Background: an optimization exercise with open tools, aiming at small area, a short achievable clock period and few clock cycles per item. Do not read the settings as production practice.
Only simulation tests tie the RTL to the original design; equivalence was not proved.
Some runs may be left out. An edit can pass the tests and still lose a function that they never use.
Power figures rest on the tool's default switching activity, not on a simulated workload.

==> flow/design.v <==
module md5round(
  input  [31:0] io_a,
  input  [31:0] io_b,
  input  [31:0] io_c,
  input  [31:0] io_d,
  input  [31:0] io_m,
  input  [4:0]  io_s,
  input  [31:0] io_t,
  input  [1:0]  io_r,
  output [31:0] io_next_a
);
  wire [31:0] _add_res_T = io_b & io_c;  
  wire [31:0] _add_res_T_1 = ~io_b;  
  wire [31:0] _add_res_T_2 = _add_res_T_1 & io_d;  
  wire [31:0] _add_res_T_3 = _add_res_T | _add_res_T_2;  
  wire [31:0] _add_res_T_5 = io_a + _add_res_T_3;  
  wire [31:0] _add_res_T_7 = _add_res_T_5 + io_m;  
  wire [31:0] _add_res_T_9 = _add_res_T_7 + io_t;  
  wire [31:0] _add_res_T_10 = io_b & io_d;  
  wire [31:0] _add_res_T_11 = ~io_d;  
  wire [31:0] _add_res_T_12 = io_c & _add_res_T_11;  
  wire [31:0] _add_res_T_13 = _add_res_T_10 | _add_res_T_12;  
  wire [31:0] _add_res_T_15 = io_a + _add_res_T_13;  
  wire [31:0] _add_res_T_17 = _add_res_T_15 + io_m;  
  wire [31:0] _add_res_T_19 = _add_res_T_17 + io_t;  
  wire [31:0] _add_res_T_20 = io_b ^ io_c;  
  wire [31:0] _add_res_T_21 = _add_res_T_20 ^ io_d;  
  wire [31:0] _add_res_T_23 = io_a + _add_res_T_21;  
  wire [31:0] _add_res_T_25 = _add_res_T_23 + io_m;  
  wire [31:0] _add_res_T_27 = _add_res_T_25 + io_t;  
  wire [31:0] _add_res_T_29 = io_b | _add_res_T_11;  
  wire [31:0] _add_res_T_30 = io_c ^ _add_res_T_29;  
  wire [31:0] _add_res_T_32 = io_a + _add_res_T_30;  
  wire [31:0] _add_res_T_34 = _add_res_T_32 + io_m;  
  wire [31:0] _add_res_T_36 = _add_res_T_34 + io_t;  
  wire [31:0] _GEN_0 = 2'h3 == io_r ? _add_res_T_36 : 32'h0;  
  wire [31:0] _GEN_1 = 2'h2 == io_r ? _add_res_T_27 : _GEN_0;  
  wire [31:0] _GEN_2 = 2'h1 == io_r ? _add_res_T_19 : _GEN_1;  
  wire [31:0] add_res = 2'h0 == io_r ? _add_res_T_9 : _GEN_2;  
  wire [62:0] _GEN_3 = {{31'd0}, add_res};  
  wire [62:0] _T = _GEN_3 << io_s;  
  wire [5:0] _GEN_4 = {{1'd0}, io_s};  
  wire [5:0] _T_2 = 6'h20 - _GEN_4;  
  wire [31:0] rot_res_1 = add_res >> _T_2;  
  wire [31:0] rot_res_0 = _T[31:0];  
  wire [31:0] _io_next_a_T = rot_res_0 | rot_res_1;  
  assign io_next_a = io_b + _io_next_a_T;  
endmodule
module md5(
  input          clock,
  input          reset,
  input  [127:0] io_in,
  input          io_in_valid,
  output [127:0] io_out,
  output         io_out_valid,
  output         io_ready
);
  wire [31:0] r_io_a;  
  wire [31:0] r_io_b;  
  wire [31:0] r_io_c;  
  wire [31:0] r_io_d;  
  wire [31:0] r_io_m;  
  wire [4:0] r_io_s;  
  wire [31:0] r_io_t;  
  wire [1:0] r_io_r;  
  wire [31:0] r_io_next_a;  
  reg [31:0] A;  
  reg [31:0] B;  
  reg [31:0] C;  
  reg [31:0] D;  
  reg [31:0] AA;  
  reg [31:0] BB;  
  reg [31:0] CC;  
  reg [31:0] DD;  
  reg [3:0] phase;  
  reg [7:0] state;  
  reg [511:0] msg;  
  reg  out_r;  
  wire [7:0] _out_r_T = {{5'd0}, state[7:5]};  
  wire [95:0] _io_out_T_1 = {A,B,C};  
  wire [7:0] _T_140 = {{6'd0}, state[7:6]};  
  wire [7:0] _T_110 = {{4'd0}, state[7:4]};  
  wire  _T_135 = phase == 4'hf;  
  wire [7:0] _T_84 = {{3'd0}, state[7:3]};  
  wire [7:0] _T_58 = {{2'd0}, state[7:2]};  
  wire [7:0] _T_32 = {{1'd0}, state[7:1]};  
  wire [7:0] _GEN_15 = io_in_valid ? 8'h2 : state;  
  wire [7:0] _GEN_16 = state[0] ? _GEN_15 : state;  
  wire [7:0] _GEN_91 = _T_135 ? 8'h4 : _GEN_16;  
  wire [7:0] _GEN_104 = _T_32[0] ? _GEN_91 : _GEN_16;  
  wire [7:0] _GEN_163 = _T_135 ? 8'h8 : _GEN_104;  
  wire [7:0] _GEN_176 = _T_58[0] ? _GEN_163 : _GEN_104;  
  wire [7:0] _GEN_235 = _T_135 ? 8'h10 : _GEN_176;  
  wire [7:0] _GEN_248 = _T_84[0] ? _GEN_235 : _GEN_176;  
  wire [7:0] _GEN_307 = phase == 4'hf ? 8'h20 : _GEN_248;  
  wire [7:0] _GEN_320 = _T_110[0] ? _GEN_307 : _GEN_248;  
  wire [7:0] _GEN_325 = _out_r_T[0] ? 8'h40 : _GEN_320;  
  wire [7:0] next_state = _T_140[0] ? 8'h1 : _GEN_325;  
  wire [7:0] _T_2 = {{1'd0}, next_state[7:1]};  
  wire  _T_6 = _T_2[0] & state[0];  
  wire [31:0] _next_A_T_1 = AA + A;  
  wire  _T_115 = 2'h0 == phase[1:0];  
  wire [31:0] _GEN_39 = _T_115 ? r_io_next_a : A;  
  wire [31:0] _GEN_93 = _T_32[0] ? _GEN_39 : A;  
  wire [31:0] _GEN_111 = _T_115 ? r_io_next_a : _GEN_93;  
  wire [31:0] _GEN_165 = _T_58[0] ? _GEN_111 : _GEN_93;  
  wire [31:0] _GEN_183 = _T_115 ? r_io_next_a : _GEN_165;  
  wire [31:0] _GEN_237 = _T_84[0] ? _GEN_183 : _GEN_165;  
  wire [31:0] _GEN_255 = 2'h0 == phase[1:0] ? r_io_next_a : _GEN_237;  
  wire [31:0] _next_B_T_1 = BB + B;  
  wire  _T_38 = 2'h1 == phase[1:0];  
  wire  _T_39 = 2'h2 == phase[1:0];  
  wire  _T_40 = 2'h3 == phase[1:0];  
  wire [31:0] _GEN_33 = 2'h3 == phase[1:0] ? r_io_next_a : B;  
  wire [31:0] _GEN_35 = 2'h2 == phase[1:0] ? B : _GEN_33;  
  wire [31:0] _GEN_38 = 2'h1 == phase[1:0] ? B : _GEN_35;  
  wire [31:0] _GEN_42 = _T_115 ? B : _GEN_38;  
  wire [31:0] _GEN_96 = _T_32[0] ? _GEN_42 : B;  
  wire [31:0] _GEN_105 = _T_40 ? r_io_next_a : _GEN_96;  
  wire [31:0] _GEN_107 = _T_39 ? _GEN_96 : _GEN_105;  
  wire [31:0] _GEN_110 = _T_38 ? _GEN_96 : _GEN_107;  
  wire [31:0] _GEN_114 = _T_115 ? _GEN_96 : _GEN_110;  
  wire [31:0] _GEN_168 = _T_58[0] ? _GEN_114 : _GEN_96;  
  wire [31:0] _GEN_177 = _T_40 ? r_io_next_a : _GEN_168;  
  wire [31:0] _GEN_179 = _T_39 ? _GEN_168 : _GEN_177;  
  wire [31:0] _GEN_182 = _T_38 ? _GEN_168 : _GEN_179;  
  wire [31:0] _GEN_186 = _T_115 ? _GEN_168 : _GEN_182;  
  wire [31:0] _GEN_240 = _T_84[0] ? _GEN_186 : _GEN_168;  
  wire [31:0] _GEN_249 = _T_40 ? r_io_next_a : _GEN_240;  
  wire [31:0] _GEN_251 = _T_39 ? _GEN_240 : _GEN_249;  
  wire [31:0] _GEN_254 = _T_38 ? _GEN_240 : _GEN_251;  
  wire [31:0] _GEN_258 = 2'h0 == phase[1:0] ? _GEN_240 : _GEN_254;  
  wire [31:0] _next_C_T_1 = CC + C;  
  wire [31:0] _GEN_34 = 2'h2 == phase[1:0] ? r_io_next_a : C;  
  wire [31:0] _GEN_37 = 2'h1 == phase[1:0] ? C : _GEN_34;  
  wire [31:0] _GEN_41 = _T_115 ? C : _GEN_37;  
  wire [31:0] _GEN_95 = _T_32[0] ? _GEN_41 : C;  
  wire [31:0] _GEN_106 = _T_39 ? r_io_next_a : _GEN_95;  
  wire [31:0] _GEN_109 = _T_38 ? _GEN_95 : _GEN_106;  
  wire [31:0] _GEN_113 = _T_115 ? _GEN_95 : _GEN_109;  
  wire [31:0] _GEN_167 = _T_58[0] ? _GEN_113 : _GEN_95;  
  wire [31:0] _GEN_178 = _T_39 ? r_io_next_a : _GEN_167;  
  wire [31:0] _GEN_181 = _T_38 ? _GEN_167 : _GEN_178;  
  wire [31:0] _GEN_185 = _T_115 ? _GEN_167 : _GEN_181;  
  wire [31:0] _GEN_239 = _T_84[0] ? _GEN_185 : _GEN_167;  
  wire [31:0] _GEN_250 = _T_39 ? r_io_next_a : _GEN_239;  
  wire [31:0] _GEN_253 = _T_38 ? _GEN_239 : _GEN_250;  
  wire [31:0] _GEN_257 = 2'h0 == phase[1:0] ? _GEN_239 : _GEN_253;  
  wire [31:0] _next_D_T_1 = DD + D;  
  wire [31:0] _GEN_36 = 2'h1 == phase[1:0] ? r_io_next_a : D;  
  wire [31:0] _GEN_40 = _T_115 ? D : _GEN_36;  
  wire [31:0] _GEN_94 = _T_32[0] ? _GEN_40 : D;  
  wire [31:0] _GEN_108 = _T_38 ? r_io_next_a : _GEN_94;  
  wire [31:0] _GEN_112 = _T_115 ? _GEN_94 : _GEN_108;  
  wire [31:0] _GEN_166 = _T_58[0] ? _GEN_112 : _GEN_94;  
  wire [31:0] _GEN_180 = _T_38 ? r_io_next_a : _GEN_166;  
  wire [31:0] _GEN_184 = _T_115 ? _GEN_166 : _GEN_180;  
  wire [31:0] _GEN_238 = _T_84[0] ? _GEN_184 : _GEN_166;  
  wire [31:0] _GEN_252 = _T_38 ? r_io_next_a : _GEN_238;  
  wire [31:0] _GEN_256 = 2'h0 == phase[1:0] ? _GEN_238 : _GEN_252;  
  wire [3:0] _phase_T_1 = phase + 4'h1;  
  wire [511:0] _msg_T = {io_in,io_in,io_in,io_in};  
  wire  _T_24 = ~reset;  
  wire [31:0] _GEN_17 = _T_40 ? B : 32'h0;  
  wire [31:0] _GEN_18 = _T_40 ? C : 32'h0;  
  wire [31:0] _GEN_19 = _T_40 ? D : 32'h0;  
  wire [31:0] _GEN_20 = _T_40 ? A : 32'h0;  
  wire [31:0] _GEN_21 = _T_39 ? C : _GEN_17;  
  wire [31:0] _GEN_22 = _T_39 ? D : _GEN_18;  
  wire [31:0] _GEN_23 = _T_39 ? A : _GEN_19;  
  wire [31:0] _GEN_24 = _T_39 ? B : _GEN_20;  
  wire [31:0] _GEN_25 = _T_38 ? D : _GEN_21;  
  wire [31:0] _GEN_26 = _T_38 ? A : _GEN_22;  
  wire [31:0] _GEN_27 = _T_38 ? B : _GEN_23;  
  wire [31:0] _GEN_28 = _T_38 ? C : _GEN_24;  
  wire [31:0] cya = _T_115 ? A : _GEN_25;  
  wire [31:0] cyb = _T_115 ? B : _GEN_26;  
  wire [31:0] cyc = _T_115 ? C : _GEN_27;  
  wire [31:0] cyd = _T_115 ? D : _GEN_28;  
  wire  _T_41 = phase == 4'h0;  
  wire [31:0] _GEN_43 = phase == 4'h0 ? msg[31:0] : 32'h0;  
  wire [4:0] _GEN_44 = phase == 4'h0 ? 5'h7 : 5'h0;  
  wire [31:0] _GEN_45 = phase == 4'h0 ? 32'hd76aa478 : 32'h0;  
  wire  _T_42 = phase == 4'h1;  
  wire [31:0] _GEN_46 = phase == 4'h1 ? msg[63:32] : _GEN_43;  
  wire [4:0] _GEN_47 = phase == 4'h1 ? 5'hc : _GEN_44;  
  wire [31:0] _GEN_48 = phase == 4'h1 ? 32'he8c7b756 : _GEN_45;  
  wire  _T_43 = phase == 4'h2;  
  wire [31:0] _GEN_49 = phase == 4'h2 ? msg[95:64] : _GEN_46;  
  wire [4:0] _GEN_50 = phase == 4'h2 ? 5'h11 : _GEN_47;  
  wire [31:0] _GEN_51 = phase == 4'h2 ? 32'h242070db : _GEN_48;  
  wire  _T_44 = phase == 4'h3;  
  wire [31:0] _GEN_52 = phase == 4'h3 ? msg[127:96] : _GEN_49;  
  wire [4:0] _GEN_53 = phase == 4'h3 ? 5'h16 : _GEN_50;  
  wire [31:0] _GEN_54 = phase == 4'h3 ? 32'hc1bdceee : _GEN_51;  
  wire  _T_45 = phase == 4'h4;  
  wire [31:0] _GEN_55 = phase == 4'h4 ? msg[159:128] : _GEN_52;  
  wire [4:0] _GEN_56 = phase == 4'h4 ? 5'h7 : _GEN_53;  
  wire [31:0] _GEN_57 = phase == 4'h4 ? 32'hf57c0faf : _GEN_54;  
  wire  _T_46 = phase == 4'h5;  
  wire [31:0] _GEN_58 = phase == 4'h5 ? msg[191:160] : _GEN_55;  
  wire [4:0] _GEN_59 = phase == 4'h5 ? 5'hc : _GEN_56;  
  wire [31:0] _GEN_60 = phase == 4'h5 ? 32'h4787c62a : _GEN_57;  
  wire  _T_47 = phase == 4'h6;  
  wire [31:0] _GEN_61 = phase == 4'h6 ? msg[223:192] : _GEN_58;  
  wire [4:0] _GEN_62 = phase == 4'h6 ? 5'h11 : _GEN_59;  
  wire [31:0] _GEN_63 = phase == 4'h6 ? 32'ha8304613 : _GEN_60;  
  wire  _T_48 = phase == 4'h7;  
  wire [31:0] _GEN_64 = phase == 4'h7 ? msg[255:224] : _GEN_61;  
  wire [4:0] _GEN_65 = phase == 4'h7 ? 5'h16 : _GEN_62;  
  wire [31:0] _GEN_66 = phase == 4'h7 ? 32'hfd469501 : _GEN_63;  
  wire  _T_49 = phase == 4'h8;  
  wire [31:0] _GEN_67 = phase == 4'h8 ? msg[287:256] : _GEN_64;  
  wire [4:0] _GEN_68 = phase == 4'h8 ? 5'h7 : _GEN_65;  
  wire [31:0] _GEN_69 = phase == 4'h8 ? 32'h698098d8 : _GEN_66;  
  wire  _T_50 = phase == 4'h9;  
  wire [31:0] _GEN_70 = phase == 4'h9 ? msg[319:288] : _GEN_67;  
  wire [4:0] _GEN_71 = phase == 4'h9 ? 5'hc : _GEN_68;  
  wire [31:0] _GEN_72 = phase == 4'h9 ? 32'h8b44f7af : _GEN_69;  
  wire  _T_51 = phase == 4'ha;  
  wire [31:0] _GEN_73 = phase == 4'ha ? msg[351:320] : _GEN_70;  
  wire [4:0] _GEN_74 = phase == 4'ha ? 5'h11 : _GEN_71;  
  wire [31:0] _GEN_75 = phase == 4'ha ? 32'hffff5bb1 : _GEN_72;  
  wire  _T_52 = phase == 4'hb;  
  wire [31:0] _GEN_76 = phase == 4'hb ? msg[383:352] : _GEN_73;  
  wire [4:0] _GEN_77 = phase == 4'hb ? 5'h16 : _GEN_74;  
  wire [31:0] _GEN_78 = phase == 4'hb ? 32'h895cd7be : _GEN_75;  
  wire  _T_53 = phase == 4'hc;  
  wire [31:0] _GEN_79 = phase == 4'hc ? msg[415:384] : _GEN_76;  
  wire [4:0] _GEN_80 = phase == 4'hc ? 5'h7 : _GEN_77;  
  wire [31:0] _GEN_81 = phase == 4'hc ? 32'h6b901122 : _GEN_78;  
  wire  _T_54 = phase == 4'hd;  
  wire [31:0] _GEN_82 = phase == 4'hd ? msg[447:416] : _GEN_79;  
  wire [4:0] _GEN_83 = phase == 4'hd ? 5'hc : _GEN_80;  
  wire [31:0] _GEN_84 = phase == 4'hd ? 32'hfd987193 : _GEN_81;  
  wire  _T_55 = phase == 4'he;  
  wire [31:0] _GEN_85 = phase == 4'he ? msg[479:448] : _GEN_82;  
  wire [4:0] _GEN_86 = phase == 4'he ? 5'h11 : _GEN_83;  
  wire [31:0] _GEN_87 = phase == 4'he ? 32'ha679438e : _GEN_84;  
  wire [31:0] _GEN_88 = _T_135 ? msg[511:480] : _GEN_85;  
  wire [4:0] _GEN_89 = _T_135 ? 5'h16 : _GEN_86;  
  wire [31:0] _GEN_90 = _T_135 ? 32'h49b40821 : _GEN_87;  
  wire [31:0] _GEN_97 = _T_32[0] ? cya : 32'h0;  
  wire [31:0] _GEN_98 = _T_32[0] ? cyb : 32'h0;  
  wire [31:0] _GEN_99 = _T_32[0] ? cyc : 32'h0;  
  wire [31:0] _GEN_100 = _T_32[0] ? cyd : 32'h0;  
  wire [31:0] _GEN_101 = _T_32[0] ? _GEN_88 : 32'h0;  
  wire [4:0] _GEN_102 = _T_32[0] ? _GEN_89 : 5'h0;  
  wire [31:0] _GEN_103 = _T_32[0] ? _GEN_90 : 32'h0;  
  wire [31:0] _GEN_115 = _T_41 ? msg[31:0] : _GEN_101;  
  wire [4:0] _GEN_116 = _T_41 ? 5'h5 : _GEN_102;  
  wire [31:0] _GEN_117 = _T_41 ? 32'hf61e2562 : _GEN_103;  
  wire [31:0] _GEN_118 = _T_42 ? msg[287:256] : _GEN_115;  
  wire [4:0] _GEN_119 = _T_42 ? 5'h9 : _GEN_116;  
  wire [31:0] _GEN_120 = _T_42 ? 32'hc040b340 : _GEN_117;  
  wire [31:0] _GEN_121 = _T_43 ? msg[63:32] : _GEN_118;  
  wire [4:0] _GEN_122 = _T_43 ? 5'he : _GEN_119;  
  wire [31:0] _GEN_123 = _T_43 ? 32'h265e5a51 : _GEN_120;  
  wire [31:0] _GEN_124 = _T_44 ? msg[319:288] : _GEN_121;  
  wire [4:0] _GEN_125 = _T_44 ? 5'h14 : _GEN_122;  
  wire [31:0] _GEN_126 = _T_44 ? 32'he9b6c7aa : _GEN_123;  
  wire [31:0] _GEN_127 = _T_45 ? msg[95:64] : _GEN_124;  
  wire [4:0] _GEN_128 = _T_45 ? 5'h5 : _GEN_125;  
  wire [31:0] _GEN_129 = _T_45 ? 32'hd62f105d : _GEN_126;  
  wire [31:0] _GEN_130 = _T_46 ? msg[351:320] : _GEN_127;  
  wire [4:0] _GEN_131 = _T_46 ? 5'h9 : _GEN_128;  
  wire [31:0] _GEN_132 = _T_46 ? 32'h2441453 : _GEN_129;  
  wire [31:0] _GEN_133 = _T_47 ? msg[127:96] : _GEN_130;  
  wire [4:0] _GEN_134 = _T_47 ? 5'he : _GEN_131;  
  wire [31:0] _GEN_135 = _T_47 ? 32'hd8a1e681 : _GEN_132;  
  wire [31:0] _GEN_136 = _T_48 ? msg[383:352] : _GEN_133;  
  wire [4:0] _GEN_137 = _T_48 ? 5'h14 : _GEN_134;  
  wire [31:0] _GEN_138 = _T_48 ? 32'he7d3fbc8 : _GEN_135;  
  wire [31:0] _GEN_139 = _T_49 ? msg[159:128] : _GEN_136;  
  wire [4:0] _GEN_140 = _T_49 ? 5'h5 : _GEN_137;  
  wire [31:0] _GEN_141 = _T_49 ? 32'h21e1cde6 : _GEN_138;  
  wire [31:0] _GEN_142 = _T_50 ? msg[415:384] : _GEN_139;  
  wire [4:0] _GEN_143 = _T_50 ? 5'h9 : _GEN_140;  
  wire [31:0] _GEN_144 = _T_50 ? 32'hc33707d6 : _GEN_141;  
  wire [31:0] _GEN_145 = _T_51 ? msg[191:160] : _GEN_142;  
  wire [4:0] _GEN_146 = _T_51 ? 5'he : _GEN_143;  
  wire [31:0] _GEN_147 = _T_51 ? 32'hf4d50d87 : _GEN_144;  
  wire [31:0] _GEN_148 = _T_52 ? msg[447:416] : _GEN_145;  
  wire [4:0] _GEN_149 = _T_52 ? 5'h14 : _GEN_146;  
  wire [31:0] _GEN_150 = _T_52 ? 32'h455a14ed : _GEN_147;  
  wire [31:0] _GEN_151 = _T_53 ? msg[223:192] : _GEN_148;  
  wire [4:0] _GEN_152 = _T_53 ? 5'h5 : _GEN_149;  
  wire [31:0] _GEN_153 = _T_53 ? 32'ha9e3e905 : _GEN_150;  
  wire [31:0] _GEN_154 = _T_54 ? msg[479:448] : _GEN_151;  
  wire [4:0] _GEN_155 = _T_54 ? 5'h9 : _GEN_152;  
  wire [31:0] _GEN_156 = _T_54 ? 32'hfcefa3f8 : _GEN_153;  
  wire [31:0] _GEN_157 = _T_55 ? msg[255:224] : _GEN_154;  
  wire [4:0] _GEN_158 = _T_55 ? 5'he : _GEN_155;  
  wire [31:0] _GEN_159 = _T_55 ? 32'h676f02d9 : _GEN_156;  
  wire [31:0] _GEN_160 = _T_135 ? msg[511:480] : _GEN_157;  
  wire [4:0] _GEN_161 = _T_135 ? 5'h14 : _GEN_158;  
  wire [31:0] _GEN_162 = _T_135 ? 32'h8d2a4c8a : _GEN_159;  
  wire [31:0] _GEN_169 = _T_58[0] ? cya : _GEN_97;  
  wire [31:0] _GEN_170 = _T_58[0] ? cyb : _GEN_98;  
  wire [31:0] _GEN_171 = _T_58[0] ? cyc : _GEN_99;  
  wire [31:0] _GEN_172 = _T_58[0] ? cyd : _GEN_100;  
  wire [31:0] _GEN_173 = _T_58[0] ? _GEN_160 : _GEN_101;  
  wire [4:0] _GEN_174 = _T_58[0] ? _GEN_161 : _GEN_102;  
  wire [31:0] _GEN_175 = _T_58[0] ? _GEN_162 : _GEN_103;  
  wire [31:0] _GEN_187 = _T_41 ? msg[31:0] : _GEN_173;  
  wire [4:0] _GEN_188 = _T_41 ? 5'h4 : _GEN_174;  
  wire [31:0] _GEN_189 = _T_41 ? 32'hfffa3942 : _GEN_175;  
  wire [31:0] _GEN_190 = _T_42 ? msg[159:128] : _GEN_187;  
  wire [4:0] _GEN_191 = _T_42 ? 5'hb : _GEN_188;  
  wire [31:0] _GEN_192 = _T_42 ? 32'h8771f681 : _GEN_189;  
  wire [31:0] _GEN_193 = _T_43 ? msg[287:256] : _GEN_190;  
  wire [4:0] _GEN_194 = _T_43 ? 5'h10 : _GEN_191;  
  wire [31:0] _GEN_195 = _T_43 ? 32'h6d9d6122 : _GEN_192;  
  wire [31:0] _GEN_196 = _T_44 ? msg[415:384] : _GEN_193;  
  wire [4:0] _GEN_197 = _T_44 ? 5'h17 : _GEN_194;  
  wire [31:0] _GEN_198 = _T_44 ? 32'hfde5380c : _GEN_195;  
  wire [31:0] _GEN_199 = _T_45 ? msg[63:32] : _GEN_196;  
  wire [4:0] _GEN_200 = _T_45 ? 5'h4 : _GEN_197;  
  wire [31:0] _GEN_201 = _T_45 ? 32'ha4beea44 : _GEN_198;  
  wire [31:0] _GEN_202 = _T_46 ? msg[191:160] : _GEN_199;  
  wire [4:0] _GEN_203 = _T_46 ? 5'hb : _GEN_200;  
  wire [31:0] _GEN_204 = _T_46 ? 32'h4bdecfa9 : _GEN_201;  
  wire [31:0] _GEN_205 = _T_47 ? msg[319:288] : _GEN_202;  
  wire [4:0] _GEN_206 = _T_47 ? 5'h10 : _GEN_203;  
  wire [31:0] _GEN_207 = _T_47 ? 32'hf6bb4b60 : _GEN_204;  
  wire [31:0] _GEN_208 = _T_48 ? msg[447:416] : _GEN_205;  
  wire [4:0] _GEN_209 = _T_48 ? 5'h17 : _GEN_206;  
  wire [31:0] _GEN_210 = _T_48 ? 32'hbebfbc70 : _GEN_207;  
  wire [31:0] _GEN_211 = _T_49 ? msg[95:64] : _GEN_208;  
  wire [4:0] _GEN_212 = _T_49 ? 5'h4 : _GEN_209;  
  wire [31:0] _GEN_213 = _T_49 ? 32'h289b7ec6 : _GEN_210;  
  wire [31:0] _GEN_214 = _T_50 ? msg[223:192] : _GEN_211;  
  wire [4:0] _GEN_215 = _T_50 ? 5'hb : _GEN_212;  
  wire [31:0] _GEN_216 = _T_50 ? 32'heaa127fa : _GEN_213;  
  wire [31:0] _GEN_217 = _T_51 ? msg[351:320] : _GEN_214;  
  wire [4:0] _GEN_218 = _T_51 ? 5'h10 : _GEN_215;  
  wire [31:0] _GEN_219 = _T_51 ? 32'hd4ef3085 : _GEN_216;  
  wire [31:0] _GEN_220 = _T_52 ? msg[479:448] : _GEN_217;  
  wire [4:0] _GEN_221 = _T_52 ? 5'h17 : _GEN_218;  
  wire [31:0] _GEN_222 = _T_52 ? 32'h4881d05 : _GEN_219;  
  wire [31:0] _GEN_223 = _T_53 ? msg[127:96] : _GEN_220;  
  wire [4:0] _GEN_224 = _T_53 ? 5'h4 : _GEN_221;  
  wire [31:0] _GEN_225 = _T_53 ? 32'hd9d4d039 : _GEN_222;  
  wire [31:0] _GEN_226 = _T_54 ? msg[255:224] : _GEN_223;  
  wire [4:0] _GEN_227 = _T_54 ? 5'hb : _GEN_224;  
  wire [31:0] _GEN_228 = _T_54 ? 32'he6db99e5 : _GEN_225;  
  wire [31:0] _GEN_229 = _T_55 ? msg[383:352] : _GEN_226;  
  wire [4:0] _GEN_230 = _T_55 ? 5'h10 : _GEN_227;  
  wire [31:0] _GEN_231 = _T_55 ? 32'h1fa27cf8 : _GEN_228;  
  wire [31:0] _GEN_232 = _T_135 ? msg[511:480] : _GEN_229;  
  wire [4:0] _GEN_233 = _T_135 ? 5'h17 : _GEN_230;  
  wire [31:0] _GEN_234 = _T_135 ? 32'hc4ac5665 : _GEN_231;  
  wire [1:0] _GEN_236 = _T_84[0] ? 2'h2 : {{1'd0}, _T_58[0]};  
  wire [31:0] _GEN_241 = _T_84[0] ? cya : _GEN_169;  
  wire [31:0] _GEN_242 = _T_84[0] ? cyb : _GEN_170;  
  wire [31:0] _GEN_243 = _T_84[0] ? cyc : _GEN_171;  
  wire [31:0] _GEN_244 = _T_84[0] ? cyd : _GEN_172;  
  wire [31:0] _GEN_245 = _T_84[0] ? _GEN_232 : _GEN_173;  
  wire [4:0] _GEN_246 = _T_84[0] ? _GEN_233 : _GEN_174;  
  wire [31:0] _GEN_247 = _T_84[0] ? _GEN_234 : _GEN_175;  
  wire [31:0] _GEN_259 = _T_41 ? msg[31:0] : _GEN_245;  
  wire [4:0] _GEN_260 = _T_41 ? 5'h6 : _GEN_246;  
  wire [31:0] _GEN_261 = _T_41 ? 32'hf4292244 : _GEN_247;  
  wire [31:0] _GEN_262 = _T_42 ? msg[95:64] : _GEN_259;  
  wire [4:0] _GEN_263 = _T_42 ? 5'ha : _GEN_260;  
  wire [31:0] _GEN_264 = _T_42 ? 32'h432aff97 : _GEN_261;  
  wire [31:0] _GEN_265 = _T_43 ? msg[159:128] : _GEN_262;  
  wire [4:0] _GEN_266 = _T_43 ? 5'hf : _GEN_263;  
  wire [31:0] _GEN_267 = _T_43 ? 32'hab9423a7 : _GEN_264;  
  wire [31:0] _GEN_268 = _T_44 ? msg[223:192] : _GEN_265;  
  wire [4:0] _GEN_269 = _T_44 ? 5'h15 : _GEN_266;  
  wire [31:0] _GEN_270 = _T_44 ? 32'hfc93a039 : _GEN_267;  
  wire [31:0] _GEN_271 = _T_45 ? msg[287:256] : _GEN_268;  
  wire [4:0] _GEN_272 = _T_45 ? 5'h6 : _GEN_269;  
  wire [31:0] _GEN_273 = _T_45 ? 32'h655b59c3 : _GEN_270;  
  wire [31:0] _GEN_274 = _T_46 ? msg[351:320] : _GEN_271;  
  wire [4:0] _GEN_275 = _T_46 ? 5'ha : _GEN_272;  
  wire [31:0] _GEN_276 = _T_46 ? 32'h8f0ccc92 : _GEN_273;  
  wire [31:0] _GEN_277 = _T_47 ? msg[415:384] : _GEN_274;  
  wire [4:0] _GEN_278 = _T_47 ? 5'hf : _GEN_275;  
  wire [31:0] _GEN_279 = _T_47 ? 32'hffeff47d : _GEN_276;  
  wire [31:0] _GEN_280 = _T_48 ? msg[479:448] : _GEN_277;  
  wire [4:0] _GEN_281 = _T_48 ? 5'h15 : _GEN_278;  
  wire [31:0] _GEN_282 = _T_48 ? 32'h85845dd1 : _GEN_279;  
  wire [31:0] _GEN_283 = _T_49 ? msg[63:32] : _GEN_280;  
  wire [4:0] _GEN_284 = _T_49 ? 5'h6 : _GEN_281;  
  wire [31:0] _GEN_285 = _T_49 ? 32'h6fa87e4f : _GEN_282;  
  wire [31:0] _GEN_286 = _T_50 ? msg[127:96] : _GEN_283;  
  wire [4:0] _GEN_287 = _T_50 ? 5'ha : _GEN_284;  
  wire [31:0] _GEN_288 = _T_50 ? 32'hfe2ce6e0 : _GEN_285;  
  wire [31:0] _GEN_289 = _T_51 ? msg[191:160] : _GEN_286;  
  wire [4:0] _GEN_290 = _T_51 ? 5'hf : _GEN_287;  
  wire [31:0] _GEN_291 = _T_51 ? 32'ha3014314 : _GEN_288;  
  wire [31:0] _GEN_292 = _T_52 ? msg[255:224] : _GEN_289;  
  wire [4:0] _GEN_293 = _T_52 ? 5'h15 : _GEN_290;  
  wire [31:0] _GEN_294 = _T_52 ? 32'h4e0811a1 : _GEN_291;  
  wire [31:0] _GEN_295 = _T_53 ? msg[319:288] : _GEN_292;  
  wire [4:0] _GEN_296 = _T_53 ? 5'h6 : _GEN_293;  
  wire [31:0] _GEN_297 = _T_53 ? 32'hf7537e82 : _GEN_294;  
  wire [31:0] _GEN_298 = _T_54 ? msg[383:352] : _GEN_295;  
  wire [4:0] _GEN_299 = _T_54 ? 5'ha : _GEN_296;  
  wire [31:0] _GEN_300 = _T_54 ? 32'hbd3af235 : _GEN_297;  
  wire [31:0] _GEN_301 = _T_55 ? msg[447:416] : _GEN_298;  
  wire [4:0] _GEN_302 = _T_55 ? 5'hf : _GEN_299;  
  wire [31:0] _GEN_303 = _T_55 ? 32'h2ad7d2bb : _GEN_300;  
  wire [31:0] _GEN_304 = _T_135 ? msg[511:480] : _GEN_301;  
  wire [4:0] _GEN_305 = _T_135 ? 5'h15 : _GEN_302;  
  wire [31:0] _GEN_306 = _T_135 ? 32'heb86d391 : _GEN_303;  
  md5round r (  
    .io_a(r_io_a),
    .io_b(r_io_b),
    .io_c(r_io_c),
    .io_d(r_io_d),
    .io_m(r_io_m),
    .io_s(r_io_s),
    .io_t(r_io_t),
    .io_r(r_io_r),
    .io_next_a(r_io_next_a)
  );
  assign io_out = {_io_out_T_1,D};  
  assign io_out_valid = out_r;  
  assign io_ready = state[0];  
  assign r_io_a = _T_110[0] ? cya : _GEN_241;  
  assign r_io_b = _T_110[0] ? cyb : _GEN_242;  
  assign r_io_c = _T_110[0] ? cyc : _GEN_243;  
  assign r_io_d = _T_110[0] ? cyd : _GEN_244;  
  assign r_io_m = _T_110[0] ? _GEN_304 : _GEN_245;  
  assign r_io_s = _T_110[0] ? _GEN_305 : _GEN_246;  
  assign r_io_t = _T_110[0] ? _GEN_306 : _GEN_247;  
  assign r_io_r = _T_110[0] ? 2'h3 : _GEN_236;  
  always @(posedge clock) begin
    if (reset) begin  
      A <= 32'h67452301;  
    end else if (next_state[0]) begin  
      A <= 32'h67452301;  
    end else if (_out_r_T[0]) begin  
      A <= _next_A_T_1;  
    end else if (_T_110[0]) begin  
      A <= _GEN_255;
    end else begin
      A <= _GEN_237;
    end
    if (reset) begin  
      B <= 32'hefcdab89;  
    end else if (next_state[0]) begin  
      B <= 32'hefcdab89;  
    end else if (_out_r_T[0]) begin  
      B <= _next_B_T_1;  
    end else if (_T_110[0]) begin  
      B <= _GEN_258;
    end else begin
      B <= _GEN_240;
    end
    if (reset) begin  
      C <= 32'h98badcfe;  
    end else if (next_state[0]) begin  
      C <= 32'h98badcfe;  
    end else if (_out_r_T[0]) begin  
      C <= _next_C_T_1;  
    end else if (_T_110[0]) begin  
      C <= _GEN_257;
    end else begin
      C <= _GEN_239;
    end
    if (reset) begin  
      D <= 32'h10325476;  
    end else if (next_state[0]) begin  
      D <= 32'h10325476;  
    end else if (_out_r_T[0]) begin  
      D <= _next_D_T_1;  
    end else if (_T_110[0]) begin  
      D <= _GEN_256;
    end else begin
      D <= _GEN_238;
    end
    if (reset) begin  
      AA <= 32'h0;  
    end else if (next_state[0]) begin  
      AA <= 32'h0;  
    end else if (_T_2[0] & state[0]) begin  
      AA <= A;  
    end
    if (reset) begin  
      BB <= 32'h0;  
    end else if (next_state[0]) begin  
      BB <= 32'h0;  
    end else if (_T_2[0] & state[0]) begin  
      BB <= B;  
    end
    if (reset) begin  
      CC <= 32'h0;  
    end else if (next_state[0]) begin  
      CC <= 32'h0;  
    end else if (_T_2[0] & state[0]) begin  
      CC <= C;  
    end
    if (reset) begin  
      DD <= 32'h0;  
    end else if (next_state[0]) begin  
      DD <= 32'h0;  
    end else if (_T_2[0] & state[0]) begin  
      DD <= D;  
    end
    if (reset) begin  
      phase <= 4'h0;  
    end else if (_T_6) begin  
      phase <= 4'h0;  
    end else begin
      phase <= _phase_T_1;  
    end
    if (reset) begin  
      state <= 8'h1;  
    end else if (_T_140[0]) begin  
      state <= 8'h1;  
    end else if (_out_r_T[0]) begin  
      state <= 8'h40;  
    end else if (_T_110[0]) begin  
      state <= _GEN_307;
    end else begin
      state <= _GEN_248;
    end
    if (reset) begin  
      msg <= 512'h0;  
    end else if (next_state[0]) begin  
      msg <= 512'h0;  
    end else if (_T_6) begin  
      msg <= _msg_T;  
    end
    if (reset) begin  
      out_r <= 1'h0;  
    end else begin
      out_r <= _out_r_T[0];  
    end
  end
endmodule
==> flow/run.sh <==
#!/bin/bash
# synth_recipe.tcl (not shown) runs the flow's synth.tcl, then flattens the netlist and writes it again
# the make line also repeats each setting of config.mk as NAME=value (left out here)
make -C /OpenROAD-flow-scripts/flow DESIGN_CONFIG=/design/flow/config.mk WORK_HOME=/design/flow/orfs CLKGATE_MAP_FILE= SYNTH_SCRIPT=/design/flow/synth_recipe.tcl finish
==> flow/config.mk <==
export PLATFORM = sky130hd
export DESIGN_NAME = md5
export DESIGN_NICKNAME = md5
export VERILOG_FILES = /design/flow/design.v
export SDC_FILE = /design/flow/constraint.sdc
export NUM_CORES = 8
export LEC_CHECK = 0
export CAP_MARGIN = 20
export CORE_MARGIN = 2
export CORE_UTILIZATION = 25
export SLEW_MARGIN = 20
==> flow/constraint.sdc <==
create_clock -name core_clock -period 13.5 [get_ports {clock}]
set_input_delay 2.7000 -clock core_clock [delete_from_list [all_inputs] [get_ports {clock}]]
set_output_delay 2.7000 -clock core_clock [all_outputs]
set_load 0.01 [all_outputs]
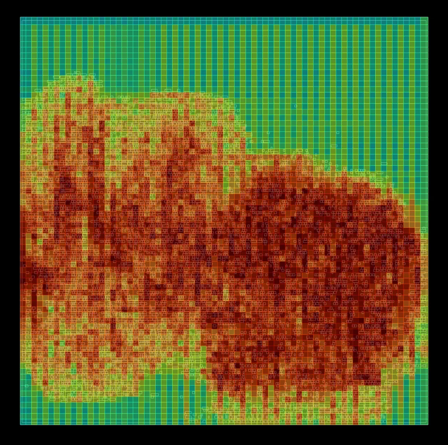
Run 1: track usage over the die
Util after Layout: 0.326
Most Crowded Layer GR: met2
gr usage total: 0.349
GR met3 Demand/Resource: 0.130
M2 GR Usage: 0.504

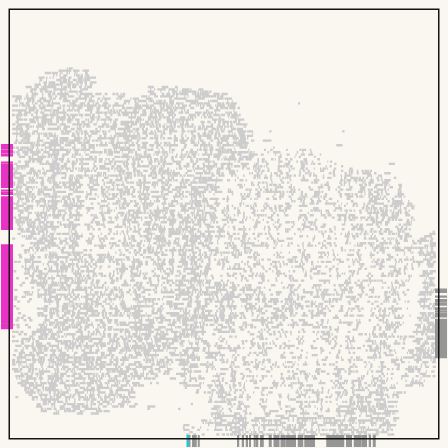
Run 1: ports around the boundary
Pins as bars across the die edge, other pins in grey.
[cyan] reset | pins: 1 | direction: input | edge: bottom
[magenta] io_out | pins: 128 | direction: output | edge: left
all pins by edge: 129 left, 85 bottom, 47 right
die width: 499 um
I/O Buffers: 260
die height: 499 um

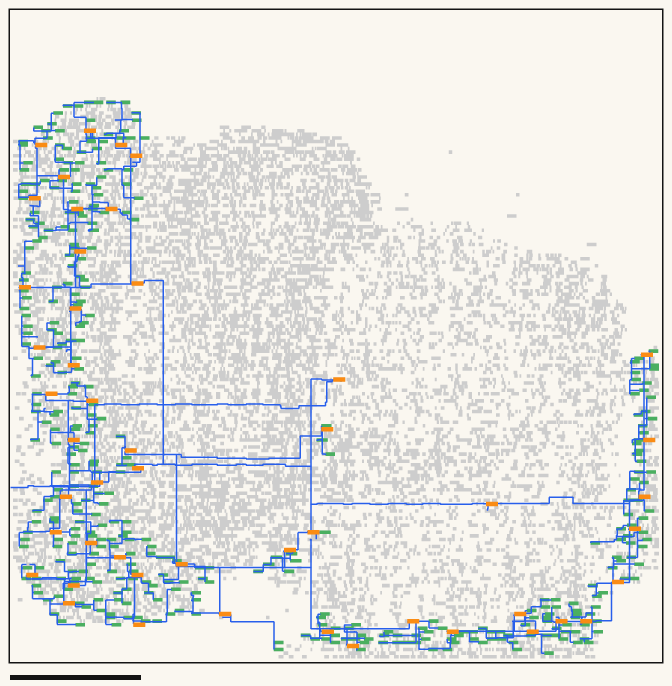
Run 1: clock distribution
The bar under the picture is 100 um long.
[green] flip-flops | count: 396
[blue] clock wires | length: 7,110 um
[orange] cells driving clock nets | count: 49
routed clock nets: 50
flops lie: widely spread
clock latency (worst-skew pair): 0.70 ns
Power Clock: 1.40 mW
Clock Skews: 0.0266 ns
clock group share of total power: 0.176

==> flow_metrics.tcl, run 1 <==
set metrics [dict create \
    yosysMostFrequentCell "nand2_1" \
    p_leak_nw 33.5 \
    critPathArrivalTime_ns 13.56 \
    initial_core_util 0.252 \
    power.group.top "combinational logic" \
    yosysTopAreaCell "dfxtp_1" \
    clockRootBuffer "clkbuf_16" \
    slowest_delay_ns 0.76 \
    top_register "msg" \
    routed.top_layer "met5" \
    met3_length_um 57200 \
    yosys.area_share.simple 0.215 \
    cts_htree_levels 2 \
    antenna_found_initial 50 \
    drt_first_iter_violations 13200 \
    crit_family "compound AO/OA/AOI/OAI gates" \
    finalCritPeriodShare 0.965 \
    synth_xor_area_frac 0.0395 \
    status "timing/DRC/antenna clean" \
    fp.dieArea_um2 249000 \
    p_seq_mw 1.33 \
    ys.flop_type "dfxtp_1" \
    ys_ff_latch 396 \
    finalHoldViolations 0 \
    grt_first_pass_wirelength_um 621000 \
    dp_cells 13200 \
    fin_ws_ns 0.466 \
    synth.avg_cell_area_um2 6.75 \
    clk_pin_slew_ns 0.06 \
    synth.area.mux_share 0.0244 \
]
Testbench counts for the RTL of run 1, summed over its fixed seeds: cycles 51,456, items 768.
run 1: worst register-to-register path: cells and delay by family, from the launching register on:
kind,cells,cell delay (ns)
AO/OA/AOI/OAI,28,5.06
XOR/XNOR,2,0.31
buffers and inverters,13,2.27
flip-flops,1,0.31
multiplexers,2,0.45
AND/OR/NAND/NOR,10,2.71
adder cells (fa/ha/maj),5,1.75
run 1: layout make-up:
type | count | area share
inverters | 444 | 0.0211
clock buffers | 72 | 0.0180
flip-flops and latches | 396 | 0.100
clock inverters | 17 | 0.00274
multi-input cells | 7434 | 0.619
repair buffers | 1765 | 0.187
diodes | 31 | 0.000977
well taps | 3202 | 0.0505
run 1: timing repair:
item                       CTS  global route
pin swaps                    1            16
setup buffers                1            22
hold buffers                 0             0
gates resized for setup      3            81
setup endpoints to repair   12            60
run 1: worst min path at each step:
stage / slack, ns / cells past startpoint / end
floorplan: 0.44 / 1 / state[1]
global placement: 0.45 / 2 / BB[27]
detailed placement: 0.45 / 2 / DD[25]
CTS: 0.46 / 2 / DD[25]
global route: 0.47 / 2 / BB[24]
finish: 0.46 / 2 / CC[28]
--- run 2 (changed files replaced; the others as in run 1) ---
removed: flow/run.sh
==> flow/design.v <==
module md5(
  input          clock,
  input          reset,
  input  [127:0] io_in,
  input          io_in_valid,
  output [127:0] io_out,
  output         io_out_valid,
  output         io_ready
);
  reg         av0;
  reg [3:0]   ap0;
  reg [127:0] ax0;
  reg [31:0]  apre0, ab0, ac0, ad0;
  reg         bv0;
  reg [3:0]   bp0;
  reg [127:0] bx0;
  reg [31:0]  bsum0, bd0, bb0, bc0;
  reg [1:0]   bws0;
  reg         av1;
  reg [3:0]   ap1;
  reg [127:0] ax1;
  reg [31:0]  apre1, ab1, ac1, ad1;
  reg         bv1;
  reg [3:0]   bp1;
  reg [127:0] bx1;
  reg [31:0]  bsum1, bd1, bb1, bc1;
  reg [1:0]   bws1;
  reg         av2;
  reg [3:0]   ap2;
  reg [127:0] ax2;
  reg [31:0]  apre2, ab2, ac2, ad2;
  reg         bv2;
  reg [3:0]   bp2;
  reg [127:0] bx2;
  reg [31:0]  bsum2, bd2, bb2, bc2;
  reg [1:0]   bws2;
  reg         av3;
  reg [3:0]   ap3;
  reg [127:0] ax3;
  reg [31:0]  apre3, ab3, ac3, ad3;
  reg         bv3;
  reg [3:0]   bp3;
  reg [127:0] bx3;
  reg [31:0]  bsum3, bd3, bb3, bc3;
  reg [1:0]   bws3;
  reg         ov;
  reg         fst;    
  wire done = bv3 & (bp3 == 4'd15);
  reg         rdy;    
  wire free = rdy;
  wire accept = free & io_in_valid & ~reset;
  assign io_ready = free;
  assign io_out_valid = ov;
  assign io_out = {apre0, ab0, ac0, ad0};
  wire [1:0] ra0 = ap0[3:2];
  reg [31:0] f0;
  always @* begin
    case (ra0)
      2'd0: f0 = (ab0 & ac0) | (~ab0 & ad0);
      2'd1: f0 = (ab0 & ad0) | (ac0 & ~ad0);
      2'd2: f0 = ab0 ^ ac0 ^ ad0;
      default: f0 = ac0 ^ (ab0 | ~ad0);
    endcase
  end
  wire [31:0] opa0 = fst ? ax0[31:0] : apre0;
  wire [31:0] opb0 = fst ? 32'hd76aa477 : f0;
  wire [31:0] sum0 = opa0 + opb0;
  wire [31:0] be0 = fst ? 32'hefcdab89 : ab0;
  wire [31:0] ce0 = fst ? 32'h98badcfe : ac0;
  wire [31:0] de0 = fst ? 32'h10325476 : ad0;
  wire [1:0] ws0 =
    ({2{ap0 == 4'd0}} & 2'd1) |
    ({2{ap0 == 4'd1}} & 2'd1) |
    ({2{ap0 == 4'd2}} & 2'd1) |
    ({2{ap0 == 4'd3}} & 2'd1) |
    ({2{ap0 == 4'd4}} & 2'd0) |
    ({2{ap0 == 4'd5}} & 2'd2) |
    ({2{ap0 == 4'd6}} & 2'd0) |
    ({2{ap0 == 4'd7}} & 2'd2) |
    ({2{ap0 == 4'd8}} & 2'd0) |
    ({2{ap0 == 4'd9}} & 2'd1) |
    ({2{ap0 == 4'd10}} & 2'd2) |
    ({2{ap0 == 4'd11}} & 2'd3) |
    ({2{ap0 == 4'd12}} & 2'd2) |
    ({2{ap0 == 4'd13}} & 2'd2) |
    ({2{ap0 == 4'd14}} & 2'd3) |
    ({2{ap0 == 4'd15}} & 2'd3);
  wire [1:0] rb0 = bp0[3:2];
  reg [31:0] rot0;
  always @* begin
    case (rb0)
      2'd0: rot0 = {bsum0[24:0], bsum0[31:25]};
      2'd1: rot0 = {bsum0[26:0], bsum0[31:27]};
      2'd2: rot0 = {bsum0[27:0], bsum0[31:28]};
      default: rot0 = {bsum0[25:0], bsum0[31:26]};
    endcase
  end
  wire [31:0] kn0 =
    ({32{bp0 == 4'd0}} & 32'he8c7b756) |
    ({32{bp0 == 4'd1}} & 32'h4787c62a) |
    ({32{bp0 == 4'd2}} & 32'h8b44f7af) |
    ({32{bp0 == 4'd3}} & 32'hfd987193) |
    ({32{bp0 == 4'd4}} & 32'hc040b340) |
    ({32{bp0 == 4'd5}} & 32'h02441453) |
    ({32{bp0 == 4'd6}} & 32'hc33707d6) |
    ({32{bp0 == 4'd7}} & 32'hfcefa3f8) |
    ({32{bp0 == 4'd8}} & 32'h8771f681) |
    ({32{bp0 == 4'd9}} & 32'h4bdecfa9) |
    ({32{bp0 == 4'd10}} & 32'heaa127fa) |
    ({32{bp0 == 4'd11}} & 32'he6db99e5) |
    ({32{bp0 == 4'd12}} & 32'h432aff97) |
    ({32{bp0 == 4'd13}} & 32'h8f0ccc92) |
    ({32{bp0 == 4'd14}} & 32'hfe2ce6e0) |
    ({32{bp0 == 4'd15}} & 32'hbd3af235);
  reg [31:0] wn0;
  always @* begin
    case (bws0)
      2'd0: wn0 = bx0[31:0];
      2'd1: wn0 = bx0[63:32];
      2'd2: wn0 = bx0[95:64];
      default: wn0 = bx0[127:96];
    endcase
  end
  wire [31:0] nb0 = bb0 + rot0;
  wire [31:0] nc0 = bb0;
  wire [31:0] nd0 = bc0;
  wire [31:0] npre0 = bd0 + wn0 + kn0;
  wire [1:0] ra1 = ap1[3:2];
  reg [31:0] f1;
  always @* begin
    case (ra1)
      2'd0: f1 = (ab1 & ac1) | (~ab1 & ad1);
      2'd1: f1 = (ab1 & ad1) | (ac1 & ~ad1);
      2'd2: f1 = ab1 ^ ac1 ^ ad1;
      default: f1 = ac1 ^ (ab1 | ~ad1);
    endcase
  end
  wire [31:0] sum1 = apre1 + f1;
  wire [31:0] be1 = ab1;
  wire [31:0] ce1 = ac1;
  wire [31:0] de1 = ad1;
  wire [1:0] ws1 =
    ({2{ap1 == 4'd0}} & 2'd2) |
    ({2{ap1 == 4'd1}} & 2'd2) |
    ({2{ap1 == 4'd2}} & 2'd2) |
    ({2{ap1 == 4'd3}} & 2'd2) |
    ({2{ap1 == 4'd4}} & 2'd1) |
    ({2{ap1 == 4'd5}} & 2'd3) |
    ({2{ap1 == 4'd6}} & 2'd1) |
    ({2{ap1 == 4'd7}} & 2'd3) |
    ({2{ap1 == 4'd8}} & 2'd0) |
    ({2{ap1 == 4'd9}} & 2'd1) |
    ({2{ap1 == 4'd10}} & 2'd2) |
    ({2{ap1 == 4'd11}} & 2'd3) |
    ({2{ap1 == 4'd12}} & 2'd0) |
    ({2{ap1 == 4'd13}} & 2'd0) |
    ({2{ap1 == 4'd14}} & 2'd1) |
    ({2{ap1 == 4'd15}} & 2'd1);
  wire [1:0] rb1 = bp1[3:2];
  reg [31:0] rot1;
  always @* begin
    case (rb1)
      2'd0: rot1 = {bsum1[19:0], bsum1[31:20]};
      2'd1: rot1 = {bsum1[22:0], bsum1[31:23]};
      2'd2: rot1 = {bsum1[20:0], bsum1[31:21]};
      default: rot1 = {bsum1[21:0], bsum1[31:22]};
    endcase
  end
  wire [31:0] kn1 =
    ({32{bp1 == 4'd0}} & 32'h242070db) |
    ({32{bp1 == 4'd1}} & 32'ha8304613) |
    ({32{bp1 == 4'd2}} & 32'hffff5bb1) |
    ({32{bp1 == 4'd3}} & 32'ha679438e) |
    ({32{bp1 == 4'd4}} & 32'h265e5a51) |
    ({32{bp1 == 4'd5}} & 32'hd8a1e681) |
    ({32{bp1 == 4'd6}} & 32'hf4d50d87) |
    ({32{bp1 == 4'd7}} & 32'h676f02d9) |
    ({32{bp1 == 4'd8}} & 32'h6d9d6122) |
    ({32{bp1 == 4'd9}} & 32'hf6bb4b60) |
    ({32{bp1 == 4'd10}} & 32'hd4ef3085) |
    ({32{bp1 == 4'd11}} & 32'h1fa27cf8) |
    ({32{bp1 == 4'd12}} & 32'hab9423a7) |
    ({32{bp1 == 4'd13}} & 32'hffeff47d) |
    ({32{bp1 == 4'd14}} & 32'ha3014314) |
    ({32{bp1 == 4'd15}} & 32'h2ad7d2bb);
  reg [31:0] wn1;
  always @* begin
    case (bws1)
      2'd0: wn1 = bx1[31:0];
      2'd1: wn1 = bx1[63:32];
      2'd2: wn1 = bx1[95:64];
      default: wn1 = bx1[127:96];
    endcase
  end
  wire [31:0] nb1 = bb1 + rot1;
  wire [31:0] nc1 = bb1;
  wire [31:0] nd1 = bc1;
  wire [31:0] npre1 = bd1 + wn1 + kn1;
  wire [1:0] ra2 = ap2[3:2];
  reg [31:0] f2;
  always @* begin
    case (ra2)
      2'd0: f2 = (ab2 & ac2) | (~ab2 & ad2);
      2'd1: f2 = (ab2 & ad2) | (ac2 & ~ad2);
      2'd2: f2 = ab2 ^ ac2 ^ ad2;
      default: f2 = ac2 ^ (ab2 | ~ad2);
    endcase
  end
  wire [31:0] sum2 = apre2 + f2;
  wire [31:0] be2 = ab2;
  wire [31:0] ce2 = ac2;
  wire [31:0] de2 = ad2;
  wire [1:0] ws2 =
    ({2{ap2 == 4'd0}} & 2'd3) |
    ({2{ap2 == 4'd1}} & 2'd3) |
    ({2{ap2 == 4'd2}} & 2'd3) |
    ({2{ap2 == 4'd3}} & 2'd3) |
    ({2{ap2 == 4'd4}} & 2'd1) |
    ({2{ap2 == 4'd5}} & 2'd3) |
    ({2{ap2 == 4'd6}} & 2'd1) |
    ({2{ap2 == 4'd7}} & 2'd3) |
    ({2{ap2 == 4'd8}} & 2'd0) |
    ({2{ap2 == 4'd9}} & 2'd1) |
    ({2{ap2 == 4'd10}} & 2'd2) |
    ({2{ap2 == 4'd11}} & 2'd3) |
    ({2{ap2 == 4'd12}} & 2'd2) |
    ({2{ap2 == 4'd13}} & 2'd2) |
    ({2{ap2 == 4'd14}} & 2'd3) |
    ({2{ap2 == 4'd15}} & 2'd3);
  wire [1:0] rb2 = bp2[3:2];
  reg [31:0] rot2;
  always @* begin
    case (rb2)
      2'd0: rot2 = {bsum2[14:0], bsum2[31:15]};
      2'd1: rot2 = {bsum2[17:0], bsum2[31:18]};
      2'd2: rot2 = {bsum2[15:0], bsum2[31:16]};
      default: rot2 = {bsum2[16:0], bsum2[31:17]};
    endcase
  end
  wire [31:0] kn2 =
    ({32{bp2 == 4'd0}} & 32'hc1bdceee) |
    ({32{bp2 == 4'd1}} & 32'hfd469501) |
    ({32{bp2 == 4'd2}} & 32'h895cd7be) |
    ({32{bp2 == 4'd3}} & 32'h49b40821) |
    ({32{bp2 == 4'd4}} & 32'he9b6c7aa) |
    ({32{bp2 == 4'd5}} & 32'he7d3fbc8) |
    ({32{bp2 == 4'd6}} & 32'h455a14ed) |
    ({32{bp2 == 4'd7}} & 32'h8d2a4c8a) |
    ({32{bp2 == 4'd8}} & 32'hfde5380c) |
    ({32{bp2 == 4'd9}} & 32'hbebfbc70) |
    ({32{bp2 == 4'd10}} & 32'h04881d05) |
    ({32{bp2 == 4'd11}} & 32'hc4ac5665) |
    ({32{bp2 == 4'd12}} & 32'hfc93a039) |
    ({32{bp2 == 4'd13}} & 32'h85845dd1) |
    ({32{bp2 == 4'd14}} & 32'h4e0811a1) |
    ({32{bp2 == 4'd15}} & 32'heb86d391);
  reg [31:0] wn2;
  always @* begin
    case (bws2)
      2'd0: wn2 = bx2[31:0];
      2'd1: wn2 = bx2[63:32];
      2'd2: wn2 = bx2[95:64];
      default: wn2 = bx2[127:96];
    endcase
  end
  wire [31:0] nb2 = bb2 + rot2;
  wire [31:0] nc2 = bb2;
  wire [31:0] nd2 = bc2;
  wire [31:0] npre2 = bd2 + wn2 + kn2;
  wire [1:0] ra3 = ap3[3:2];
  reg [31:0] f3;
  always @* begin
    case (ra3)
      2'd0: f3 = (ab3 & ac3) | (~ab3 & ad3);
      2'd1: f3 = (ab3 & ad3) | (ac3 & ~ad3);
      2'd2: f3 = ab3 ^ ac3 ^ ad3;
      default: f3 = ac3 ^ (ab3 | ~ad3);
    endcase
  end
  wire [31:0] sum3 = apre3 + f3;
  wire [31:0] be3 = ab3;
  wire [31:0] ce3 = ac3;
  wire [31:0] de3 = ad3;
  wire [1:0] ws3 =
    ({2{ap3 == 4'd0}} & 2'd0) |
    ({2{ap3 == 4'd1}} & 2'd0) |
    ({2{ap3 == 4'd2}} & 2'd0) |
    ({2{ap3 == 4'd3}} & 2'd0) |
    ({2{ap3 == 4'd4}} & 2'd2) |
    ({2{ap3 == 4'd5}} & 2'd0) |
    ({2{ap3 == 4'd6}} & 2'd2) |
    ({2{ap3 == 4'd7}} & 2'd0) |
    ({2{ap3 == 4'd8}} & 2'd1) |
    ({2{ap3 == 4'd9}} & 2'd2) |
    ({2{ap3 == 4'd10}} & 2'd3) |
    ({2{ap3 == 4'd11}} & 2'd0) |
    ({2{ap3 == 4'd12}} & 2'd0) |
    ({2{ap3 == 4'd13}} & 2'd1) |
    ({2{ap3 == 4'd14}} & 2'd1) |
    ({2{ap3 == 4'd15}} & 2'd0);
  wire [1:0] rb3 = bp3[3:2];
  reg [31:0] rot3;
  always @* begin
    case (rb3)
      2'd0: rot3 = {bsum3[9:0], bsum3[31:10]};
      2'd1: rot3 = {bsum3[11:0], bsum3[31:12]};
      2'd2: rot3 = {bsum3[8:0], bsum3[31:9]};
      default: rot3 = {bsum3[10:0], bsum3[31:11]};
    endcase
  end
  wire [31:0] kn3 =
    ({32{bp3 == 4'd0}} & 32'hf57c0faf) |
    ({32{bp3 == 4'd1}} & 32'h698098d8) |
    ({32{bp3 == 4'd2}} & 32'h6b901122) |
    ({32{bp3 == 4'd3}} & 32'hf61e2562) |
    ({32{bp3 == 4'd4}} & 32'hd62f105d) |
    ({32{bp3 == 4'd5}} & 32'h21e1cde6) |
    ({32{bp3 == 4'd6}} & 32'ha9e3e905) |
    ({32{bp3 == 4'd7}} & 32'hfffa3942) |
    ({32{bp3 == 4'd8}} & 32'ha4beea44) |
    ({32{bp3 == 4'd9}} & 32'h289b7ec6) |
    ({32{bp3 == 4'd10}} & 32'hd9d4d039) |
    ({32{bp3 == 4'd11}} & 32'hf4292244) |
    ({32{bp3 == 4'd12}} & 32'h655b59c3) |
    ({32{bp3 == 4'd13}} & 32'h6fa87e4f) |
    ({32{bp3 == 4'd14}} & 32'hf7537e82) |
    ({32{bp3 == 4'd15}} & 32'h67452301);
  reg [31:0] wn3;
  always @* begin
    case (bws3)
      2'd0: wn3 = bx3[31:0];
      2'd1: wn3 = bx3[63:32];
      2'd2: wn3 = bx3[95:64];
      default: wn3 = bx3[127:96];
    endcase
  end
  wire blast = (bp3 == 4'd15);
  wire [31:0] bbx3 = blast ? bb3 + 32'hefcdab89 : bb3;
  wire [31:0] nb3 = bbx3 + rot3;
  wire [31:0] nc3 = blast ? bb3 + 32'h98badcfe : bb3;
  wire [31:0] nd3 = blast ? bc3 + 32'h10325476 : bc3;
  wire [31:0] wm3 = blast ? 32'd0 : wn3;
  wire [31:0] npre3 = bd3 + wm3 + kn3;
  always @(posedge clock) begin
    ov <= ~reset & done;
    av0 <= accept | (~reset & bv3 & ~done);
    ap0 <= bv3 ? bp3 + 4'd1 : 4'd0;
    fst <= free;
    rdy <= reset | ~av3 | (ap3 == 4'd15);
    ax0 <= free ? io_in : bx3;
    apre0 <= npre3; ab0 <= nb3; ac0 <= nc3; ad0 <= nd3;
    bv0 <= ~reset & av0;
    bp0 <= ap0;
    bx0 <= ax0;
    bsum0 <= sum0; bd0 <= de0; bb0 <= be0; bc0 <= ce0; bws0 <= ws0;
    av1 <= ~reset & bv0;
    ap1 <= bp0;
    ax1 <= bx0;
    apre1 <= npre0; ab1 <= nb0; ac1 <= nc0; ad1 <= nd0;
    bv1 <= ~reset & av1;
    bp1 <= ap1;
    bx1 <= ax1;
    bsum1 <= sum1; bd1 <= de1; bb1 <= be1; bc1 <= ce1; bws1 <= ws1;
    av2 <= ~reset & bv1;
    ap2 <= bp1;
    ax2 <= bx1;
    apre2 <= npre1; ab2 <= nb1; ac2 <= nc1; ad2 <= nd1;
    bv2 <= ~reset & av2;
    bp2 <= ap2;
    bx2 <= ax2;
    bsum2 <= sum2; bd2 <= de2; bb2 <= be2; bc2 <= ce2; bws2 <= ws2;
    av3 <= ~reset & bv2;
    ap3 <= bp2;
    ax3 <= bx2;
    apre3 <= npre2; ab3 <= nb2; ac3 <= nc2; ad3 <= nd2;
    bv3 <= ~reset & av3;
    bp3 <= ap3;
    bx3 <= ax3;
    bsum3 <= sum3; bd3 <= de3; bb3 <= be3; bc3 <= ce3; bws3 <= ws3;
  end
endmodule
==> flow/flow/run.sh <==
#!/bin/bash
export SETUP_SLACK_MARGIN=9.2
bash standard.sh > standard.log 2>&1
==> flow/standard.sh <==
#!/bin/bash
# synth_recipe.tcl (not shown) runs the flow's synth.tcl, then flattens the netlist and writes it again
# the make line also repeats each setting of config.mk as NAME=value (left out here)
make -C /OpenROAD-flow-scripts/flow DESIGN_CONFIG=/design/flow/config.mk WORK_HOME=/design/flow/orfs CLKGATE_MAP_FILE= SYNTH_SCRIPT=/design/flow/synth_recipe.tcl "${@:-finish}"
==> run 2 against run 1 <==
Net effect:
- still clean on timing, DRC and antenna
- register-to-register slack better by 8.6 ns
- highest routed layer unchanged
- flip-flop and latch count increased by 1703
- non-clock buffer count is 1155 lower
- synthesized area is 38% higher
==> flow_metrics.tcl, run 2 <==
set metrics [dict create \
    clock_buffers 264 \
    worstHoldEndpoint "ad3[30]" \
    finalCriticalPeriod_ns 4.42 \
    port_buffers 260 \
    final.setup_skew_ns 0.0742 \
    fin_ws_ns 9.08 \
    crit_family "compound AO/OA/AOI/OAI gates" \
    diodes 10 \
    clkLatencyLatePin_ns 0.91 \
    power_density_nw_per_um2 219 \
    n_all_buffers 610 \
    critPathArrivalTime_ns 5.16 \
    inverters 224 \
    clk_pin_slew_ns 0.07 \
    power.group.top "registers" \
    clockRootBuffer "clkbuf_16" \
    met3_length_um 28200 \
    netlist_top_cells_area "dfxtp_1 50%, mux4_2 6.7%, ha_1 5.6%" \
    hp-class "reg -> reg" \
    finalCritPeriodShare 0.327 \
    seq_share 0.402 \
    pg_clk_mw 6.41 \
    clk_share 0.0734 \
    status "timing/DRC/antenna clean" \
    yosys_warnings 1 \
    p_seq_mw 9.24 \
    initial_core_util 0.251 \
    crit_cells 19 \
    synthToLayoutAreaGrowth_pct 25.2 \
    busiest_layer "met2" \
    largest_class "flip-flops and latches" \
    multi_input_area_share 0.398 \
    yosysTopAreaCell "dfxtp_1" \
    finalHoldViolations 0 \
    final_cell_count_no_fill 13100 \
    ys.flop_type "dfxtp_1" \
    die_h_um 585 \
    slowest_delay_ns 0.40 \
    ys_ff_latch 2099 \
    cts_max_path_buffers 3 \
    holdPathStages 0 \
    holdBufCountCts 0 \
    routabilityCongestion 0.966 \
    routed.top_layer "met5" \
    multi_input_gates 5251 \
    synth_top_family_by_area "compound AO/OA/AOI/OAI gates" \
    yosys.area_share.simple 0.108 \
    die_x_um 585 \
    drt_first_iter_violations 7711 \
    antenna_found_initial 36 \
    synth_edf_count 0 \
    seq_cells 2099 \
    p_clk_frac 0.277 \
    grt_first_pass_wirelength_um 440000 \
    cts_htree_levels 4 \
    synth_xor_area_frac 0.0576 \
    tapCellCount 4515 \
    fp.dieArea_um2 343000 \
]
Testbench counts for the RTL of run 2, summed over its fixed seeds: cycles 12,360, items 768.
-- run 2: cell count changes in the layout (fill, tap and decap cells not counted), sizes merged, moves of 135 or more --
cell and delta:
xor2 +154, mux4 +251, o21ai -389, dfxtp +1703, nand2 -739, and3 -135, clkbuf +208, buf -1177
a21oi -363, a221oi -177, inv -221, mux2 +135, a22oi -137, nor2 -300
-- run 2: worst reg2reg max path, cell delays in order (launching register included) --
cell and delay, ns:
dfxtp_4 0.40, buf_16 0.13, buf_8 0.16, nand2_2 0.13, o32a_1 0.31, o22a_1 0.20, fa_2 0.37, ha_4 0.18
inv_2 0.05, fa_2 0.21, nor2b_2 0.05, o31a_1 0.29, o31a_1 0.26, o41a_1 0.35, a221o_1 0.31, a21o_1 0.19
a21o_1 0.17, a221oi_2 0.25, o21ai_1 0.13, xor2_1 0.16
-- run 2: timing repair --
item | in CTS | in global routing
pin swaps | 52 | 117
gates cloned | 17 | 16
buffers inserted | 193 | 86
resized for setup | 746 | 236
endpoints found under the setup margin | 337 | 89
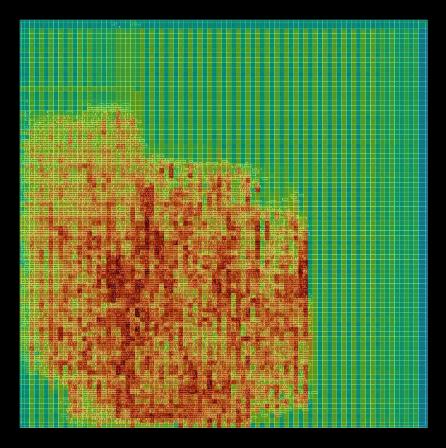
Run 2: track usage over the die
per-cell routed wire length: 24.8 um
gr usage total: 0.182

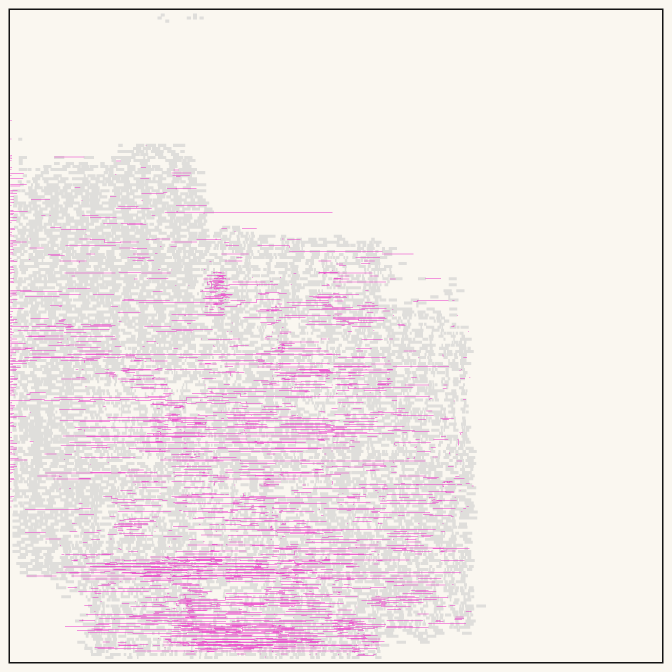
Run 2: signal wires on met3
Cells faint in the background.
wire length on this layer: 28.2 mm
main direction: horizontal
longest straight run: 251 um
nets with wire on the layer: 1,075
routed wire length: 325,000 um
GR met3 Demand/Resource: 0.0380

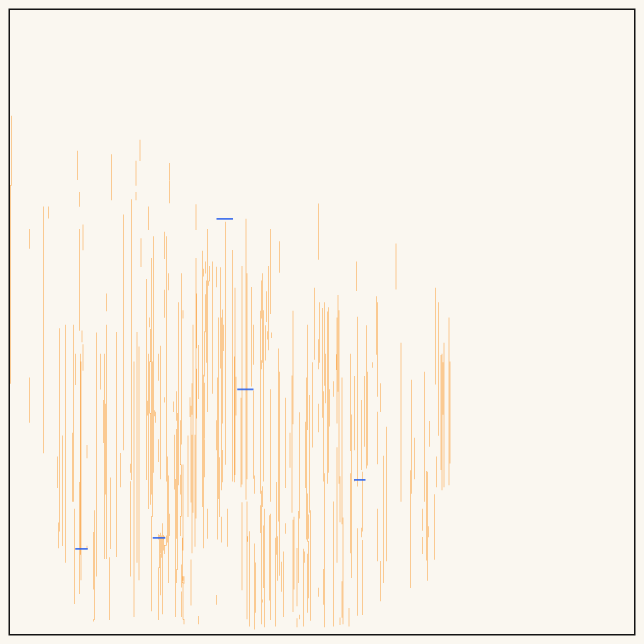
Run 2: metal layers overlaid
Only two layers are drawn.
[orange] met4 | wire length: 22.6 mm
[blue] met5 | wire length: 57.0 um
vias: 63,600

==> run 2 -> run 3 <==
==> flow/run.sh (new file) <==
#!/bin/bash
# synth_recipe.tcl (not shown) runs the flow's synth.tcl, then flattens the netlist and writes it again
# the make line also repeats each setting of config.mk as NAME=value (left out here)
make -C /OpenROAD-flow-scripts/flow DESIGN_CONFIG=/design/flow/config.mk WORK_HOME=/design/flow/orfs CLKGATE_MAP_FILE= SYNTH_SCRIPT=/design/flow/synth_recipe.tcl finish
--- a/flow/config.mk
+++ b/flow/config.mk
@@ -8,4 +8,5 @@
 export CAP_MARGIN = 20
 export CORE_MARGIN = 2
 export CORE_UTILIZATION = 25
+export SETUP_SLACK_MARGIN = 5
 export SLEW_MARGIN = 20
removed: flow/flow/run.sh
removed: flow/standard.sh
==> run 3 against run 2 <==
Net effect:
- setup slack got worse by 1.6 ns
- non-clock buffer count down 310
- core utilization down 1.9 points
- largest cell class unchanged
- highest routed layer unchanged
==> flow_metrics.tcl, run 3 <==
set metrics [dict create \
    status "timing/DRC/antenna clean" \
    yosys.area_share.simple 0.108 \
    crit_fanout 41 \
    grt_first_pass_wirelength_um 413000 \
    routabilityCongestion 0.966 \
    synth_xor_area_frac 0.0576 \
    die_x_um 585 \
    final_cell_count_no_fill 12800 \
    initial_core_util 0.251 \
    hp-class "reg -> reg" \
    postLayoutCoreUtil 0.295 \
    ys_ff_latch 2099 \
    yosysMostFrequentCell "dfxtp_1" \
    total_power_mw 22.2 \
    drt_first_iter_violations 6415 \
    cts_setup_buffers 0 \
    crit_family "compound AO/OA/AOI/OAI gates" \
    cts_max_path_buffers 3 \
    critPathArrivalTime_ns 6.84 \
    holdBufCountCts 0 \
    worstSetupEndpointType "flip-flop" \
    synth_edf_count 0 \
    routed_wl_um 301000 \
    clockRootBuffer "clkbuf_16" \
    synthToLayoutAreaGrowth_pct 17.4 \
    netlist_top_cells_area "dfxtp_1 50%, mux4_2 6.7%, ha_1 5.6%" \
    die_h_um 585 \
    yosysTopAreaCell "dfxtp_1" \
    clk_pin_slew_ns 0.07 \
    synth-adder-area-share 0.0901 \
    final.setup_skew_ns 0.0787 \
    p_clk_frac 0.270 \
    met3_length_um 23000 \
    cts_resized 0 \
    p_leak_nw 39.2 \
    route.detailed.drc 0 \
    finalHoldViolations 0 \
    synth.area.mux_share 0.0897 \
    ys.flop_type "dfxtp_1" \
    fin_ws_ns 7.45 \
    antenna_found_initial 36 \
    power_density_nw_per_um2 224 \
    synth.avg_cell_area_um2 10.7 \
    slowest_delay_ns 0.97 \
    finalCriticalPeriod_ns 6.05 \
    synth_top_family_by_area "compound AO/OA/AOI/OAI gates" \
    clkLatencyLatePin_ns 0.90 \
    dp_cells 12400 \
    wl_per_cell_um 23.5 \
    yosys_warnings 1 \
    cts_htree_levels 4 \
    port_buffers 260 \
    finalCritPeriodShare 0.448 \
]
==> run 3: worst paths after layout <==
kind / from / end / slack, ns / cells after the start
hold / removal: bc2[17] / ad3[17] / 0.27 / 0
setup reg to reg: bp3[2] / apre0[21] / 7.45 / 17
setup / recovery: bp3[2] / apre0[21] / 7.45 / 17
hold reg to reg: bc2[17] / ad3[17] / 0.27 / 0
==> run 3: final cells by class <==
type / instances / area, um^2
diodes: 14 / 35.0
clock buffers: 273 / 5770
clock inverters: 103 / 1430
fillers: 34800 / 237000
inverters: 223 / 837
multi-input cells: 5249 / 40500
flip-flops and latches: 2099 / 42100
well taps: 4515 / 5650
repair buffers: 300 / 2920
==> run 3: power groups by stage <==
stage                     clock network (mW)  logic, mW  registers [mW]
after floorplan                            0       4.71            8.25
after global placement                     0       6.72            9.35
after detailed placement                   0       6.73            9.35
after CTS                               6.07       6.80            9.24
after global routing                    6.32       7.49            9.36
final                                   6.01       6.89            9.34
==> run 3: per-layer routing <==
| layer | GRT usage | vias to the layer above |
|---|---|---|
| li1 | - | 28400 |
| met1 | 0.222 | 29500 |
| met2 | 0.261 | 2351 |
| met3 | 0.0361 | 514 |
| met4 | 0.0959 | 2 |
| met5 | 0 | - |
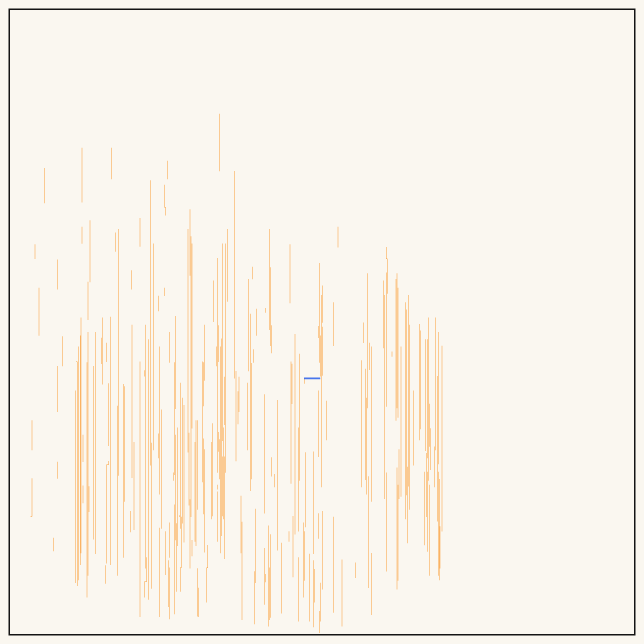
Run 3: metal layers overlaid
Only two layers are drawn.
gr usage total: 0.170
vias: 60,800

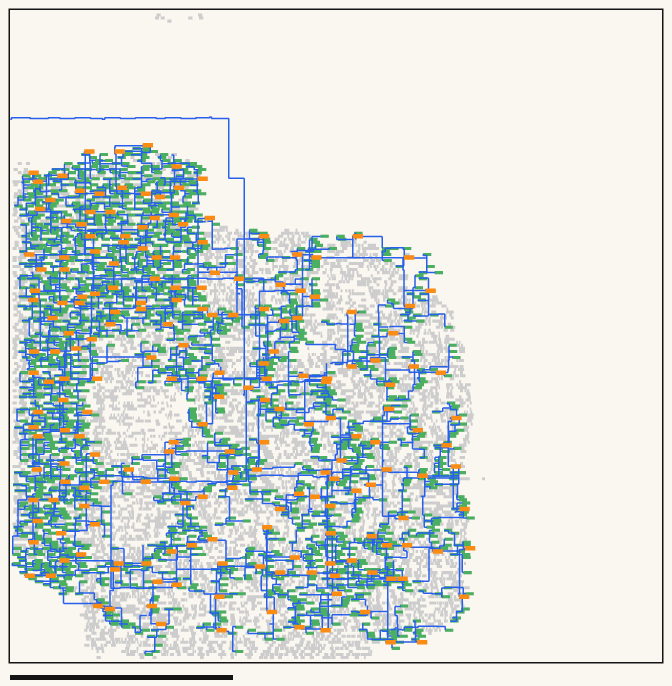
Run 3: clock distribution
The bar under the picture is 200 um long.
[blue] clock wires | length: 23.3 mm
[green] flip-flops | count: 2,099
[orange] cells driving clock nets | count: 203
routed clock nets: 204

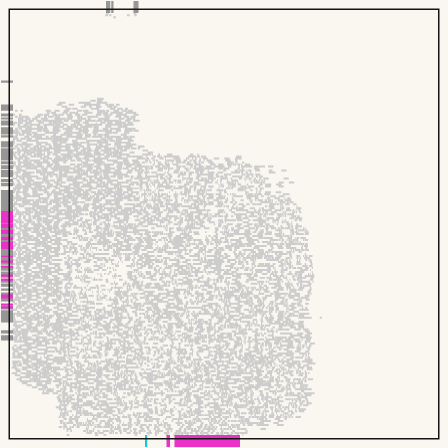
Run 3: ports around the boundary
Pins as bars across the die edge, other pins in grey.
[cyan] reset | pins: 1 | direction: input | edge: bottom
[magenta] io_out | pins: 128 | direction: output | edge: 98 bottom, 30 left
all pins by edge: 155 left, 99 bottom, 7 top

==> run 4: a larger rewrite; changed files in full <==
removed: flow/run.sh
==> flow/design.v <==
module md5(
  input          clock,
  input          reset,
  input  [127:0] io_in,
  input          io_in_valid,
  output [127:0] io_out,
  output         io_out_valid,
  output         io_ready
);
  reg         av0;
  reg [3:0]   ap0;
  reg [127:0] ax0;
  reg [31:0]  apre0, ab0, ac0, ad0;
  reg         bv0;
  reg [3:0]   bp0;
  reg [127:0] bx0;
  reg [31:0]  bsum0, bdk0, bb0, bc0;
  reg [1:0]   bws0;
  reg         av1;
  reg [3:0]   ap1;
  reg [127:0] ax1;
  reg [31:0]  apre1, ab1, ac1, ad1;
  reg         bv1;
  reg [3:0]   bp1;
  reg [127:0] bx1;
  reg [31:0]  bsum1, bdk1, bb1, bc1;
  reg [1:0]   bws1;
  reg         av2;
  reg [3:0]   ap2;
  reg [127:0] ax2;
  reg [31:0]  apre2, ab2, ac2, ad2;
  reg         bv2;
  reg [3:0]   bp2;
  reg [127:0] bx2;
  reg [31:0]  bsum2, bdk2, bb2, bc2;
  reg [1:0]   bws2;
  reg         av3;
  reg [3:0]   ap3;
  reg [127:0] ax3;
  reg [31:0]  apre3, ab3, ac3, ad3;
  reg         bv3;
  reg [3:0]   bp3;
  reg [127:0] bx3;
  reg [31:0]  bsum3, bdk3, bb3, bc3;
  reg [1:0]   bws3;
  reg         ov;
  reg         fst;    
  wire done = bv3 & (bp3 == 4'd15);
  reg         rdy;    
  wire free = rdy;
  wire accept = free & io_in_valid & ~reset;
  assign io_ready = free;
  assign io_out_valid = ov;
  assign io_out = {apre0, ab0, ac0, ad0};
  wire [1:0] ra0 = ap0[3:2];
  reg [31:0] f0;
  always @* begin
    case (ra0)
      2'd0: f0 = (ab0 & ac0) | (~ab0 & ad0);
      2'd1: f0 = (ab0 & ad0) | (ac0 & ~ad0);
      2'd2: f0 = ab0 ^ ac0 ^ ad0;
      default: f0 = ac0 ^ (ab0 | ~ad0);
    endcase
  end
  wire [31:0] opa0 = fst ? ax0[31:0] : apre0;
  wire [31:0] opb0 = fst ? 32'hd76aa477 : f0;
  wire [31:0] sum0 = opa0 + opb0;
  wire [31:0] be0 = fst ? 32'hefcdab89 : ab0;
  wire [31:0] ce0 = fst ? 32'h98badcfe : ac0;
  wire [31:0] de0 = fst ? 32'h10325476 : ad0;
  wire [1:0] ws0 =
    ({2{ap0 == 4'd0}} & 2'd1) |
    ({2{ap0 == 4'd1}} & 2'd1) |
    ({2{ap0 == 4'd2}} & 2'd1) |
    ({2{ap0 == 4'd3}} & 2'd1) |
    ({2{ap0 == 4'd4}} & 2'd0) |
    ({2{ap0 == 4'd5}} & 2'd2) |
    ({2{ap0 == 4'd6}} & 2'd0) |
    ({2{ap0 == 4'd7}} & 2'd2) |
    ({2{ap0 == 4'd8}} & 2'd0) |
    ({2{ap0 == 4'd9}} & 2'd1) |
    ({2{ap0 == 4'd10}} & 2'd2) |
    ({2{ap0 == 4'd11}} & 2'd3) |
    ({2{ap0 == 4'd12}} & 2'd2) |
    ({2{ap0 == 4'd13}} & 2'd2) |
    ({2{ap0 == 4'd14}} & 2'd3) |
    ({2{ap0 == 4'd15}} & 2'd3);
  wire [31:0] kn0 =
    ({32{ap0 == 4'd0}} & 32'he8c7b756) |
    ({32{ap0 == 4'd1}} & 32'h4787c62a) |
    ({32{ap0 == 4'd2}} & 32'h8b44f7af) |
    ({32{ap0 == 4'd3}} & 32'hfd987193) |
    ({32{ap0 == 4'd4}} & 32'hc040b340) |
    ({32{ap0 == 4'd5}} & 32'h02441453) |
    ({32{ap0 == 4'd6}} & 32'hc33707d6) |
    ({32{ap0 == 4'd7}} & 32'hfcefa3f8) |
    ({32{ap0 == 4'd8}} & 32'h8771f681) |
    ({32{ap0 == 4'd9}} & 32'h4bdecfa9) |
    ({32{ap0 == 4'd10}} & 32'heaa127fa) |
    ({32{ap0 == 4'd11}} & 32'he6db99e5) |
    ({32{ap0 == 4'd12}} & 32'h432aff97) |
    ({32{ap0 == 4'd13}} & 32'h8f0ccc92) |
    ({32{ap0 == 4'd14}} & 32'hfe2ce6e0) |
    ({32{ap0 == 4'd15}} & 32'hbd3af235);
  wire [31:0] dk0 = de0 + kn0;
  wire [1:0] rb0 = bp0[3:2];
  reg [31:0] rot0;
  always @* begin
    case (rb0)
      2'd0: rot0 = {bsum0[24:0], bsum0[31:25]};
      2'd1: rot0 = {bsum0[26:0], bsum0[31:27]};
      2'd2: rot0 = {bsum0[27:0], bsum0[31:28]};
      default: rot0 = {bsum0[25:0], bsum0[31:26]};
    endcase
  end
  reg [31:0] wn0;
  always @* begin
    case (bws0)
      2'd0: wn0 = bx0[31:0];
      2'd1: wn0 = bx0[63:32];
      2'd2: wn0 = bx0[95:64];
      default: wn0 = bx0[127:96];
    endcase
  end
  wire [31:0] nb0 = bb0 + rot0;
  wire [31:0] nc0 = bb0;
  wire [31:0] nd0 = bc0;
  wire [31:0] npre0 = bdk0 + wn0;
  wire [1:0] ra1 = ap1[3:2];
  reg [31:0] f1;
  always @* begin
    case (ra1)
      2'd0: f1 = (ab1 & ac1) | (~ab1 & ad1);
      2'd1: f1 = (ab1 & ad1) | (ac1 & ~ad1);
      2'd2: f1 = ab1 ^ ac1 ^ ad1;
      default: f1 = ac1 ^ (ab1 | ~ad1);
    endcase
  end
  wire [31:0] sum1 = apre1 + f1;
  wire [31:0] be1 = ab1;
  wire [31:0] ce1 = ac1;
  wire [31:0] de1 = ad1;
  wire [1:0] ws1 =
    ({2{ap1 == 4'd0}} & 2'd2) |
    ({2{ap1 == 4'd1}} & 2'd2) |
    ({2{ap1 == 4'd2}} & 2'd2) |
    ({2{ap1 == 4'd3}} & 2'd2) |
    ({2{ap1 == 4'd4}} & 2'd1) |
    ({2{ap1 == 4'd5}} & 2'd3) |
    ({2{ap1 == 4'd6}} & 2'd1) |
    ({2{ap1 == 4'd7}} & 2'd3) |
    ({2{ap1 == 4'd8}} & 2'd0) |
    ({2{ap1 == 4'd9}} & 2'd1) |
    ({2{ap1 == 4'd10}} & 2'd2) |
    ({2{ap1 == 4'd11}} & 2'd3) |
    ({2{ap1 == 4'd12}} & 2'd0) |
    ({2{ap1 == 4'd13}} & 2'd0) |
    ({2{ap1 == 4'd14}} & 2'd1) |
    ({2{ap1 == 4'd15}} & 2'd1);
  wire [31:0] kn1 =
    ({32{ap1 == 4'd0}} & 32'h242070db) |
    ({32{ap1 == 4'd1}} & 32'ha8304613) |
    ({32{ap1 == 4'd2}} & 32'hffff5bb1) |
    ({32{ap1 == 4'd3}} & 32'ha679438e) |
    ({32{ap1 == 4'd4}} & 32'h265e5a51) |
    ({32{ap1 == 4'd5}} & 32'hd8a1e681) |
    ({32{ap1 == 4'd6}} & 32'hf4d50d87) |
    ({32{ap1 == 4'd7}} & 32'h676f02d9) |
    ({32{ap1 == 4'd8}} & 32'h6d9d6122) |
    ({32{ap1 == 4'd9}} & 32'hf6bb4b60) |
    ({32{ap1 == 4'd10}} & 32'hd4ef3085) |
    ({32{ap1 == 4'd11}} & 32'h1fa27cf8) |
    ({32{ap1 == 4'd12}} & 32'hab9423a7) |
    ({32{ap1 == 4'd13}} & 32'hffeff47d) |
    ({32{ap1 == 4'd14}} & 32'ha3014314) |
    ({32{ap1 == 4'd15}} & 32'h2ad7d2bb);
  wire [31:0] dk1 = de1 + kn1;
  wire [1:0] rb1 = bp1[3:2];
  reg [31:0] rot1;
  always @* begin
    case (rb1)
      2'd0: rot1 = {bsum1[19:0], bsum1[31:20]};
      2'd1: rot1 = {bsum1[22:0], bsum1[31:23]};
      2'd2: rot1 = {bsum1[20:0], bsum1[31:21]};
      default: rot1 = {bsum1[21:0], bsum1[31:22]};
    endcase
  end
  reg [31:0] wn1;
  always @* begin
    case (bws1)
      2'd0: wn1 = bx1[31:0];
      2'd1: wn1 = bx1[63:32];
      2'd2: wn1 = bx1[95:64];
      default: wn1 = bx1[127:96];
    endcase
  end
  wire [31:0] nb1 = bb1 + rot1;
  wire [31:0] nc1 = bb1;
  wire [31:0] nd1 = bc1;
  wire [31:0] npre1 = bdk1 + wn1;
  wire [1:0] ra2 = ap2[3:2];
  reg [31:0] f2;
  always @* begin
    case (ra2)
      2'd0: f2 = (ab2 & ac2) | (~ab2 & ad2);
      2'd1: f2 = (ab2 & ad2) | (ac2 & ~ad2);
      2'd2: f2 = ab2 ^ ac2 ^ ad2;
      default: f2 = ac2 ^ (ab2 | ~ad2);
    endcase
  end
  wire [31:0] sum2 = apre2 + f2;
  wire [31:0] be2 = ab2;
  wire [31:0] ce2 = ac2;
  wire [31:0] de2 = ad2;
  wire [1:0] ws2 =
    ({2{ap2 == 4'd0}} & 2'd3) |
    ({2{ap2 == 4'd1}} & 2'd3) |
    ({2{ap2 == 4'd2}} & 2'd3) |
    ({2{ap2 == 4'd3}} & 2'd3) |
    ({2{ap2 == 4'd4}} & 2'd1) |
    ({2{ap2 == 4'd5}} & 2'd3) |
    ({2{ap2 == 4'd6}} & 2'd1) |
    ({2{ap2 == 4'd7}} & 2'd3) |
    ({2{ap2 == 4'd8}} & 2'd0) |
    ({2{ap2 == 4'd9}} & 2'd1) |
    ({2{ap2 == 4'd10}} & 2'd2) |
    ({2{ap2 == 4'd11}} & 2'd3) |
    ({2{ap2 == 4'd12}} & 2'd2) |
    ({2{ap2 == 4'd13}} & 2'd2) |
    ({2{ap2 == 4'd14}} & 2'd3) |
    ({2{ap2 == 4'd15}} & 2'd3);
  wire [31:0] kn2 =
    ({32{ap2 == 4'd0}} & 32'hc1bdceee) |
    ({32{ap2 == 4'd1}} & 32'hfd469501) |
    ({32{ap2 == 4'd2}} & 32'h895cd7be) |
    ({32{ap2 == 4'd3}} & 32'h49b40821) |
    ({32{ap2 == 4'd4}} & 32'he9b6c7aa) |
    ({32{ap2 == 4'd5}} & 32'he7d3fbc8) |
    ({32{ap2 == 4'd6}} & 32'h455a14ed) |
    ({32{ap2 == 4'd7}} & 32'h8d2a4c8a) |
    ({32{ap2 == 4'd8}} & 32'hfde5380c) |
    ({32{ap2 == 4'd9}} & 32'hbebfbc70) |
    ({32{ap2 == 4'd10}} & 32'h04881d05) |
    ({32{ap2 == 4'd11}} & 32'hc4ac5665) |
    ({32{ap2 == 4'd12}} & 32'hfc93a039) |
    ({32{ap2 == 4'd13}} & 32'h85845dd1) |
    ({32{ap2 == 4'd14}} & 32'h4e0811a1) |
    ({32{ap2 == 4'd15}} & 32'heb86d391);
  wire [31:0] dk2 = de2 + kn2;
  wire [1:0] rb2 = bp2[3:2];
  reg [31:0] rot2;
  always @* begin
    case (rb2)
      2'd0: rot2 = {bsum2[14:0], bsum2[31:15]};
      2'd1: rot2 = {bsum2[17:0], bsum2[31:18]};
      2'd2: rot2 = {bsum2[15:0], bsum2[31:16]};
      default: rot2 = {bsum2[16:0], bsum2[31:17]};
    endcase
  end
  reg [31:0] wn2;
  always @* begin
    case (bws2)
      2'd0: wn2 = bx2[31:0];
      2'd1: wn2 = bx2[63:32];
      2'd2: wn2 = bx2[95:64];
      default: wn2 = bx2[127:96];
    endcase
  end
  wire [31:0] nb2 = bb2 + rot2;
  wire [31:0] nc2 = bb2;
  wire [31:0] nd2 = bc2;
  wire [31:0] npre2 = bdk2 + wn2;
  wire [1:0] ra3 = ap3[3:2];
  reg [31:0] f3;
  always @* begin
    case (ra3)
      2'd0: f3 = (ab3 & ac3) | (~ab3 & ad3);
      2'd1: f3 = (ab3 & ad3) | (ac3 & ~ad3);
      2'd2: f3 = ab3 ^ ac3 ^ ad3;
      default: f3 = ac3 ^ (ab3 | ~ad3);
    endcase
  end
  wire [31:0] sum3 = apre3 + f3;
  wire [31:0] be3 = ab3;
  wire [31:0] ce3 = ac3;
  wire [31:0] de3 = ad3;
  wire [1:0] ws3 =
    ({2{ap3 == 4'd0}} & 2'd0) |
    ({2{ap3 == 4'd1}} & 2'd0) |
    ({2{ap3 == 4'd2}} & 2'd0) |
    ({2{ap3 == 4'd3}} & 2'd0) |
    ({2{ap3 == 4'd4}} & 2'd2) |
    ({2{ap3 == 4'd5}} & 2'd0) |
    ({2{ap3 == 4'd6}} & 2'd2) |
    ({2{ap3 == 4'd7}} & 2'd0) |
    ({2{ap3 == 4'd8}} & 2'd1) |
    ({2{ap3 == 4'd9}} & 2'd2) |
    ({2{ap3 == 4'd10}} & 2'd3) |
    ({2{ap3 == 4'd11}} & 2'd0) |
    ({2{ap3 == 4'd12}} & 2'd0) |
    ({2{ap3 == 4'd13}} & 2'd1) |
    ({2{ap3 == 4'd14}} & 2'd1) |
    ({2{ap3 == 4'd15}} & 2'd0);
  wire [31:0] kn3 =
    ({32{ap3 == 4'd0}} & 32'hf57c0faf) |
    ({32{ap3 == 4'd1}} & 32'h698098d8) |
    ({32{ap3 == 4'd2}} & 32'h6b901122) |
    ({32{ap3 == 4'd3}} & 32'hf61e2562) |
    ({32{ap3 == 4'd4}} & 32'hd62f105d) |
    ({32{ap3 == 4'd5}} & 32'h21e1cde6) |
    ({32{ap3 == 4'd6}} & 32'ha9e3e905) |
    ({32{ap3 == 4'd7}} & 32'hfffa3942) |
    ({32{ap3 == 4'd8}} & 32'ha4beea44) |
    ({32{ap3 == 4'd9}} & 32'h289b7ec6) |
    ({32{ap3 == 4'd10}} & 32'hd9d4d039) |
    ({32{ap3 == 4'd11}} & 32'hf4292244) |
    ({32{ap3 == 4'd12}} & 32'h655b59c3) |
    ({32{ap3 == 4'd13}} & 32'h6fa87e4f) |
    ({32{ap3 == 4'd14}} & 32'hf7537e82) |
    ({32{ap3 == 4'd15}} & 32'h67452301);
  wire [31:0] dk3 = de3 + kn3;
  wire [1:0] rb3 = bp3[3:2];
  reg [31:0] rot3;
  always @* begin
    case (rb3)
      2'd0: rot3 = {bsum3[9:0], bsum3[31:10]};
      2'd1: rot3 = {bsum3[11:0], bsum3[31:12]};
      2'd2: rot3 = {bsum3[8:0], bsum3[31:9]};
      default: rot3 = {bsum3[10:0], bsum3[31:11]};
    endcase
  end
  reg [31:0] wn3;
  always @* begin
    case (bws3)
      2'd0: wn3 = bx3[31:0];
      2'd1: wn3 = bx3[63:32];
      2'd2: wn3 = bx3[95:64];
      default: wn3 = bx3[127:96];
    endcase
  end
  wire blast = (bp3 == 4'd15);
  wire [31:0] bbx3 = blast ? bb3 + 32'hefcdab89 : bb3;
  wire [31:0] nb3 = bbx3 + rot3;
  wire [31:0] nc3 = blast ? bb3 + 32'h98badcfe : bb3;
  wire [31:0] nd3 = blast ? bc3 + 32'h10325476 : bc3;
  wire [31:0] wm3 = blast ? 32'd0 : wn3;
  wire [31:0] npre3 = bdk3 + wm3;
  always @(posedge clock) begin
    ov <= ~reset & done;
    av0 <= accept | (~reset & bv3 & ~done);
    ap0 <= bv3 ? bp3 + 4'd1 : 4'd0;
    fst <= free;
    rdy <= reset | ~av3 | (ap3 == 4'd15);
    ax0 <= free ? io_in : bx3;
    apre0 <= npre3; ab0 <= nb3; ac0 <= nc3; ad0 <= nd3;
    bv0 <= ~reset & av0;
    bp0 <= ap0;
    bx0 <= ax0;
    bsum0 <= sum0; bdk0 <= dk0; bb0 <= be0; bc0 <= ce0; bws0 <= ws0;
    av1 <= ~reset & bv0;
    ap1 <= bp0;
    ax1 <= bx0;
    apre1 <= npre0; ab1 <= nb0; ac1 <= nc0; ad1 <= nd0;
    bv1 <= ~reset & av1;
    bp1 <= ap1;
    bx1 <= ax1;
    bsum1 <= sum1; bdk1 <= dk1; bb1 <= be1; bc1 <= ce1; bws1 <= ws1;
    av2 <= ~reset & bv1;
    ap2 <= bp1;
    ax2 <= bx1;
    apre2 <= npre1; ab2 <= nb1; ac2 <= nc1; ad2 <= nd1;
    bv2 <= ~reset & av2;
    bp2 <= ap2;
    bx2 <= ax2;
    bsum2 <= sum2; bdk2 <= dk2; bb2 <= be2; bc2 <= ce2; bws2 <= ws2;
    av3 <= ~reset & bv2;
    ap3 <= bp2;
    ax3 <= bx2;
    apre3 <= npre2; ab3 <= nb2; ac3 <= nc2; ad3 <= nd2;
    bv3 <= ~reset & av3;
    bp3 <= ap3;
    bx3 <= ax3;
    bsum3 <= sum3; bdk3 <= dk3; bb3 <= be3; bc3 <= ce3; bws3 <= ws3;
  end
endmodule
==> flow/flow/run.sh <==
#!/bin/bash
export SETUP_SLACK_MARGIN=9.3
bash standard.sh > standard.log 2>&1
==> flow/standard.sh <==
#!/bin/bash
# synth_recipe.tcl (not shown) runs the flow's synth.tcl, then flattens the netlist and writes it again
# the make line also repeats each setting of config.mk as NAME=value (left out here)
make -C /OpenROAD-flow-scripts/flow DESIGN_CONFIG=/design/flow/config.mk WORK_HOME=/design/flow/orfs CLKGATE_MAP_FILE= SYNTH_SCRIPT=/design/flow/synth_recipe.tcl "${@:-finish}"
==> flow/config.mk <==
export PLATFORM = sky130hd
export DESIGN_NAME = md5
export DESIGN_NICKNAME = md5
export VERILOG_FILES = /design/flow/design.v
export SDC_FILE = /design/flow/constraint.sdc
export NUM_CORES = 8
export LEC_CHECK = 0
export CAP_MARGIN = 20
export CORE_MARGIN = 2
export CORE_UTILIZATION = 60
export SLEW_MARGIN = 20
==> run 4 against run 3 <==
Net effect:
- still clean on timing, DRC and antenna
- power grew 2.9%
- sequential share of layout area down 0.68 points
- maximum frequency rose by 43%
- critical endpoint is now io_out[74]
- largest power group unchanged
- highest routed layer unchanged
==> flow_metrics.tcl, run 4 <==
set metrics [dict create \
    inverters 202 \
    die_x_um 385 \
    busiest_layer "met2" \
    fp.dieArea_um2 149000 \
    seq_share 0.417 \
    synth_edf_count 0 \
    grt_first_pass_wirelength_um 447000 \
    largest_class "multi-input gates" \
    p_leak_nw 42.1 \
    routabilityCongestion 1.07 \
    antenna_found_initial 39 \
    p_clk_frac 0.265 \
    clkLatencyLatePin_ns 0.91 \
    wl_per_cell_um 29.9 \
    regArea_um2 42500 \
    status "timing/DRC/antenna clean" \
    n_fill_cell 10300 \
    total_power_mw 22.9 \
    yosys_warnings 1 \
    clockRootBuffer "clkbuf_16" \
    dp_cells 10300 \
    routed_wl_um 325000 \
    yosysMostFrequentCell "dfxtp_1" \
    ys.flop_type "dfxtp_1" \
    finalCriticalPeriod_ns 4.22 \
    comb_power_mw 7.60 \
    fin_ws_ns 9.28 \
    cts_max_path_buffers 3 \
]
Testbench counts for the RTL of run 4, summed over its fixed seeds: cycles 12,360, items 768.
-- run 4: cell types whose count changed after synthesis, moves of 59 or more --
cell | before | now
ha_1 | 376 | 501
nor3_1 | 260 | 201
a21o_1 | 153 | 250
fa_1 | 136 | 16
a21oi_1 | 680 | 793
xnor2_1 | 305 | 475
-- run 4: worst paths after layout --
path,startpoint,endpoint,slack [ns],cells after the start
max,ab0[10],io_out[74],9.28,1
min,ax2[64],bx2[64],0.28,0
max reg2reg,bws2[0],apre3[23],9.34,14
min reg2reg,ax2[64],bx2[64],0.28,0
-- run 4: what timing repair did --
item | in CTS | in global routing
pin swaps | 5 | 24
buffers inserted | 119 | 68
endpoints found under the setup margin | 339 | 123
cloned | 5 | 6
gates resized for setup | 667 | 141
-- run 4: kinds of logic (layout without fill, tap and decap cells) --
group,count (synthesis),count (layout),share of synthesized area
adders and majority gates,535,535,0.0775
other,0,30,0
buffers and inverters,525,1066,0.0226
muxes,431,431,0.0860
DFF,2099,2099,0.481
and+or+nand+nor,1924,1925,0.105
xor gates and xnor gates,736,736,0.0738
AOI/OAI and AO/OA,2137,2137,0.154
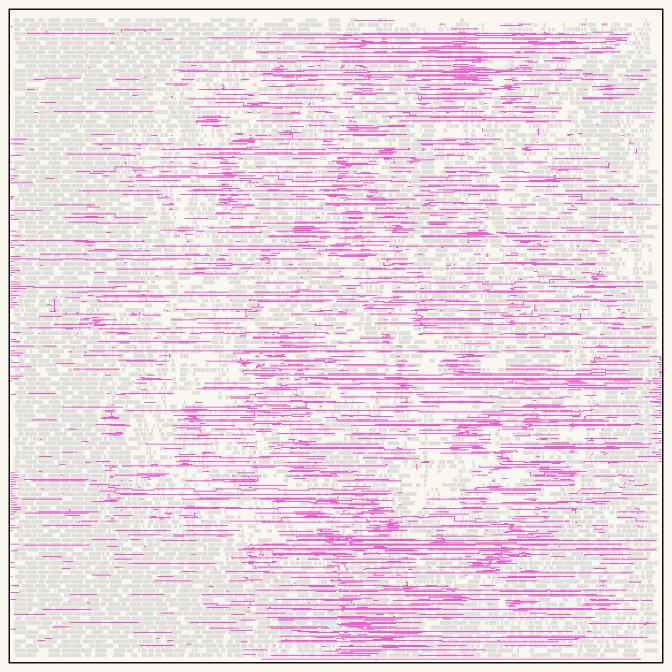
Run 4: signal wires on met3
Cells faint in the background.
wire length on this layer: 34.2 mm
nets with wire on the layer: 1,339
share of all routed wire: 11%
main direction: horizontal
GR met3 Demand/Resource: 0.107
vias: 68,800

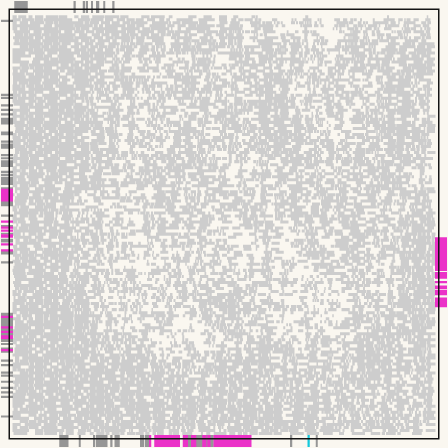
Run 4: ports around the boundary
Pins as bars across the die edge, other pins in grey.
[cyan] reset | pins: 1 | direction: input | edge: bottom
[magenta] io_out | pins: 128 | direction: output | edge: 69 bottom, 38 right, 21 left
all pins by edge: 115 bottom, 88 left, 38 right, 20 top

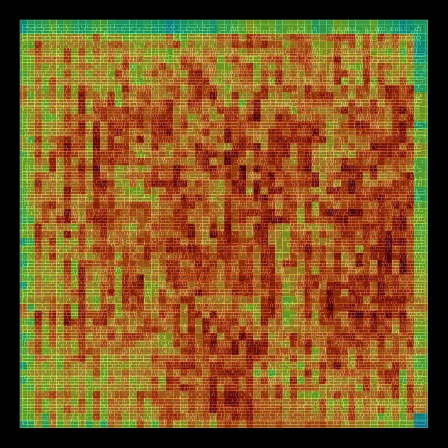
Run 4: track usage over the die
Util after Layout: 0.707
M1 GR Usage: 0.540
gr usage total: 0.424
M2 GR Usage: 0.637

==> run 4 -> run 5 <==
--- a/flow/design.v
+++ b/flow/design.v
@@ -64,7 +64,8 @@
   end
   wire [31:0] opa0 = fst ? ax0[31:0] : apre0;
   wire [31:0] opb0 = fst ? 32'hd76aa477 : f0;
-  wire [31:0] sum0 = opa0 + opb0;
+  wire [31:0] sum0;
+  add32_sk u_sum0(.a(opa0), .b(opb0), .s(sum0));
   wire [31:0] be0 = fst ? 32'hefcdab89 : ab0;
   wire [31:0] ce0 = fst ? 32'h98badcfe : ac0;
   wire [31:0] de0 = fst ? 32'h10325476 : ad0;
@@ -102,7 +103,8 @@
     ({32{ap0 == 4'd13}} & 32'h8f0ccc92) |
     ({32{ap0 == 4'd14}} & 32'hfe2ce6e0) |
     ({32{ap0 == 4'd15}} & 32'hbd3af235);
-  wire [31:0] dk0 = de0 + kn0;
+  wire [31:0] dk0;
+  add32_sk u_dk0(.a(de0), .b(kn0), .s(dk0));
   wire [1:0] rb0 = bp0[3:2];
   reg [31:0] rot0;
   always @* begin
@@ -122,10 +124,12 @@
       default: wn0 = bx0[127:96];
     endcase
   end
-  wire [31:0] nb0 = bb0 + rot0;
+  wire [31:0] nb0;
+  add32_sk u_nb0(.a(bb0), .b(rot0), .s(nb0));
   wire [31:0] nc0 = bb0;
   wire [31:0] nd0 = bc0;
-  wire [31:0] npre0 = bdk0 + wn0;
+  wire [31:0] npre0;
+  add32_sk u_npre0(.a(bdk0), .b(wn0), .s(npre0));
   wire [1:0] ra1 = ap1[3:2];
   reg [31:0] f1;
   always @* begin
@@ -136,7 +140,8 @@
       default: f1 = ac1 ^ (ab1 | ~ad1);
     endcase
   end
-  wire [31:0] sum1 = apre1 + f1;
+  wire [31:0] sum1;
+  add32_sk u_sum1(.a(apre1), .b(f1), .s(sum1));
   wire [31:0] be1 = ab1;
   wire [31:0] ce1 = ac1;
   wire [31:0] de1 = ad1;
@@ -174,7 +179,8 @@
     ({32{ap1 == 4'd13}} & 32'hffeff47d) |
     ({32{ap1 == 4'd14}} & 32'ha3014314) |
     ({32{ap1 == 4'd15}} & 32'h2ad7d2bb);
-  wire [31:0] dk1 = de1 + kn1;
+  wire [31:0] dk1;
+  add32_sk u_dk1(.a(de1), .b(kn1), .s(dk1));
   wire [1:0] rb1 = bp1[3:2];
   reg [31:0] rot1;
   always @* begin
@@ -194,10 +200,12 @@
       default: wn1 = bx1[127:96];
     endcase
   end
-  wire [31:0] nb1 = bb1 + rot1;
+  wire [31:0] nb1;
+  add32_sk u_nb1(.a(bb1), .b(rot1), .s(nb1));
   wire [31:0] nc1 = bb1;
   wire [31:0] nd1 = bc1;
-  wire [31:0] npre1 = bdk1 + wn1;
+  wire [31:0] npre1;
+  add32_sk u_npre1(.a(bdk1), .b(wn1), .s(npre1));
   wire [1:0] ra2 = ap2[3:2];
   reg [31:0] f2;
   always @* begin
@@ -208,7 +216,8 @@
       default: f2 = ac2 ^ (ab2 | ~ad2);
     endcase
   end
-  wire [31:0] sum2 = apre2 + f2;
+  wire [31:0] sum2;
+  add32_sk u_sum2(.a(apre2), .b(f2), .s(sum2));
   wire [31:0] be2 = ab2;
   wire [31:0] ce2 = ac2;
   wire [31:0] de2 = ad2;
@@ -246,7 +255,8 @@
     ({32{ap2 == 4'd13}} & 32'h85845dd1) |
     ({32{ap2 == 4'd14}} & 32'h4e0811a1) |
     ({32{ap2 == 4'd15}} & 32'heb86d391);
-  wire [31:0] dk2 = de2 + kn2;
+  wire [31:0] dk2;
+  add32_sk u_dk2(.a(de2), .b(kn2), .s(dk2));
   wire [1:0] rb2 = bp2[3:2];
   reg [31:0] rot2;
   always @* begin
@@ -266,10 +276,12 @@
       default: wn2 = bx2[127:96];
     endcase
   end
-  wire [31:0] nb2 = bb2 + rot2;
+  wire [31:0] nb2;
+  add32_sk u_nb2(.a(bb2), .b(rot2), .s(nb2));
   wire [31:0] nc2 = bb2;
   wire [31:0] nd2 = bc2;
-  wire [31:0] npre2 = bdk2 + wn2;
+  wire [31:0] npre2;
+  add32_sk u_npre2(.a(bdk2), .b(wn2), .s(npre2));
   wire [1:0] ra3 = ap3[3:2];
   reg [31:0] f3;
   always @* begin
@@ -280,7 +292,8 @@
       default: f3 = ac3 ^ (ab3 | ~ad3);
     endcase
   end
-  wire [31:0] sum3 = apre3 + f3;
+  wire [31:0] sum3;
+  add32_sk u_sum3(.a(apre3), .b(f3), .s(sum3));
   wire [31:0] be3 = ab3;
   wire [31:0] ce3 = ac3;
   wire [31:0] de3 = ad3;
@@ -318,7 +331,8 @@
     ({32{ap3 == 4'd13}} & 32'h6fa87e4f) |
     ({32{ap3 == 4'd14}} & 32'hf7537e82) |
     ({32{ap3 == 4'd15}} & 32'h67452301);
-  wire [31:0] dk3 = de3 + kn3;
+  wire [31:0] dk3;
+  add32_sk u_dk3(.a(de3), .b(kn3), .s(dk3));
   wire [1:0] rb3 = bp3[3:2];
   reg [31:0] rot3;
   always @* begin
@@ -340,11 +354,13 @@
   end
   wire blast = (bp3 == 4'd15);
   wire [31:0] bbx3 = blast ? bb3 + 32'hefcdab89 : bb3;
-  wire [31:0] nb3 = bbx3 + rot3;
+  wire [31:0] nb3;
+  add32_sk u_nb3(.a(bbx3), .b(rot3), .s(nb3));
   wire [31:0] nc3 = blast ? bb3 + 32'h98badcfe : bb3;
   wire [31:0] nd3 = blast ? bc3 + 32'h10325476 : bc3;
   wire [31:0] wm3 = blast ? 32'd0 : wn3;
-  wire [31:0] npre3 = bdk3 + wm3;
+  wire [31:0] npre3;
+  add32_sk u_npre3(.a(bdk3), .b(wm3), .s(npre3));
   always @(posedge clock) begin
     ov <= ~reset & done;
     av0 <= accept | (~reset & bv3 & ~done);
@@ -383,3 +399,199 @@
     bsum3 <= sum3; bdk3 <= dk3; bb3 <= be3; bc3 <= ce3; bws3 <= ws3;
   end
 endmodule
+module add32_sk(input [31:0] a, input [31:0] b, output [31:0] s);
+  wire [31:0] p0 = a ^ b;
+  wire [31:0] g0 = a & b;
+  wire gg1 = g0[1] | (p0[1] & g0[0]);
+  wire pp1 = p0[1] & p0[0];
+  wire gg2 = g0[3] | (p0[3] & g0[2]);
+  wire pp2 = p0[3] & p0[2];
+  wire gg3 = g0[5] | (p0[5] & g0[4]);
+  wire pp3 = p0[5] & p0[4];
+  wire gg4 = g0[7] | (p0[7] & g0[6]);
+  wire pp4 = p0[7] & p0[6];
+  wire gg5 = g0[9] | (p0[9] & g0[8]);
+  wire pp5 = p0[9] & p0[8];
+  wire gg6 = g0[11] | (p0[11] & g0[10]);
+  wire pp6 = p0[11] & p0[10];
+  wire gg7 = g0[13] | (p0[13] & g0[12]);
+  wire pp7 = p0[13] & p0[12];
+  wire gg8 = g0[15] | (p0[15] & g0[14]);
+  wire pp8 = p0[15] & p0[14];
+  wire gg9 = g0[17] | (p0[17] & g0[16]);
+  wire pp9 = p0[17] & p0[16];
+  wire gg10 = g0[19] | (p0[19] & g0[18]);
+  wire pp10 = p0[19] & p0[18];
+  wire gg11 = g0[21] | (p0[21] & g0[20]);
+  wire pp11 = p0[21] & p0[20];
+  wire gg12 = g0[23] | (p0[23] & g0[22]);
+  wire pp12 = p0[23] & p0[22];
+  wire gg13 = g0[25] | (p0[25] & g0[24]);
+  wire pp13 = p0[25] & p0[24];
+  wire gg14 = g0[27] | (p0[27] & g0[26]);
+  wire pp14 = p0[27] & p0[26];
+  wire gg15 = g0[29] | (p0[29] & g0[28]);
+  wire pp15 = p0[29] & p0[28];
+  wire gg16 = g0[31] | (p0[31] & g0[30]);
+  wire pp16 = p0[31] & p0[30];
+  wire gg17 = g0[2] | (p0[2] & gg1);
+  wire pp17 = p0[2] & pp1;
+  wire gg18 = gg2 | (pp2 & gg1);
+  wire pp18 = pp2 & pp1;
+  wire gg19 = g0[6] | (p0[6] & gg3);
+  wire pp19 = p0[6] & pp3;
+  wire gg20 = gg4 | (pp4 & gg3);
+  wire pp20 = pp4 & pp3;
+  wire gg21 = g0[10] | (p0[10] & gg5);
+  wire pp21 = p0[10] & pp5;
+  wire gg22 = gg6 | (pp6 & gg5);
+  wire pp22 = pp6 & pp5;
+  wire gg23 = g0[14] | (p0[14] & gg7);
+  wire pp23 = p0[14] & pp7;
+  wire gg24 = gg8 | (pp8 & gg7);
+  wire pp24 = pp8 & pp7;
+  wire gg25 = g0[18] | (p0[18] & gg9);
+  wire pp25 = p0[18] & pp9;
+  wire gg26 = gg10 | (pp10 & gg9);
+  wire pp26 = pp10 & pp9;
+  wire gg27 = g0[22] | (p0[22] & gg11);
+  wire pp27 = p0[22] & pp11;
+  wire gg28 = gg12 | (pp12 & gg11);
+  wire pp28 = pp12 & pp11;
+  wire gg29 = g0[26] | (p0[26] & gg13);
+  wire pp29 = p0[26] & pp13;
+  wire gg30 = gg14 | (pp14 & gg13);
+  wire pp30 = pp14 & pp13;
+  wire gg31 = g0[30] | (p0[30] & gg15);
+  wire pp31 = p0[30] & pp15;
+  wire gg32 = gg16 | (pp16 & gg15);
+  wire pp32 = pp16 & pp15;
+  wire gg33 = g0[4] | (p0[4] & gg18);
+  wire pp33 = p0[4] & pp18;
+  wire gg34 = gg3 | (pp3 & gg18);
+  wire pp34 = pp3 & pp18;
+  wire gg35 = gg19 | (pp19 & gg18);
+  wire pp35 = pp19 & pp18;
+  wire gg36 = gg20 | (pp20 & gg18);
+  wire pp36 = pp20 & pp18;
+  wire gg37 = g0[12] | (p0[12] & gg22);
+  wire pp37 = p0[12] & pp22;
+  wire gg38 = gg7 | (pp7 & gg22);
+  wire pp38 = pp7 & pp22;
+  wire gg39 = gg23 | (pp23 & gg22);
+  wire pp39 = pp23 & pp22;
+  wire gg40 = gg24 | (pp24 & gg22);
+  wire pp40 = pp24 & pp22;
+  wire gg41 = g0[20] | (p0[20] & gg26);
+  wire pp41 = p0[20] & pp26;
+  wire gg42 = gg11 | (pp11 & gg26);
+  wire pp42 = pp11 & pp26;
+  wire gg43 = gg27 | (pp27 & gg26);
+  wire pp43 = pp27 & pp26;
+  wire gg44 = gg28 | (pp28 & gg26);
+  wire pp44 = pp28 & pp26;
+  wire gg45 = g0[28] | (p0[28] & gg30);
+  wire pp45 = p0[28] & pp30;
+  wire gg46 = gg15 | (pp15 & gg30);
+  wire pp46 = pp15 & pp30;
+  wire gg47 = gg31 | (pp31 & gg30);
+  wire pp47 = pp31 & pp30;
+  wire gg48 = gg32 | (pp32 & gg30);
+  wire pp48 = pp32 & pp30;
+  wire gg49 = g0[8] | (p0[8] & gg36);
+  wire pp49 = p0[8] & pp36;
+  wire gg50 = gg5 | (pp5 & gg36);
+  wire pp50 = pp5 & pp36;
+  wire gg51 = gg21 | (pp21 & gg36);
+  wire pp51 = pp21 & pp36;
+  wire gg52 = gg22 | (pp22 & gg36);
+  wire pp52 = pp22 & pp36;
+  wire gg53 = gg37 | (pp37 & gg36);
+  wire pp53 = pp37 & pp36;
+  wire gg54 = gg38 | (pp38 & gg36);
+  wire pp54 = pp38 & pp36;
+  wire gg55 = gg39 | (pp39 & gg36);
+  wire pp55 = pp39 & pp36;
+  wire gg56 = gg40 | (pp40 & gg36);
+  wire pp56 = pp40 & pp36;
+  wire gg57 = g0[24] | (p0[24] & gg44);
+  wire pp57 = p0[24] & pp44;
+  wire gg58 = gg13 | (pp13 & gg44);
+  wire pp58 = pp13 & pp44;
+  wire gg59 = gg29 | (pp29 & gg44);
+  wire pp59 = pp29 & pp44;
+  wire gg60 = gg30 | (pp30 & gg44);
+  wire pp60 = pp30 & pp44;
+  wire gg61 = gg45 | (pp45 & gg44);
+  wire pp61 = pp45 & pp44;
+  wire gg62 = gg46 | (pp46 & gg44);
+  wire pp62 = pp46 & pp44;
+  wire gg63 = gg47 | (pp47 & gg44);
+  wire pp63 = pp47 & pp44;
+  wire gg64 = gg48 | (pp48 & gg44);
+  wire pp64 = pp48 & pp44;
+  wire gg65 = g0[16] | (p0[16] & gg56);
+  wire pp65 = p0[16] & pp56;
+  wire gg66 = gg9 | (pp9 & gg56);
+  wire pp66 = pp9 & pp56;
+  wire gg67 = gg25 | (pp25 & gg56);
+  wire pp67 = pp25 & pp56;
+  wire gg68 = gg26 | (pp26 & gg56);
+  wire pp68 = pp26 & pp56;
+  wire gg69 = gg41 | (pp41 & gg56);
+  wire pp69 = pp41 & pp56;
+  wire gg70 = gg42 | (pp42 & gg56);
+  wire pp70 = pp42 & pp56;
+  wire gg71 = gg43 | (pp43 & gg56);
+  wire pp71 = pp43 & pp56;
+  wire gg72 = gg44 | (pp44 & gg56);
+  wire pp72 = pp44 & pp56;
+  wire gg73 = gg57 | (pp57 & gg56);
+  wire pp73 = pp57 & pp56;
+  wire gg74 = gg58 | (pp58 & gg56);
+  wire pp74 = pp58 & pp56;
+  wire gg75 = gg59 | (pp59 & gg56);
+  wire pp75 = pp59 & pp56;
+  wire gg76 = gg60 | (pp60 & gg56);
+  wire pp76 = pp60 & pp56;
+  wire gg77 = gg61 | (pp61 & gg56);
+  wire pp77 = pp61 & pp56;
+  wire gg78 = gg62 | (pp62 & gg56);
+  wire pp78 = pp62 & pp56;
+  wire gg79 = gg63 | (pp63 & gg56);
+  wire pp79 = pp63 & pp56;
+  wire gg80 = gg64 | (pp64 & gg56);
+  wire pp80 = pp64 & pp56;
+  assign s[0] = p0[0];
+  assign s[1] = p0[1] ^ g0[0];
+  assign s[2] = p0[2] ^ gg1;
+  assign s[3] = p0[3] ^ gg17;
+  assign s[4] = p0[4] ^ gg18;
+  assign s[5] = p0[5] ^ gg33;
+  assign s[6] = p0[6] ^ gg34;
+  assign s[7] = p0[7] ^ gg35;
+  assign s[8] = p0[8] ^ gg36;
+  assign s[9] = p0[9] ^ gg49;
+  assign s[10] = p0[10] ^ gg50;
+  assign s[11] = p0[11] ^ gg51;
+  assign s[12] = p0[12] ^ gg52;
+  assign s[13] = p0[13] ^ gg53;
+  assign s[14] = p0[14] ^ gg54;
+  assign s[15] = p0[15] ^ gg55;
+  assign s[16] = p0[16] ^ gg56;
+  assign s[17] = p0[17] ^ gg65;
+  assign s[18] = p0[18] ^ gg66;
+  assign s[19] = p0[19] ^ gg67;
+  assign s[20] = p0[20] ^ gg68;
+  assign s[21] = p0[21] ^ gg69;
+  assign s[22] = p0[22] ^ gg70;
+  assign s[23] = p0[23] ^ gg71;
+  assign s[24] = p0[24] ^ gg72;
+  assign s[25] = p0[25] ^ gg73;
+  assign s[26] = p0[26] ^ gg74;
+  assign s[27] = p0[27] ^ gg75;
+  assign s[28] = p0[28] ^ gg76;
+  assign s[29] = p0[29] ^ gg77;
+  assign s[30] = p0[30] ^ gg78;
+  assign s[31] = p0[31] ^ gg79;
+endmodule
--- a/flow/config.mk
+++ b/flow/config.mk
@@ -8,4 +8,6 @@
 export CAP_MARGIN = 20
 export CORE_MARGIN = 2
 export CORE_UTILIZATION = 60
+export CTS_CLUSTER_DIAMETER = 100
+export CTS_CLUSTER_SIZE = 25
 export SLEW_MARGIN = 20
==> run 5 against run 4 <==
Net effect:
- wire length is 9.3% lower
- maximum frequency is 0.33% higher
- synthesized cell count is 8.2% lower
- setup slack better by 0.014 ns
- sequential share of layout area is 3.6 points higher
- register-to-register slack better by 0.02 ns
- worst hold slack better by 0.017 ns
- flip-flop and latch count stayed put
- critical path type unchanged
- highest routed layer unchanged
==> flow_metrics.tcl, run 5 <==
set metrics [dict create \
    pg_clk_mw 3.32 \
    worstHoldEndpoint "bx1[65]" \
    final.setup_skew_ns 0.0736 \
    status "timing/DRC/antenna clean" \
    ys_ff_latch 2099 \
    clk_pin_slew_ns 0.11 \
    netlist_top_cells_area "dfxtp_1 50%, ha_1 7.3%, mux4_2 6.7%" \
    routabilityCongestion 1.03 \
    synth_edf_count 0 \
    ys.flop_type "dfxtp_1" \
    fin_ws_ns 9.29 \
    port_buffers 260 \
    worstSetupEndpointType "output port" \
    synth.avg_cell_area_um2 10.8 \
    crit_fanout 2 \
    p_clk_frac 0.175 \
    multi_input_area_um2 40200 \
    crit_cells 1 \
    fp.dieArea_um2 142000 \
    p_seq_mw 9.14 \
    startpoint "ab0[14]" \
    grt_first_pass_wirelength_um 401000 \
    yosysMostFrequentCell "dfxtp_1" \
    cts_htree_levels 3 \
    final_cell_count_no_fill 9833 \
    n_fill_cell 10300 \
    slowest_delay_ns 0.43 \
    cts_max_path_buffers 3 \
    yosys_warnings 1 \
    rrSetupSlack_ns 9.36 \
    holdBufCountCts 0 \
]
Testbench counts for the RTL of run 5, summed over its fixed seeds: cycles 12,360, items 768.
==> run 5: changes by cell type in the layout (fill, tap and decap cells not counted), sizes merged, moves of 40 or more <==
cell / change
a21oi: -228
clkbuf: -155
a21o: -100
nor3: +87
xnor2: -65
fa: +64
clkinv: -55
dlygate4sd2: +51
a31oi: -48
xor2: -45
nand2b: -43
o22ai: -40
==> run 5: metal layers <==
metal	global-route usage	routed length, um	vias to the layer above
met2	0.606	126000	3143
met1	0.520	114000	29600
met3	0.0893	30300	733
met5	0	124	-
met4	0.276	24300	16
li1	-	-	27600
==> run 5: what timing repair did <==
| action | in CTS | in global routing |
|---|---|---|
| pin swaps | 15 | 63 |
| buffers inserted | 129 | 67 |
| setup endpoints to repair | 390 | 106 |
| resized for setup | 550 | 148 |
| endpoints found under the hold margin | 0 | 0 |
| gates cloned | 9 | 7 |
==> run 5: layout make-up <==
class / count / share of cell area
Inverter: 167 / 0.00691
Tap cell: 1794 / 0.0240
Multi-Input combinational cell: 5125 / 0.429
Antenna cell: 15 / 0.000401
Sequential cell: 2099 / 0.453
Clock inverter: 13 / 0.00248
Timing Repair Buffer: 514 / 0.0579
Clock buffer: 106 / 0.0262
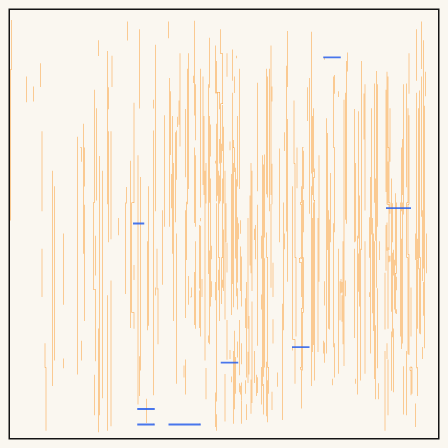
Run 5: metal layers overlaid
Only two layers are drawn.
[blue] met5 | wire length: 124 um
[orange] met4 | wire length: 24.3 mm
per-cell routed wire length: 30.0 um
routed wire length: 295,000 um
vias: 61,200

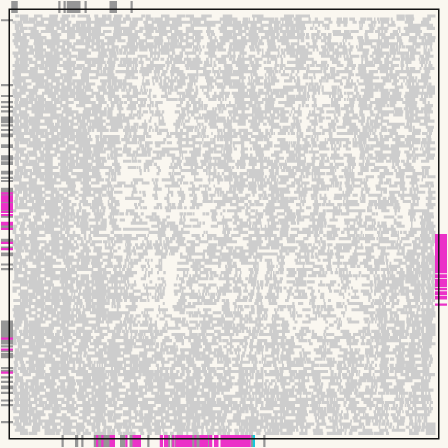
Run 5: ports around the boundary
Pins as bars across the die edge, other pins in grey.
die width: 377 um
die height: 377 um

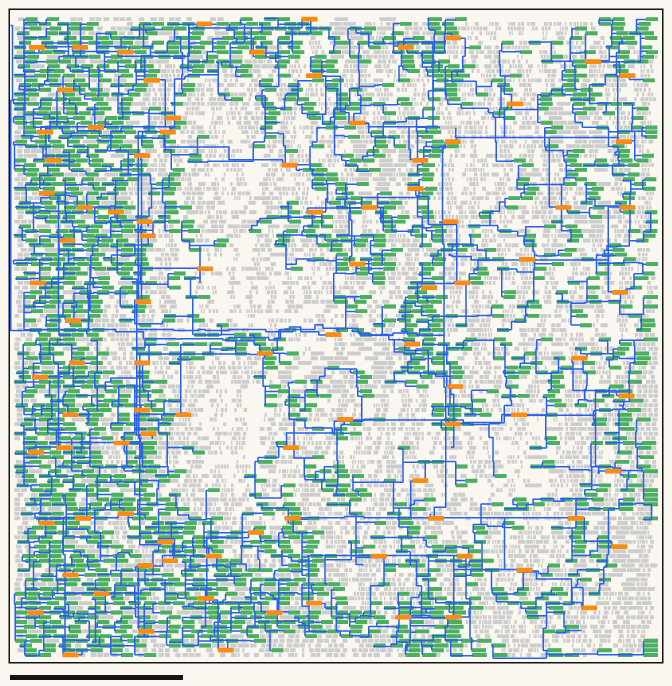
Run 5: clock distribution
The bar under the picture is 100 um long.
[green] flip-flops | count: 2,099
[orange] cells driving clock nets | count: 95
[blue] clock wires | length: 20.3 mm
routed clock nets: 96

## Run 6: large edit since run 5, in outline
flow/design.v: 597 -> 605 lines; modules unchanged: 1
  md5: edited, 401 -> 409 lines
==> flow/flow/run.sh (replaced) <==
#!/bin/bash
# The standard layout (standard.sh: unchanged synthesis, SDC and steps)
# with two resizer settings changed:
# - the port buffers are buf_4 cells rather than the default delay-buffer
#   cells (every port still gets its own buffer).
export SETUP_SLACK_MARGIN=9.3
export BUFFER_PORTS_ARGS="-buffer_cell sky130_fd_sc_hd__buf_4"
bash standard.sh > standard.log 2>&1
--- a/flow/config.mk
+++ b/flow/config.mk
@@ -9,5 +9,5 @@
 export CORE_MARGIN = 2
 export CORE_UTILIZATION = 60
-export CTS_CLUSTER_DIAMETER = 100
+export CTS_CLUSTER_DIAMETER = 80
 export CTS_CLUSTER_SIZE = 25
 export SLEW_MARGIN = 20
==> run 6 against run 5 <==
Net effect:
- non-clock buffer count is 91 lower
- cell count is 1.3% lower
- critical path type unchanged
- largest power group unchanged
- largest cell class unchanged
- via count is 1.3% lower
==> flow_metrics.tcl, run 6 <==
set metrics [dict create \
    slowest_delay_ns 0.53 \
    power.group.top "registers" \
    met3_usage 0.0918 \
    yosysTopAreaCell "dfxtp_1" \
    ys.flop_type "dfxtp_1" \
    p_clk_frac 0.198 \
    met3_length_um 28300 \
    clkLatencyLatePin_ns 0.82 \
    yosys_warnings 1 \
    final.setup_skew_ns 0.0852 \
    ys_ff_latch 2099 \
    p_leak_nw 38.4 \
    finalCritPeriodShare 0.311 \
    synthToLayoutAreaGrowth_pct 11.8 \
    critPathArrivalTime_ns 1.49 \
    postLayoutCoreUtil 0.676 \
    fp.dieArea_um2 142000 \
    synth_edf_count 0 \
    busiest_layer "met2" \
    antenna_found_initial 22 \
    grt_first_pass_wirelength_um 396000 \
    dp_cells 9431 \
    routabilityCongestion 1.07 \
    cts_htree_levels 3 \
    finalHoldViolations 0 \
    status "timing/DRC/antenna clean" \
    crit_fanout 5 \
]
Testbench counts for the RTL of run 6, summed over its fixed seeds: cycles 12,360, items 768.
==> run 6: cell types whose count changed after synthesis, sizes merged, moves of 33 or more <==
cell,delta
xor2,+37
nand2,-96
nand3,+33
nor3,-64
inv,+58
a21oi,-69
==> run 6: final timing paths <==
| kind | start | to | slack [ns] | cells after the start |
|---|---|---|---|---|
| worst max register to register | bws3[0] | apre0[31] | 9.33 | 15 |
| worst min-delay path | ax0[69] | bx0[69] | 0.32 | 0 |
| worst min register to register | ax0[69] | bx0[69] | 0.32 | 0 |
| worst max-delay path | ad0[7] | io_out[7] | 9.31 | 1 |
==> run 6: through the flow <==
| step | instance area (um^2) | power [mW] |
|---|---|---|
| 3_3_place_gp | 86800 | 14.6 |
| 2_1_floorplan | 83300 | 12.1 |
| 4_1_cts | 92100 | 18.6 |
| 6_report | 93100 | 18.9 |
| 5_1_grt | 93100 | 19.6 |
| 3_5_place_dp | 86800 | 14.7 |
==> run 6: cell type report <==
cell class | instances | area [um^2]
fillers | 10400 | 44600
flip-flops and latches | 2099 | 42200
multi-input cells | 4999 | 40100
repair buffers | 423 | 4310
clock buffers | 116 | 2720
well taps | 1794 | 2240
inverters | 224 | 851
clock inverters | 39 | 662
diodes | 7 | 17.5
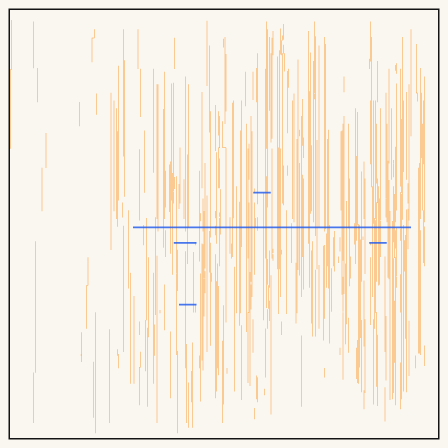
Run 6: metal layers overlaid
Only two layers are drawn.
[orange] met4 | wire length: 23.8 mm
[blue] met5 | wire length: 303 um
gr usage total: 0.396
vias: 60,400
routed wire length: 288,000 um
per-cell routed wire length: 29.7 um

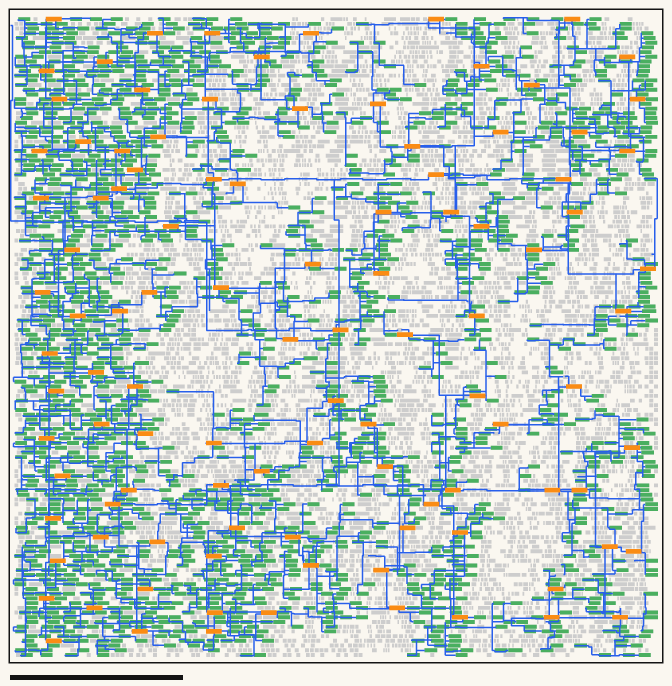
Run 6: clock distribution
The bar under the picture is 100 um long.
[orange] cells driving clock nets | count: 105
[green] flip-flops | count: 2,099
[blue] clock wires | length: 20.2 mm
routed clock nets: 106
flops lie: widely spread

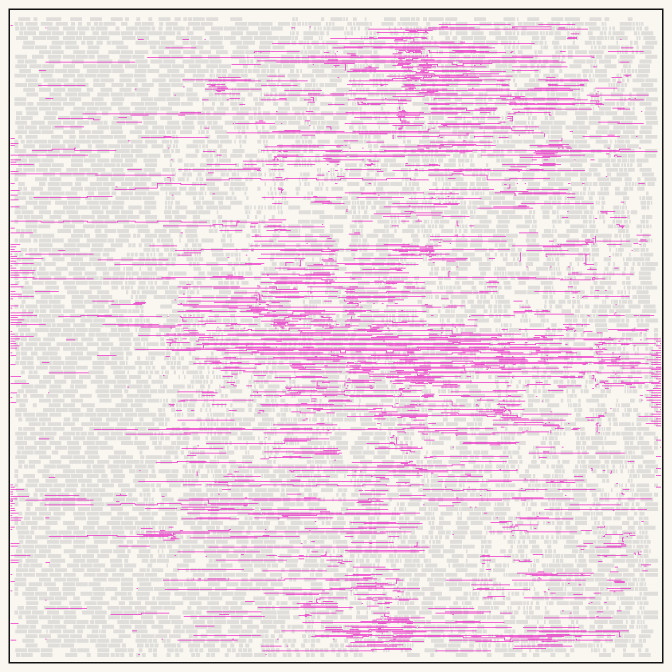
Run 6: signal wires on met3
Cells faint in the background.
wire length on this layer: 28.3 mm
nets with wire on the layer: 1,116
main direction: horizontal
share of all routed wire: 9.8%
longest straight run: 228 um


==> screenshots <==
Signal wires on met3.
Cells faint in the background.
Plate I
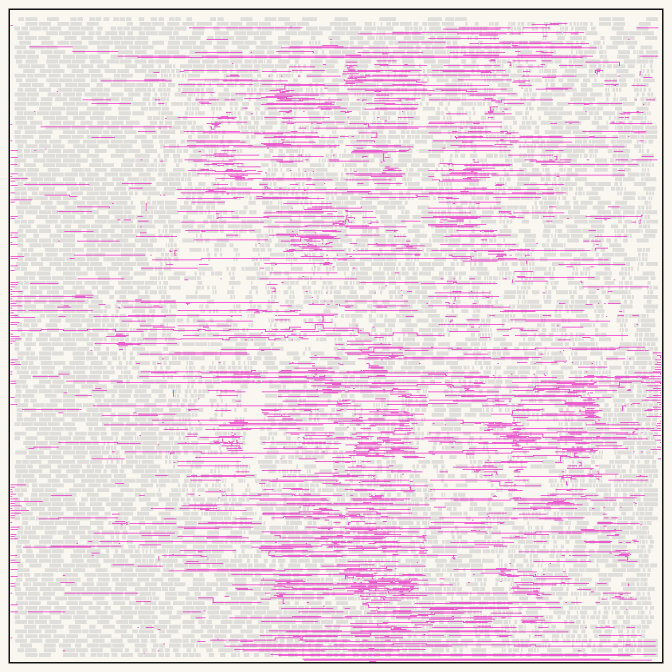
Plate II
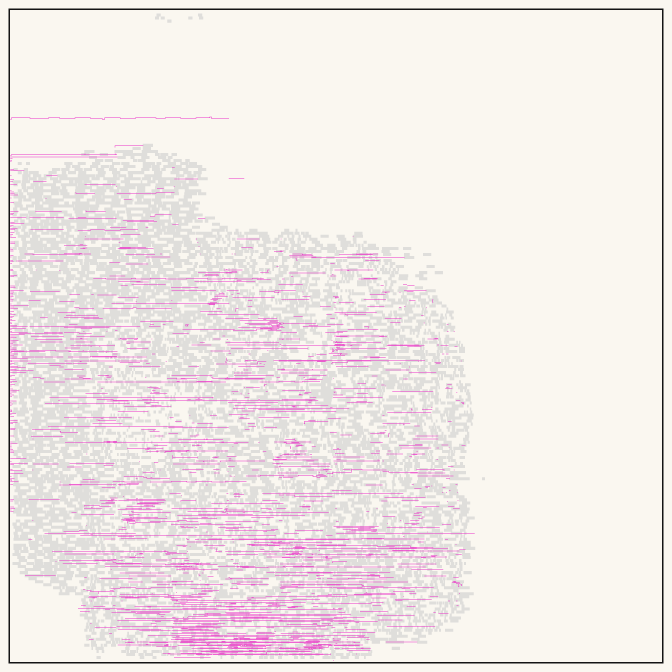
Plate III
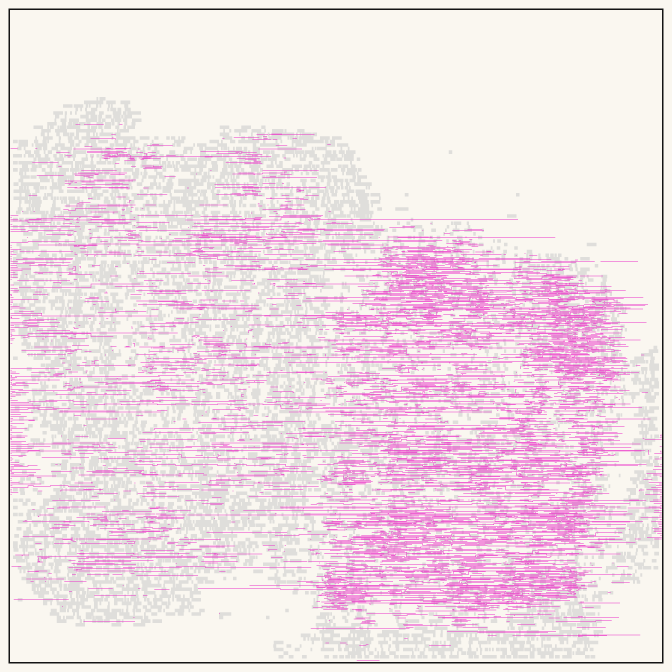
run 5 -> Plate I
run 1 -> Plate III
run 3 -> Plate II

Key to Plate I:
share of all routed wire: 10%
longest straight run: 257 um
wire length on this layer: 30.3 mm
nets with wire on the layer: 1,115


==> screenshots <==
Track usage over the die.
(a)
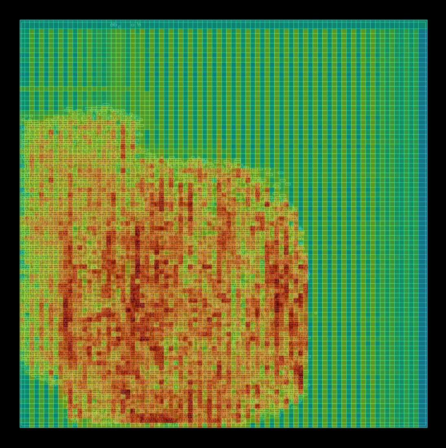
(b)
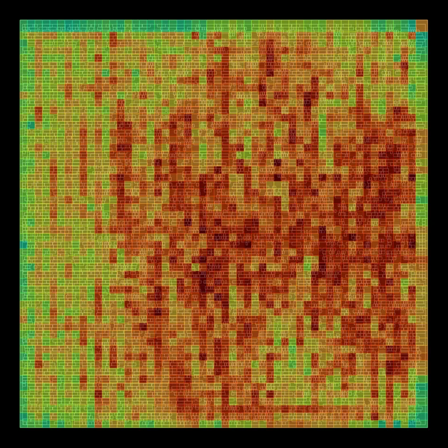
The one with the highest utilization is (b).
Run 6 is (b).
Run 3 is (a).

[re-timing with driven ports]
No port has a modelled driver above. Below, the same layouts with a new extraction and two added sets of constraints.
Step 1: set_driving_cell puts a clkbuf_16 on clock and a buf_2 on each other input, an assumption about the parent block.
Step 2, shift: input delay + t, output delay - t, t = (earliest + latest rising clock arrival at the registers) / 2. This alone moves slack from input paths to output paths.
Slacks: ideal ports / drivers / drivers and shift; pairs: ideal ports / drivers.
run | t (ns) | setup WS [ns] | hold WS [ns]
run 1 | 0.774 | 0.466 / 0.466 / 0.466 | 0.458 / 0.458 / 0.458
run 2 | 0.963 | 9.083 / 9.083 / 9.083 | 0.264 / 0.264 / 0.264
run 3 | 0.949 | 7.448 / 7.448 / 7.448 | 0.269 / 0.269 / 0.269
run 4 | 0.943 | 9.279 / 9.195 / 9.339 | 0.281 / 0.281 / 0.281
run 5 | 0.855 | 9.293 / 9.212 / 8.826 | 0.298 / 0.298 / 0.298
run 6 | 0.856 | 9.306 / 9.226 / 9.333 | 0.315 / 0.315 / 0.315
After both steps setup and hold are still met in every run listed. For run 5, which loses most, drivers alone change the setup slack by -0.081 ns; drivers and shift together by -0.467 ns.
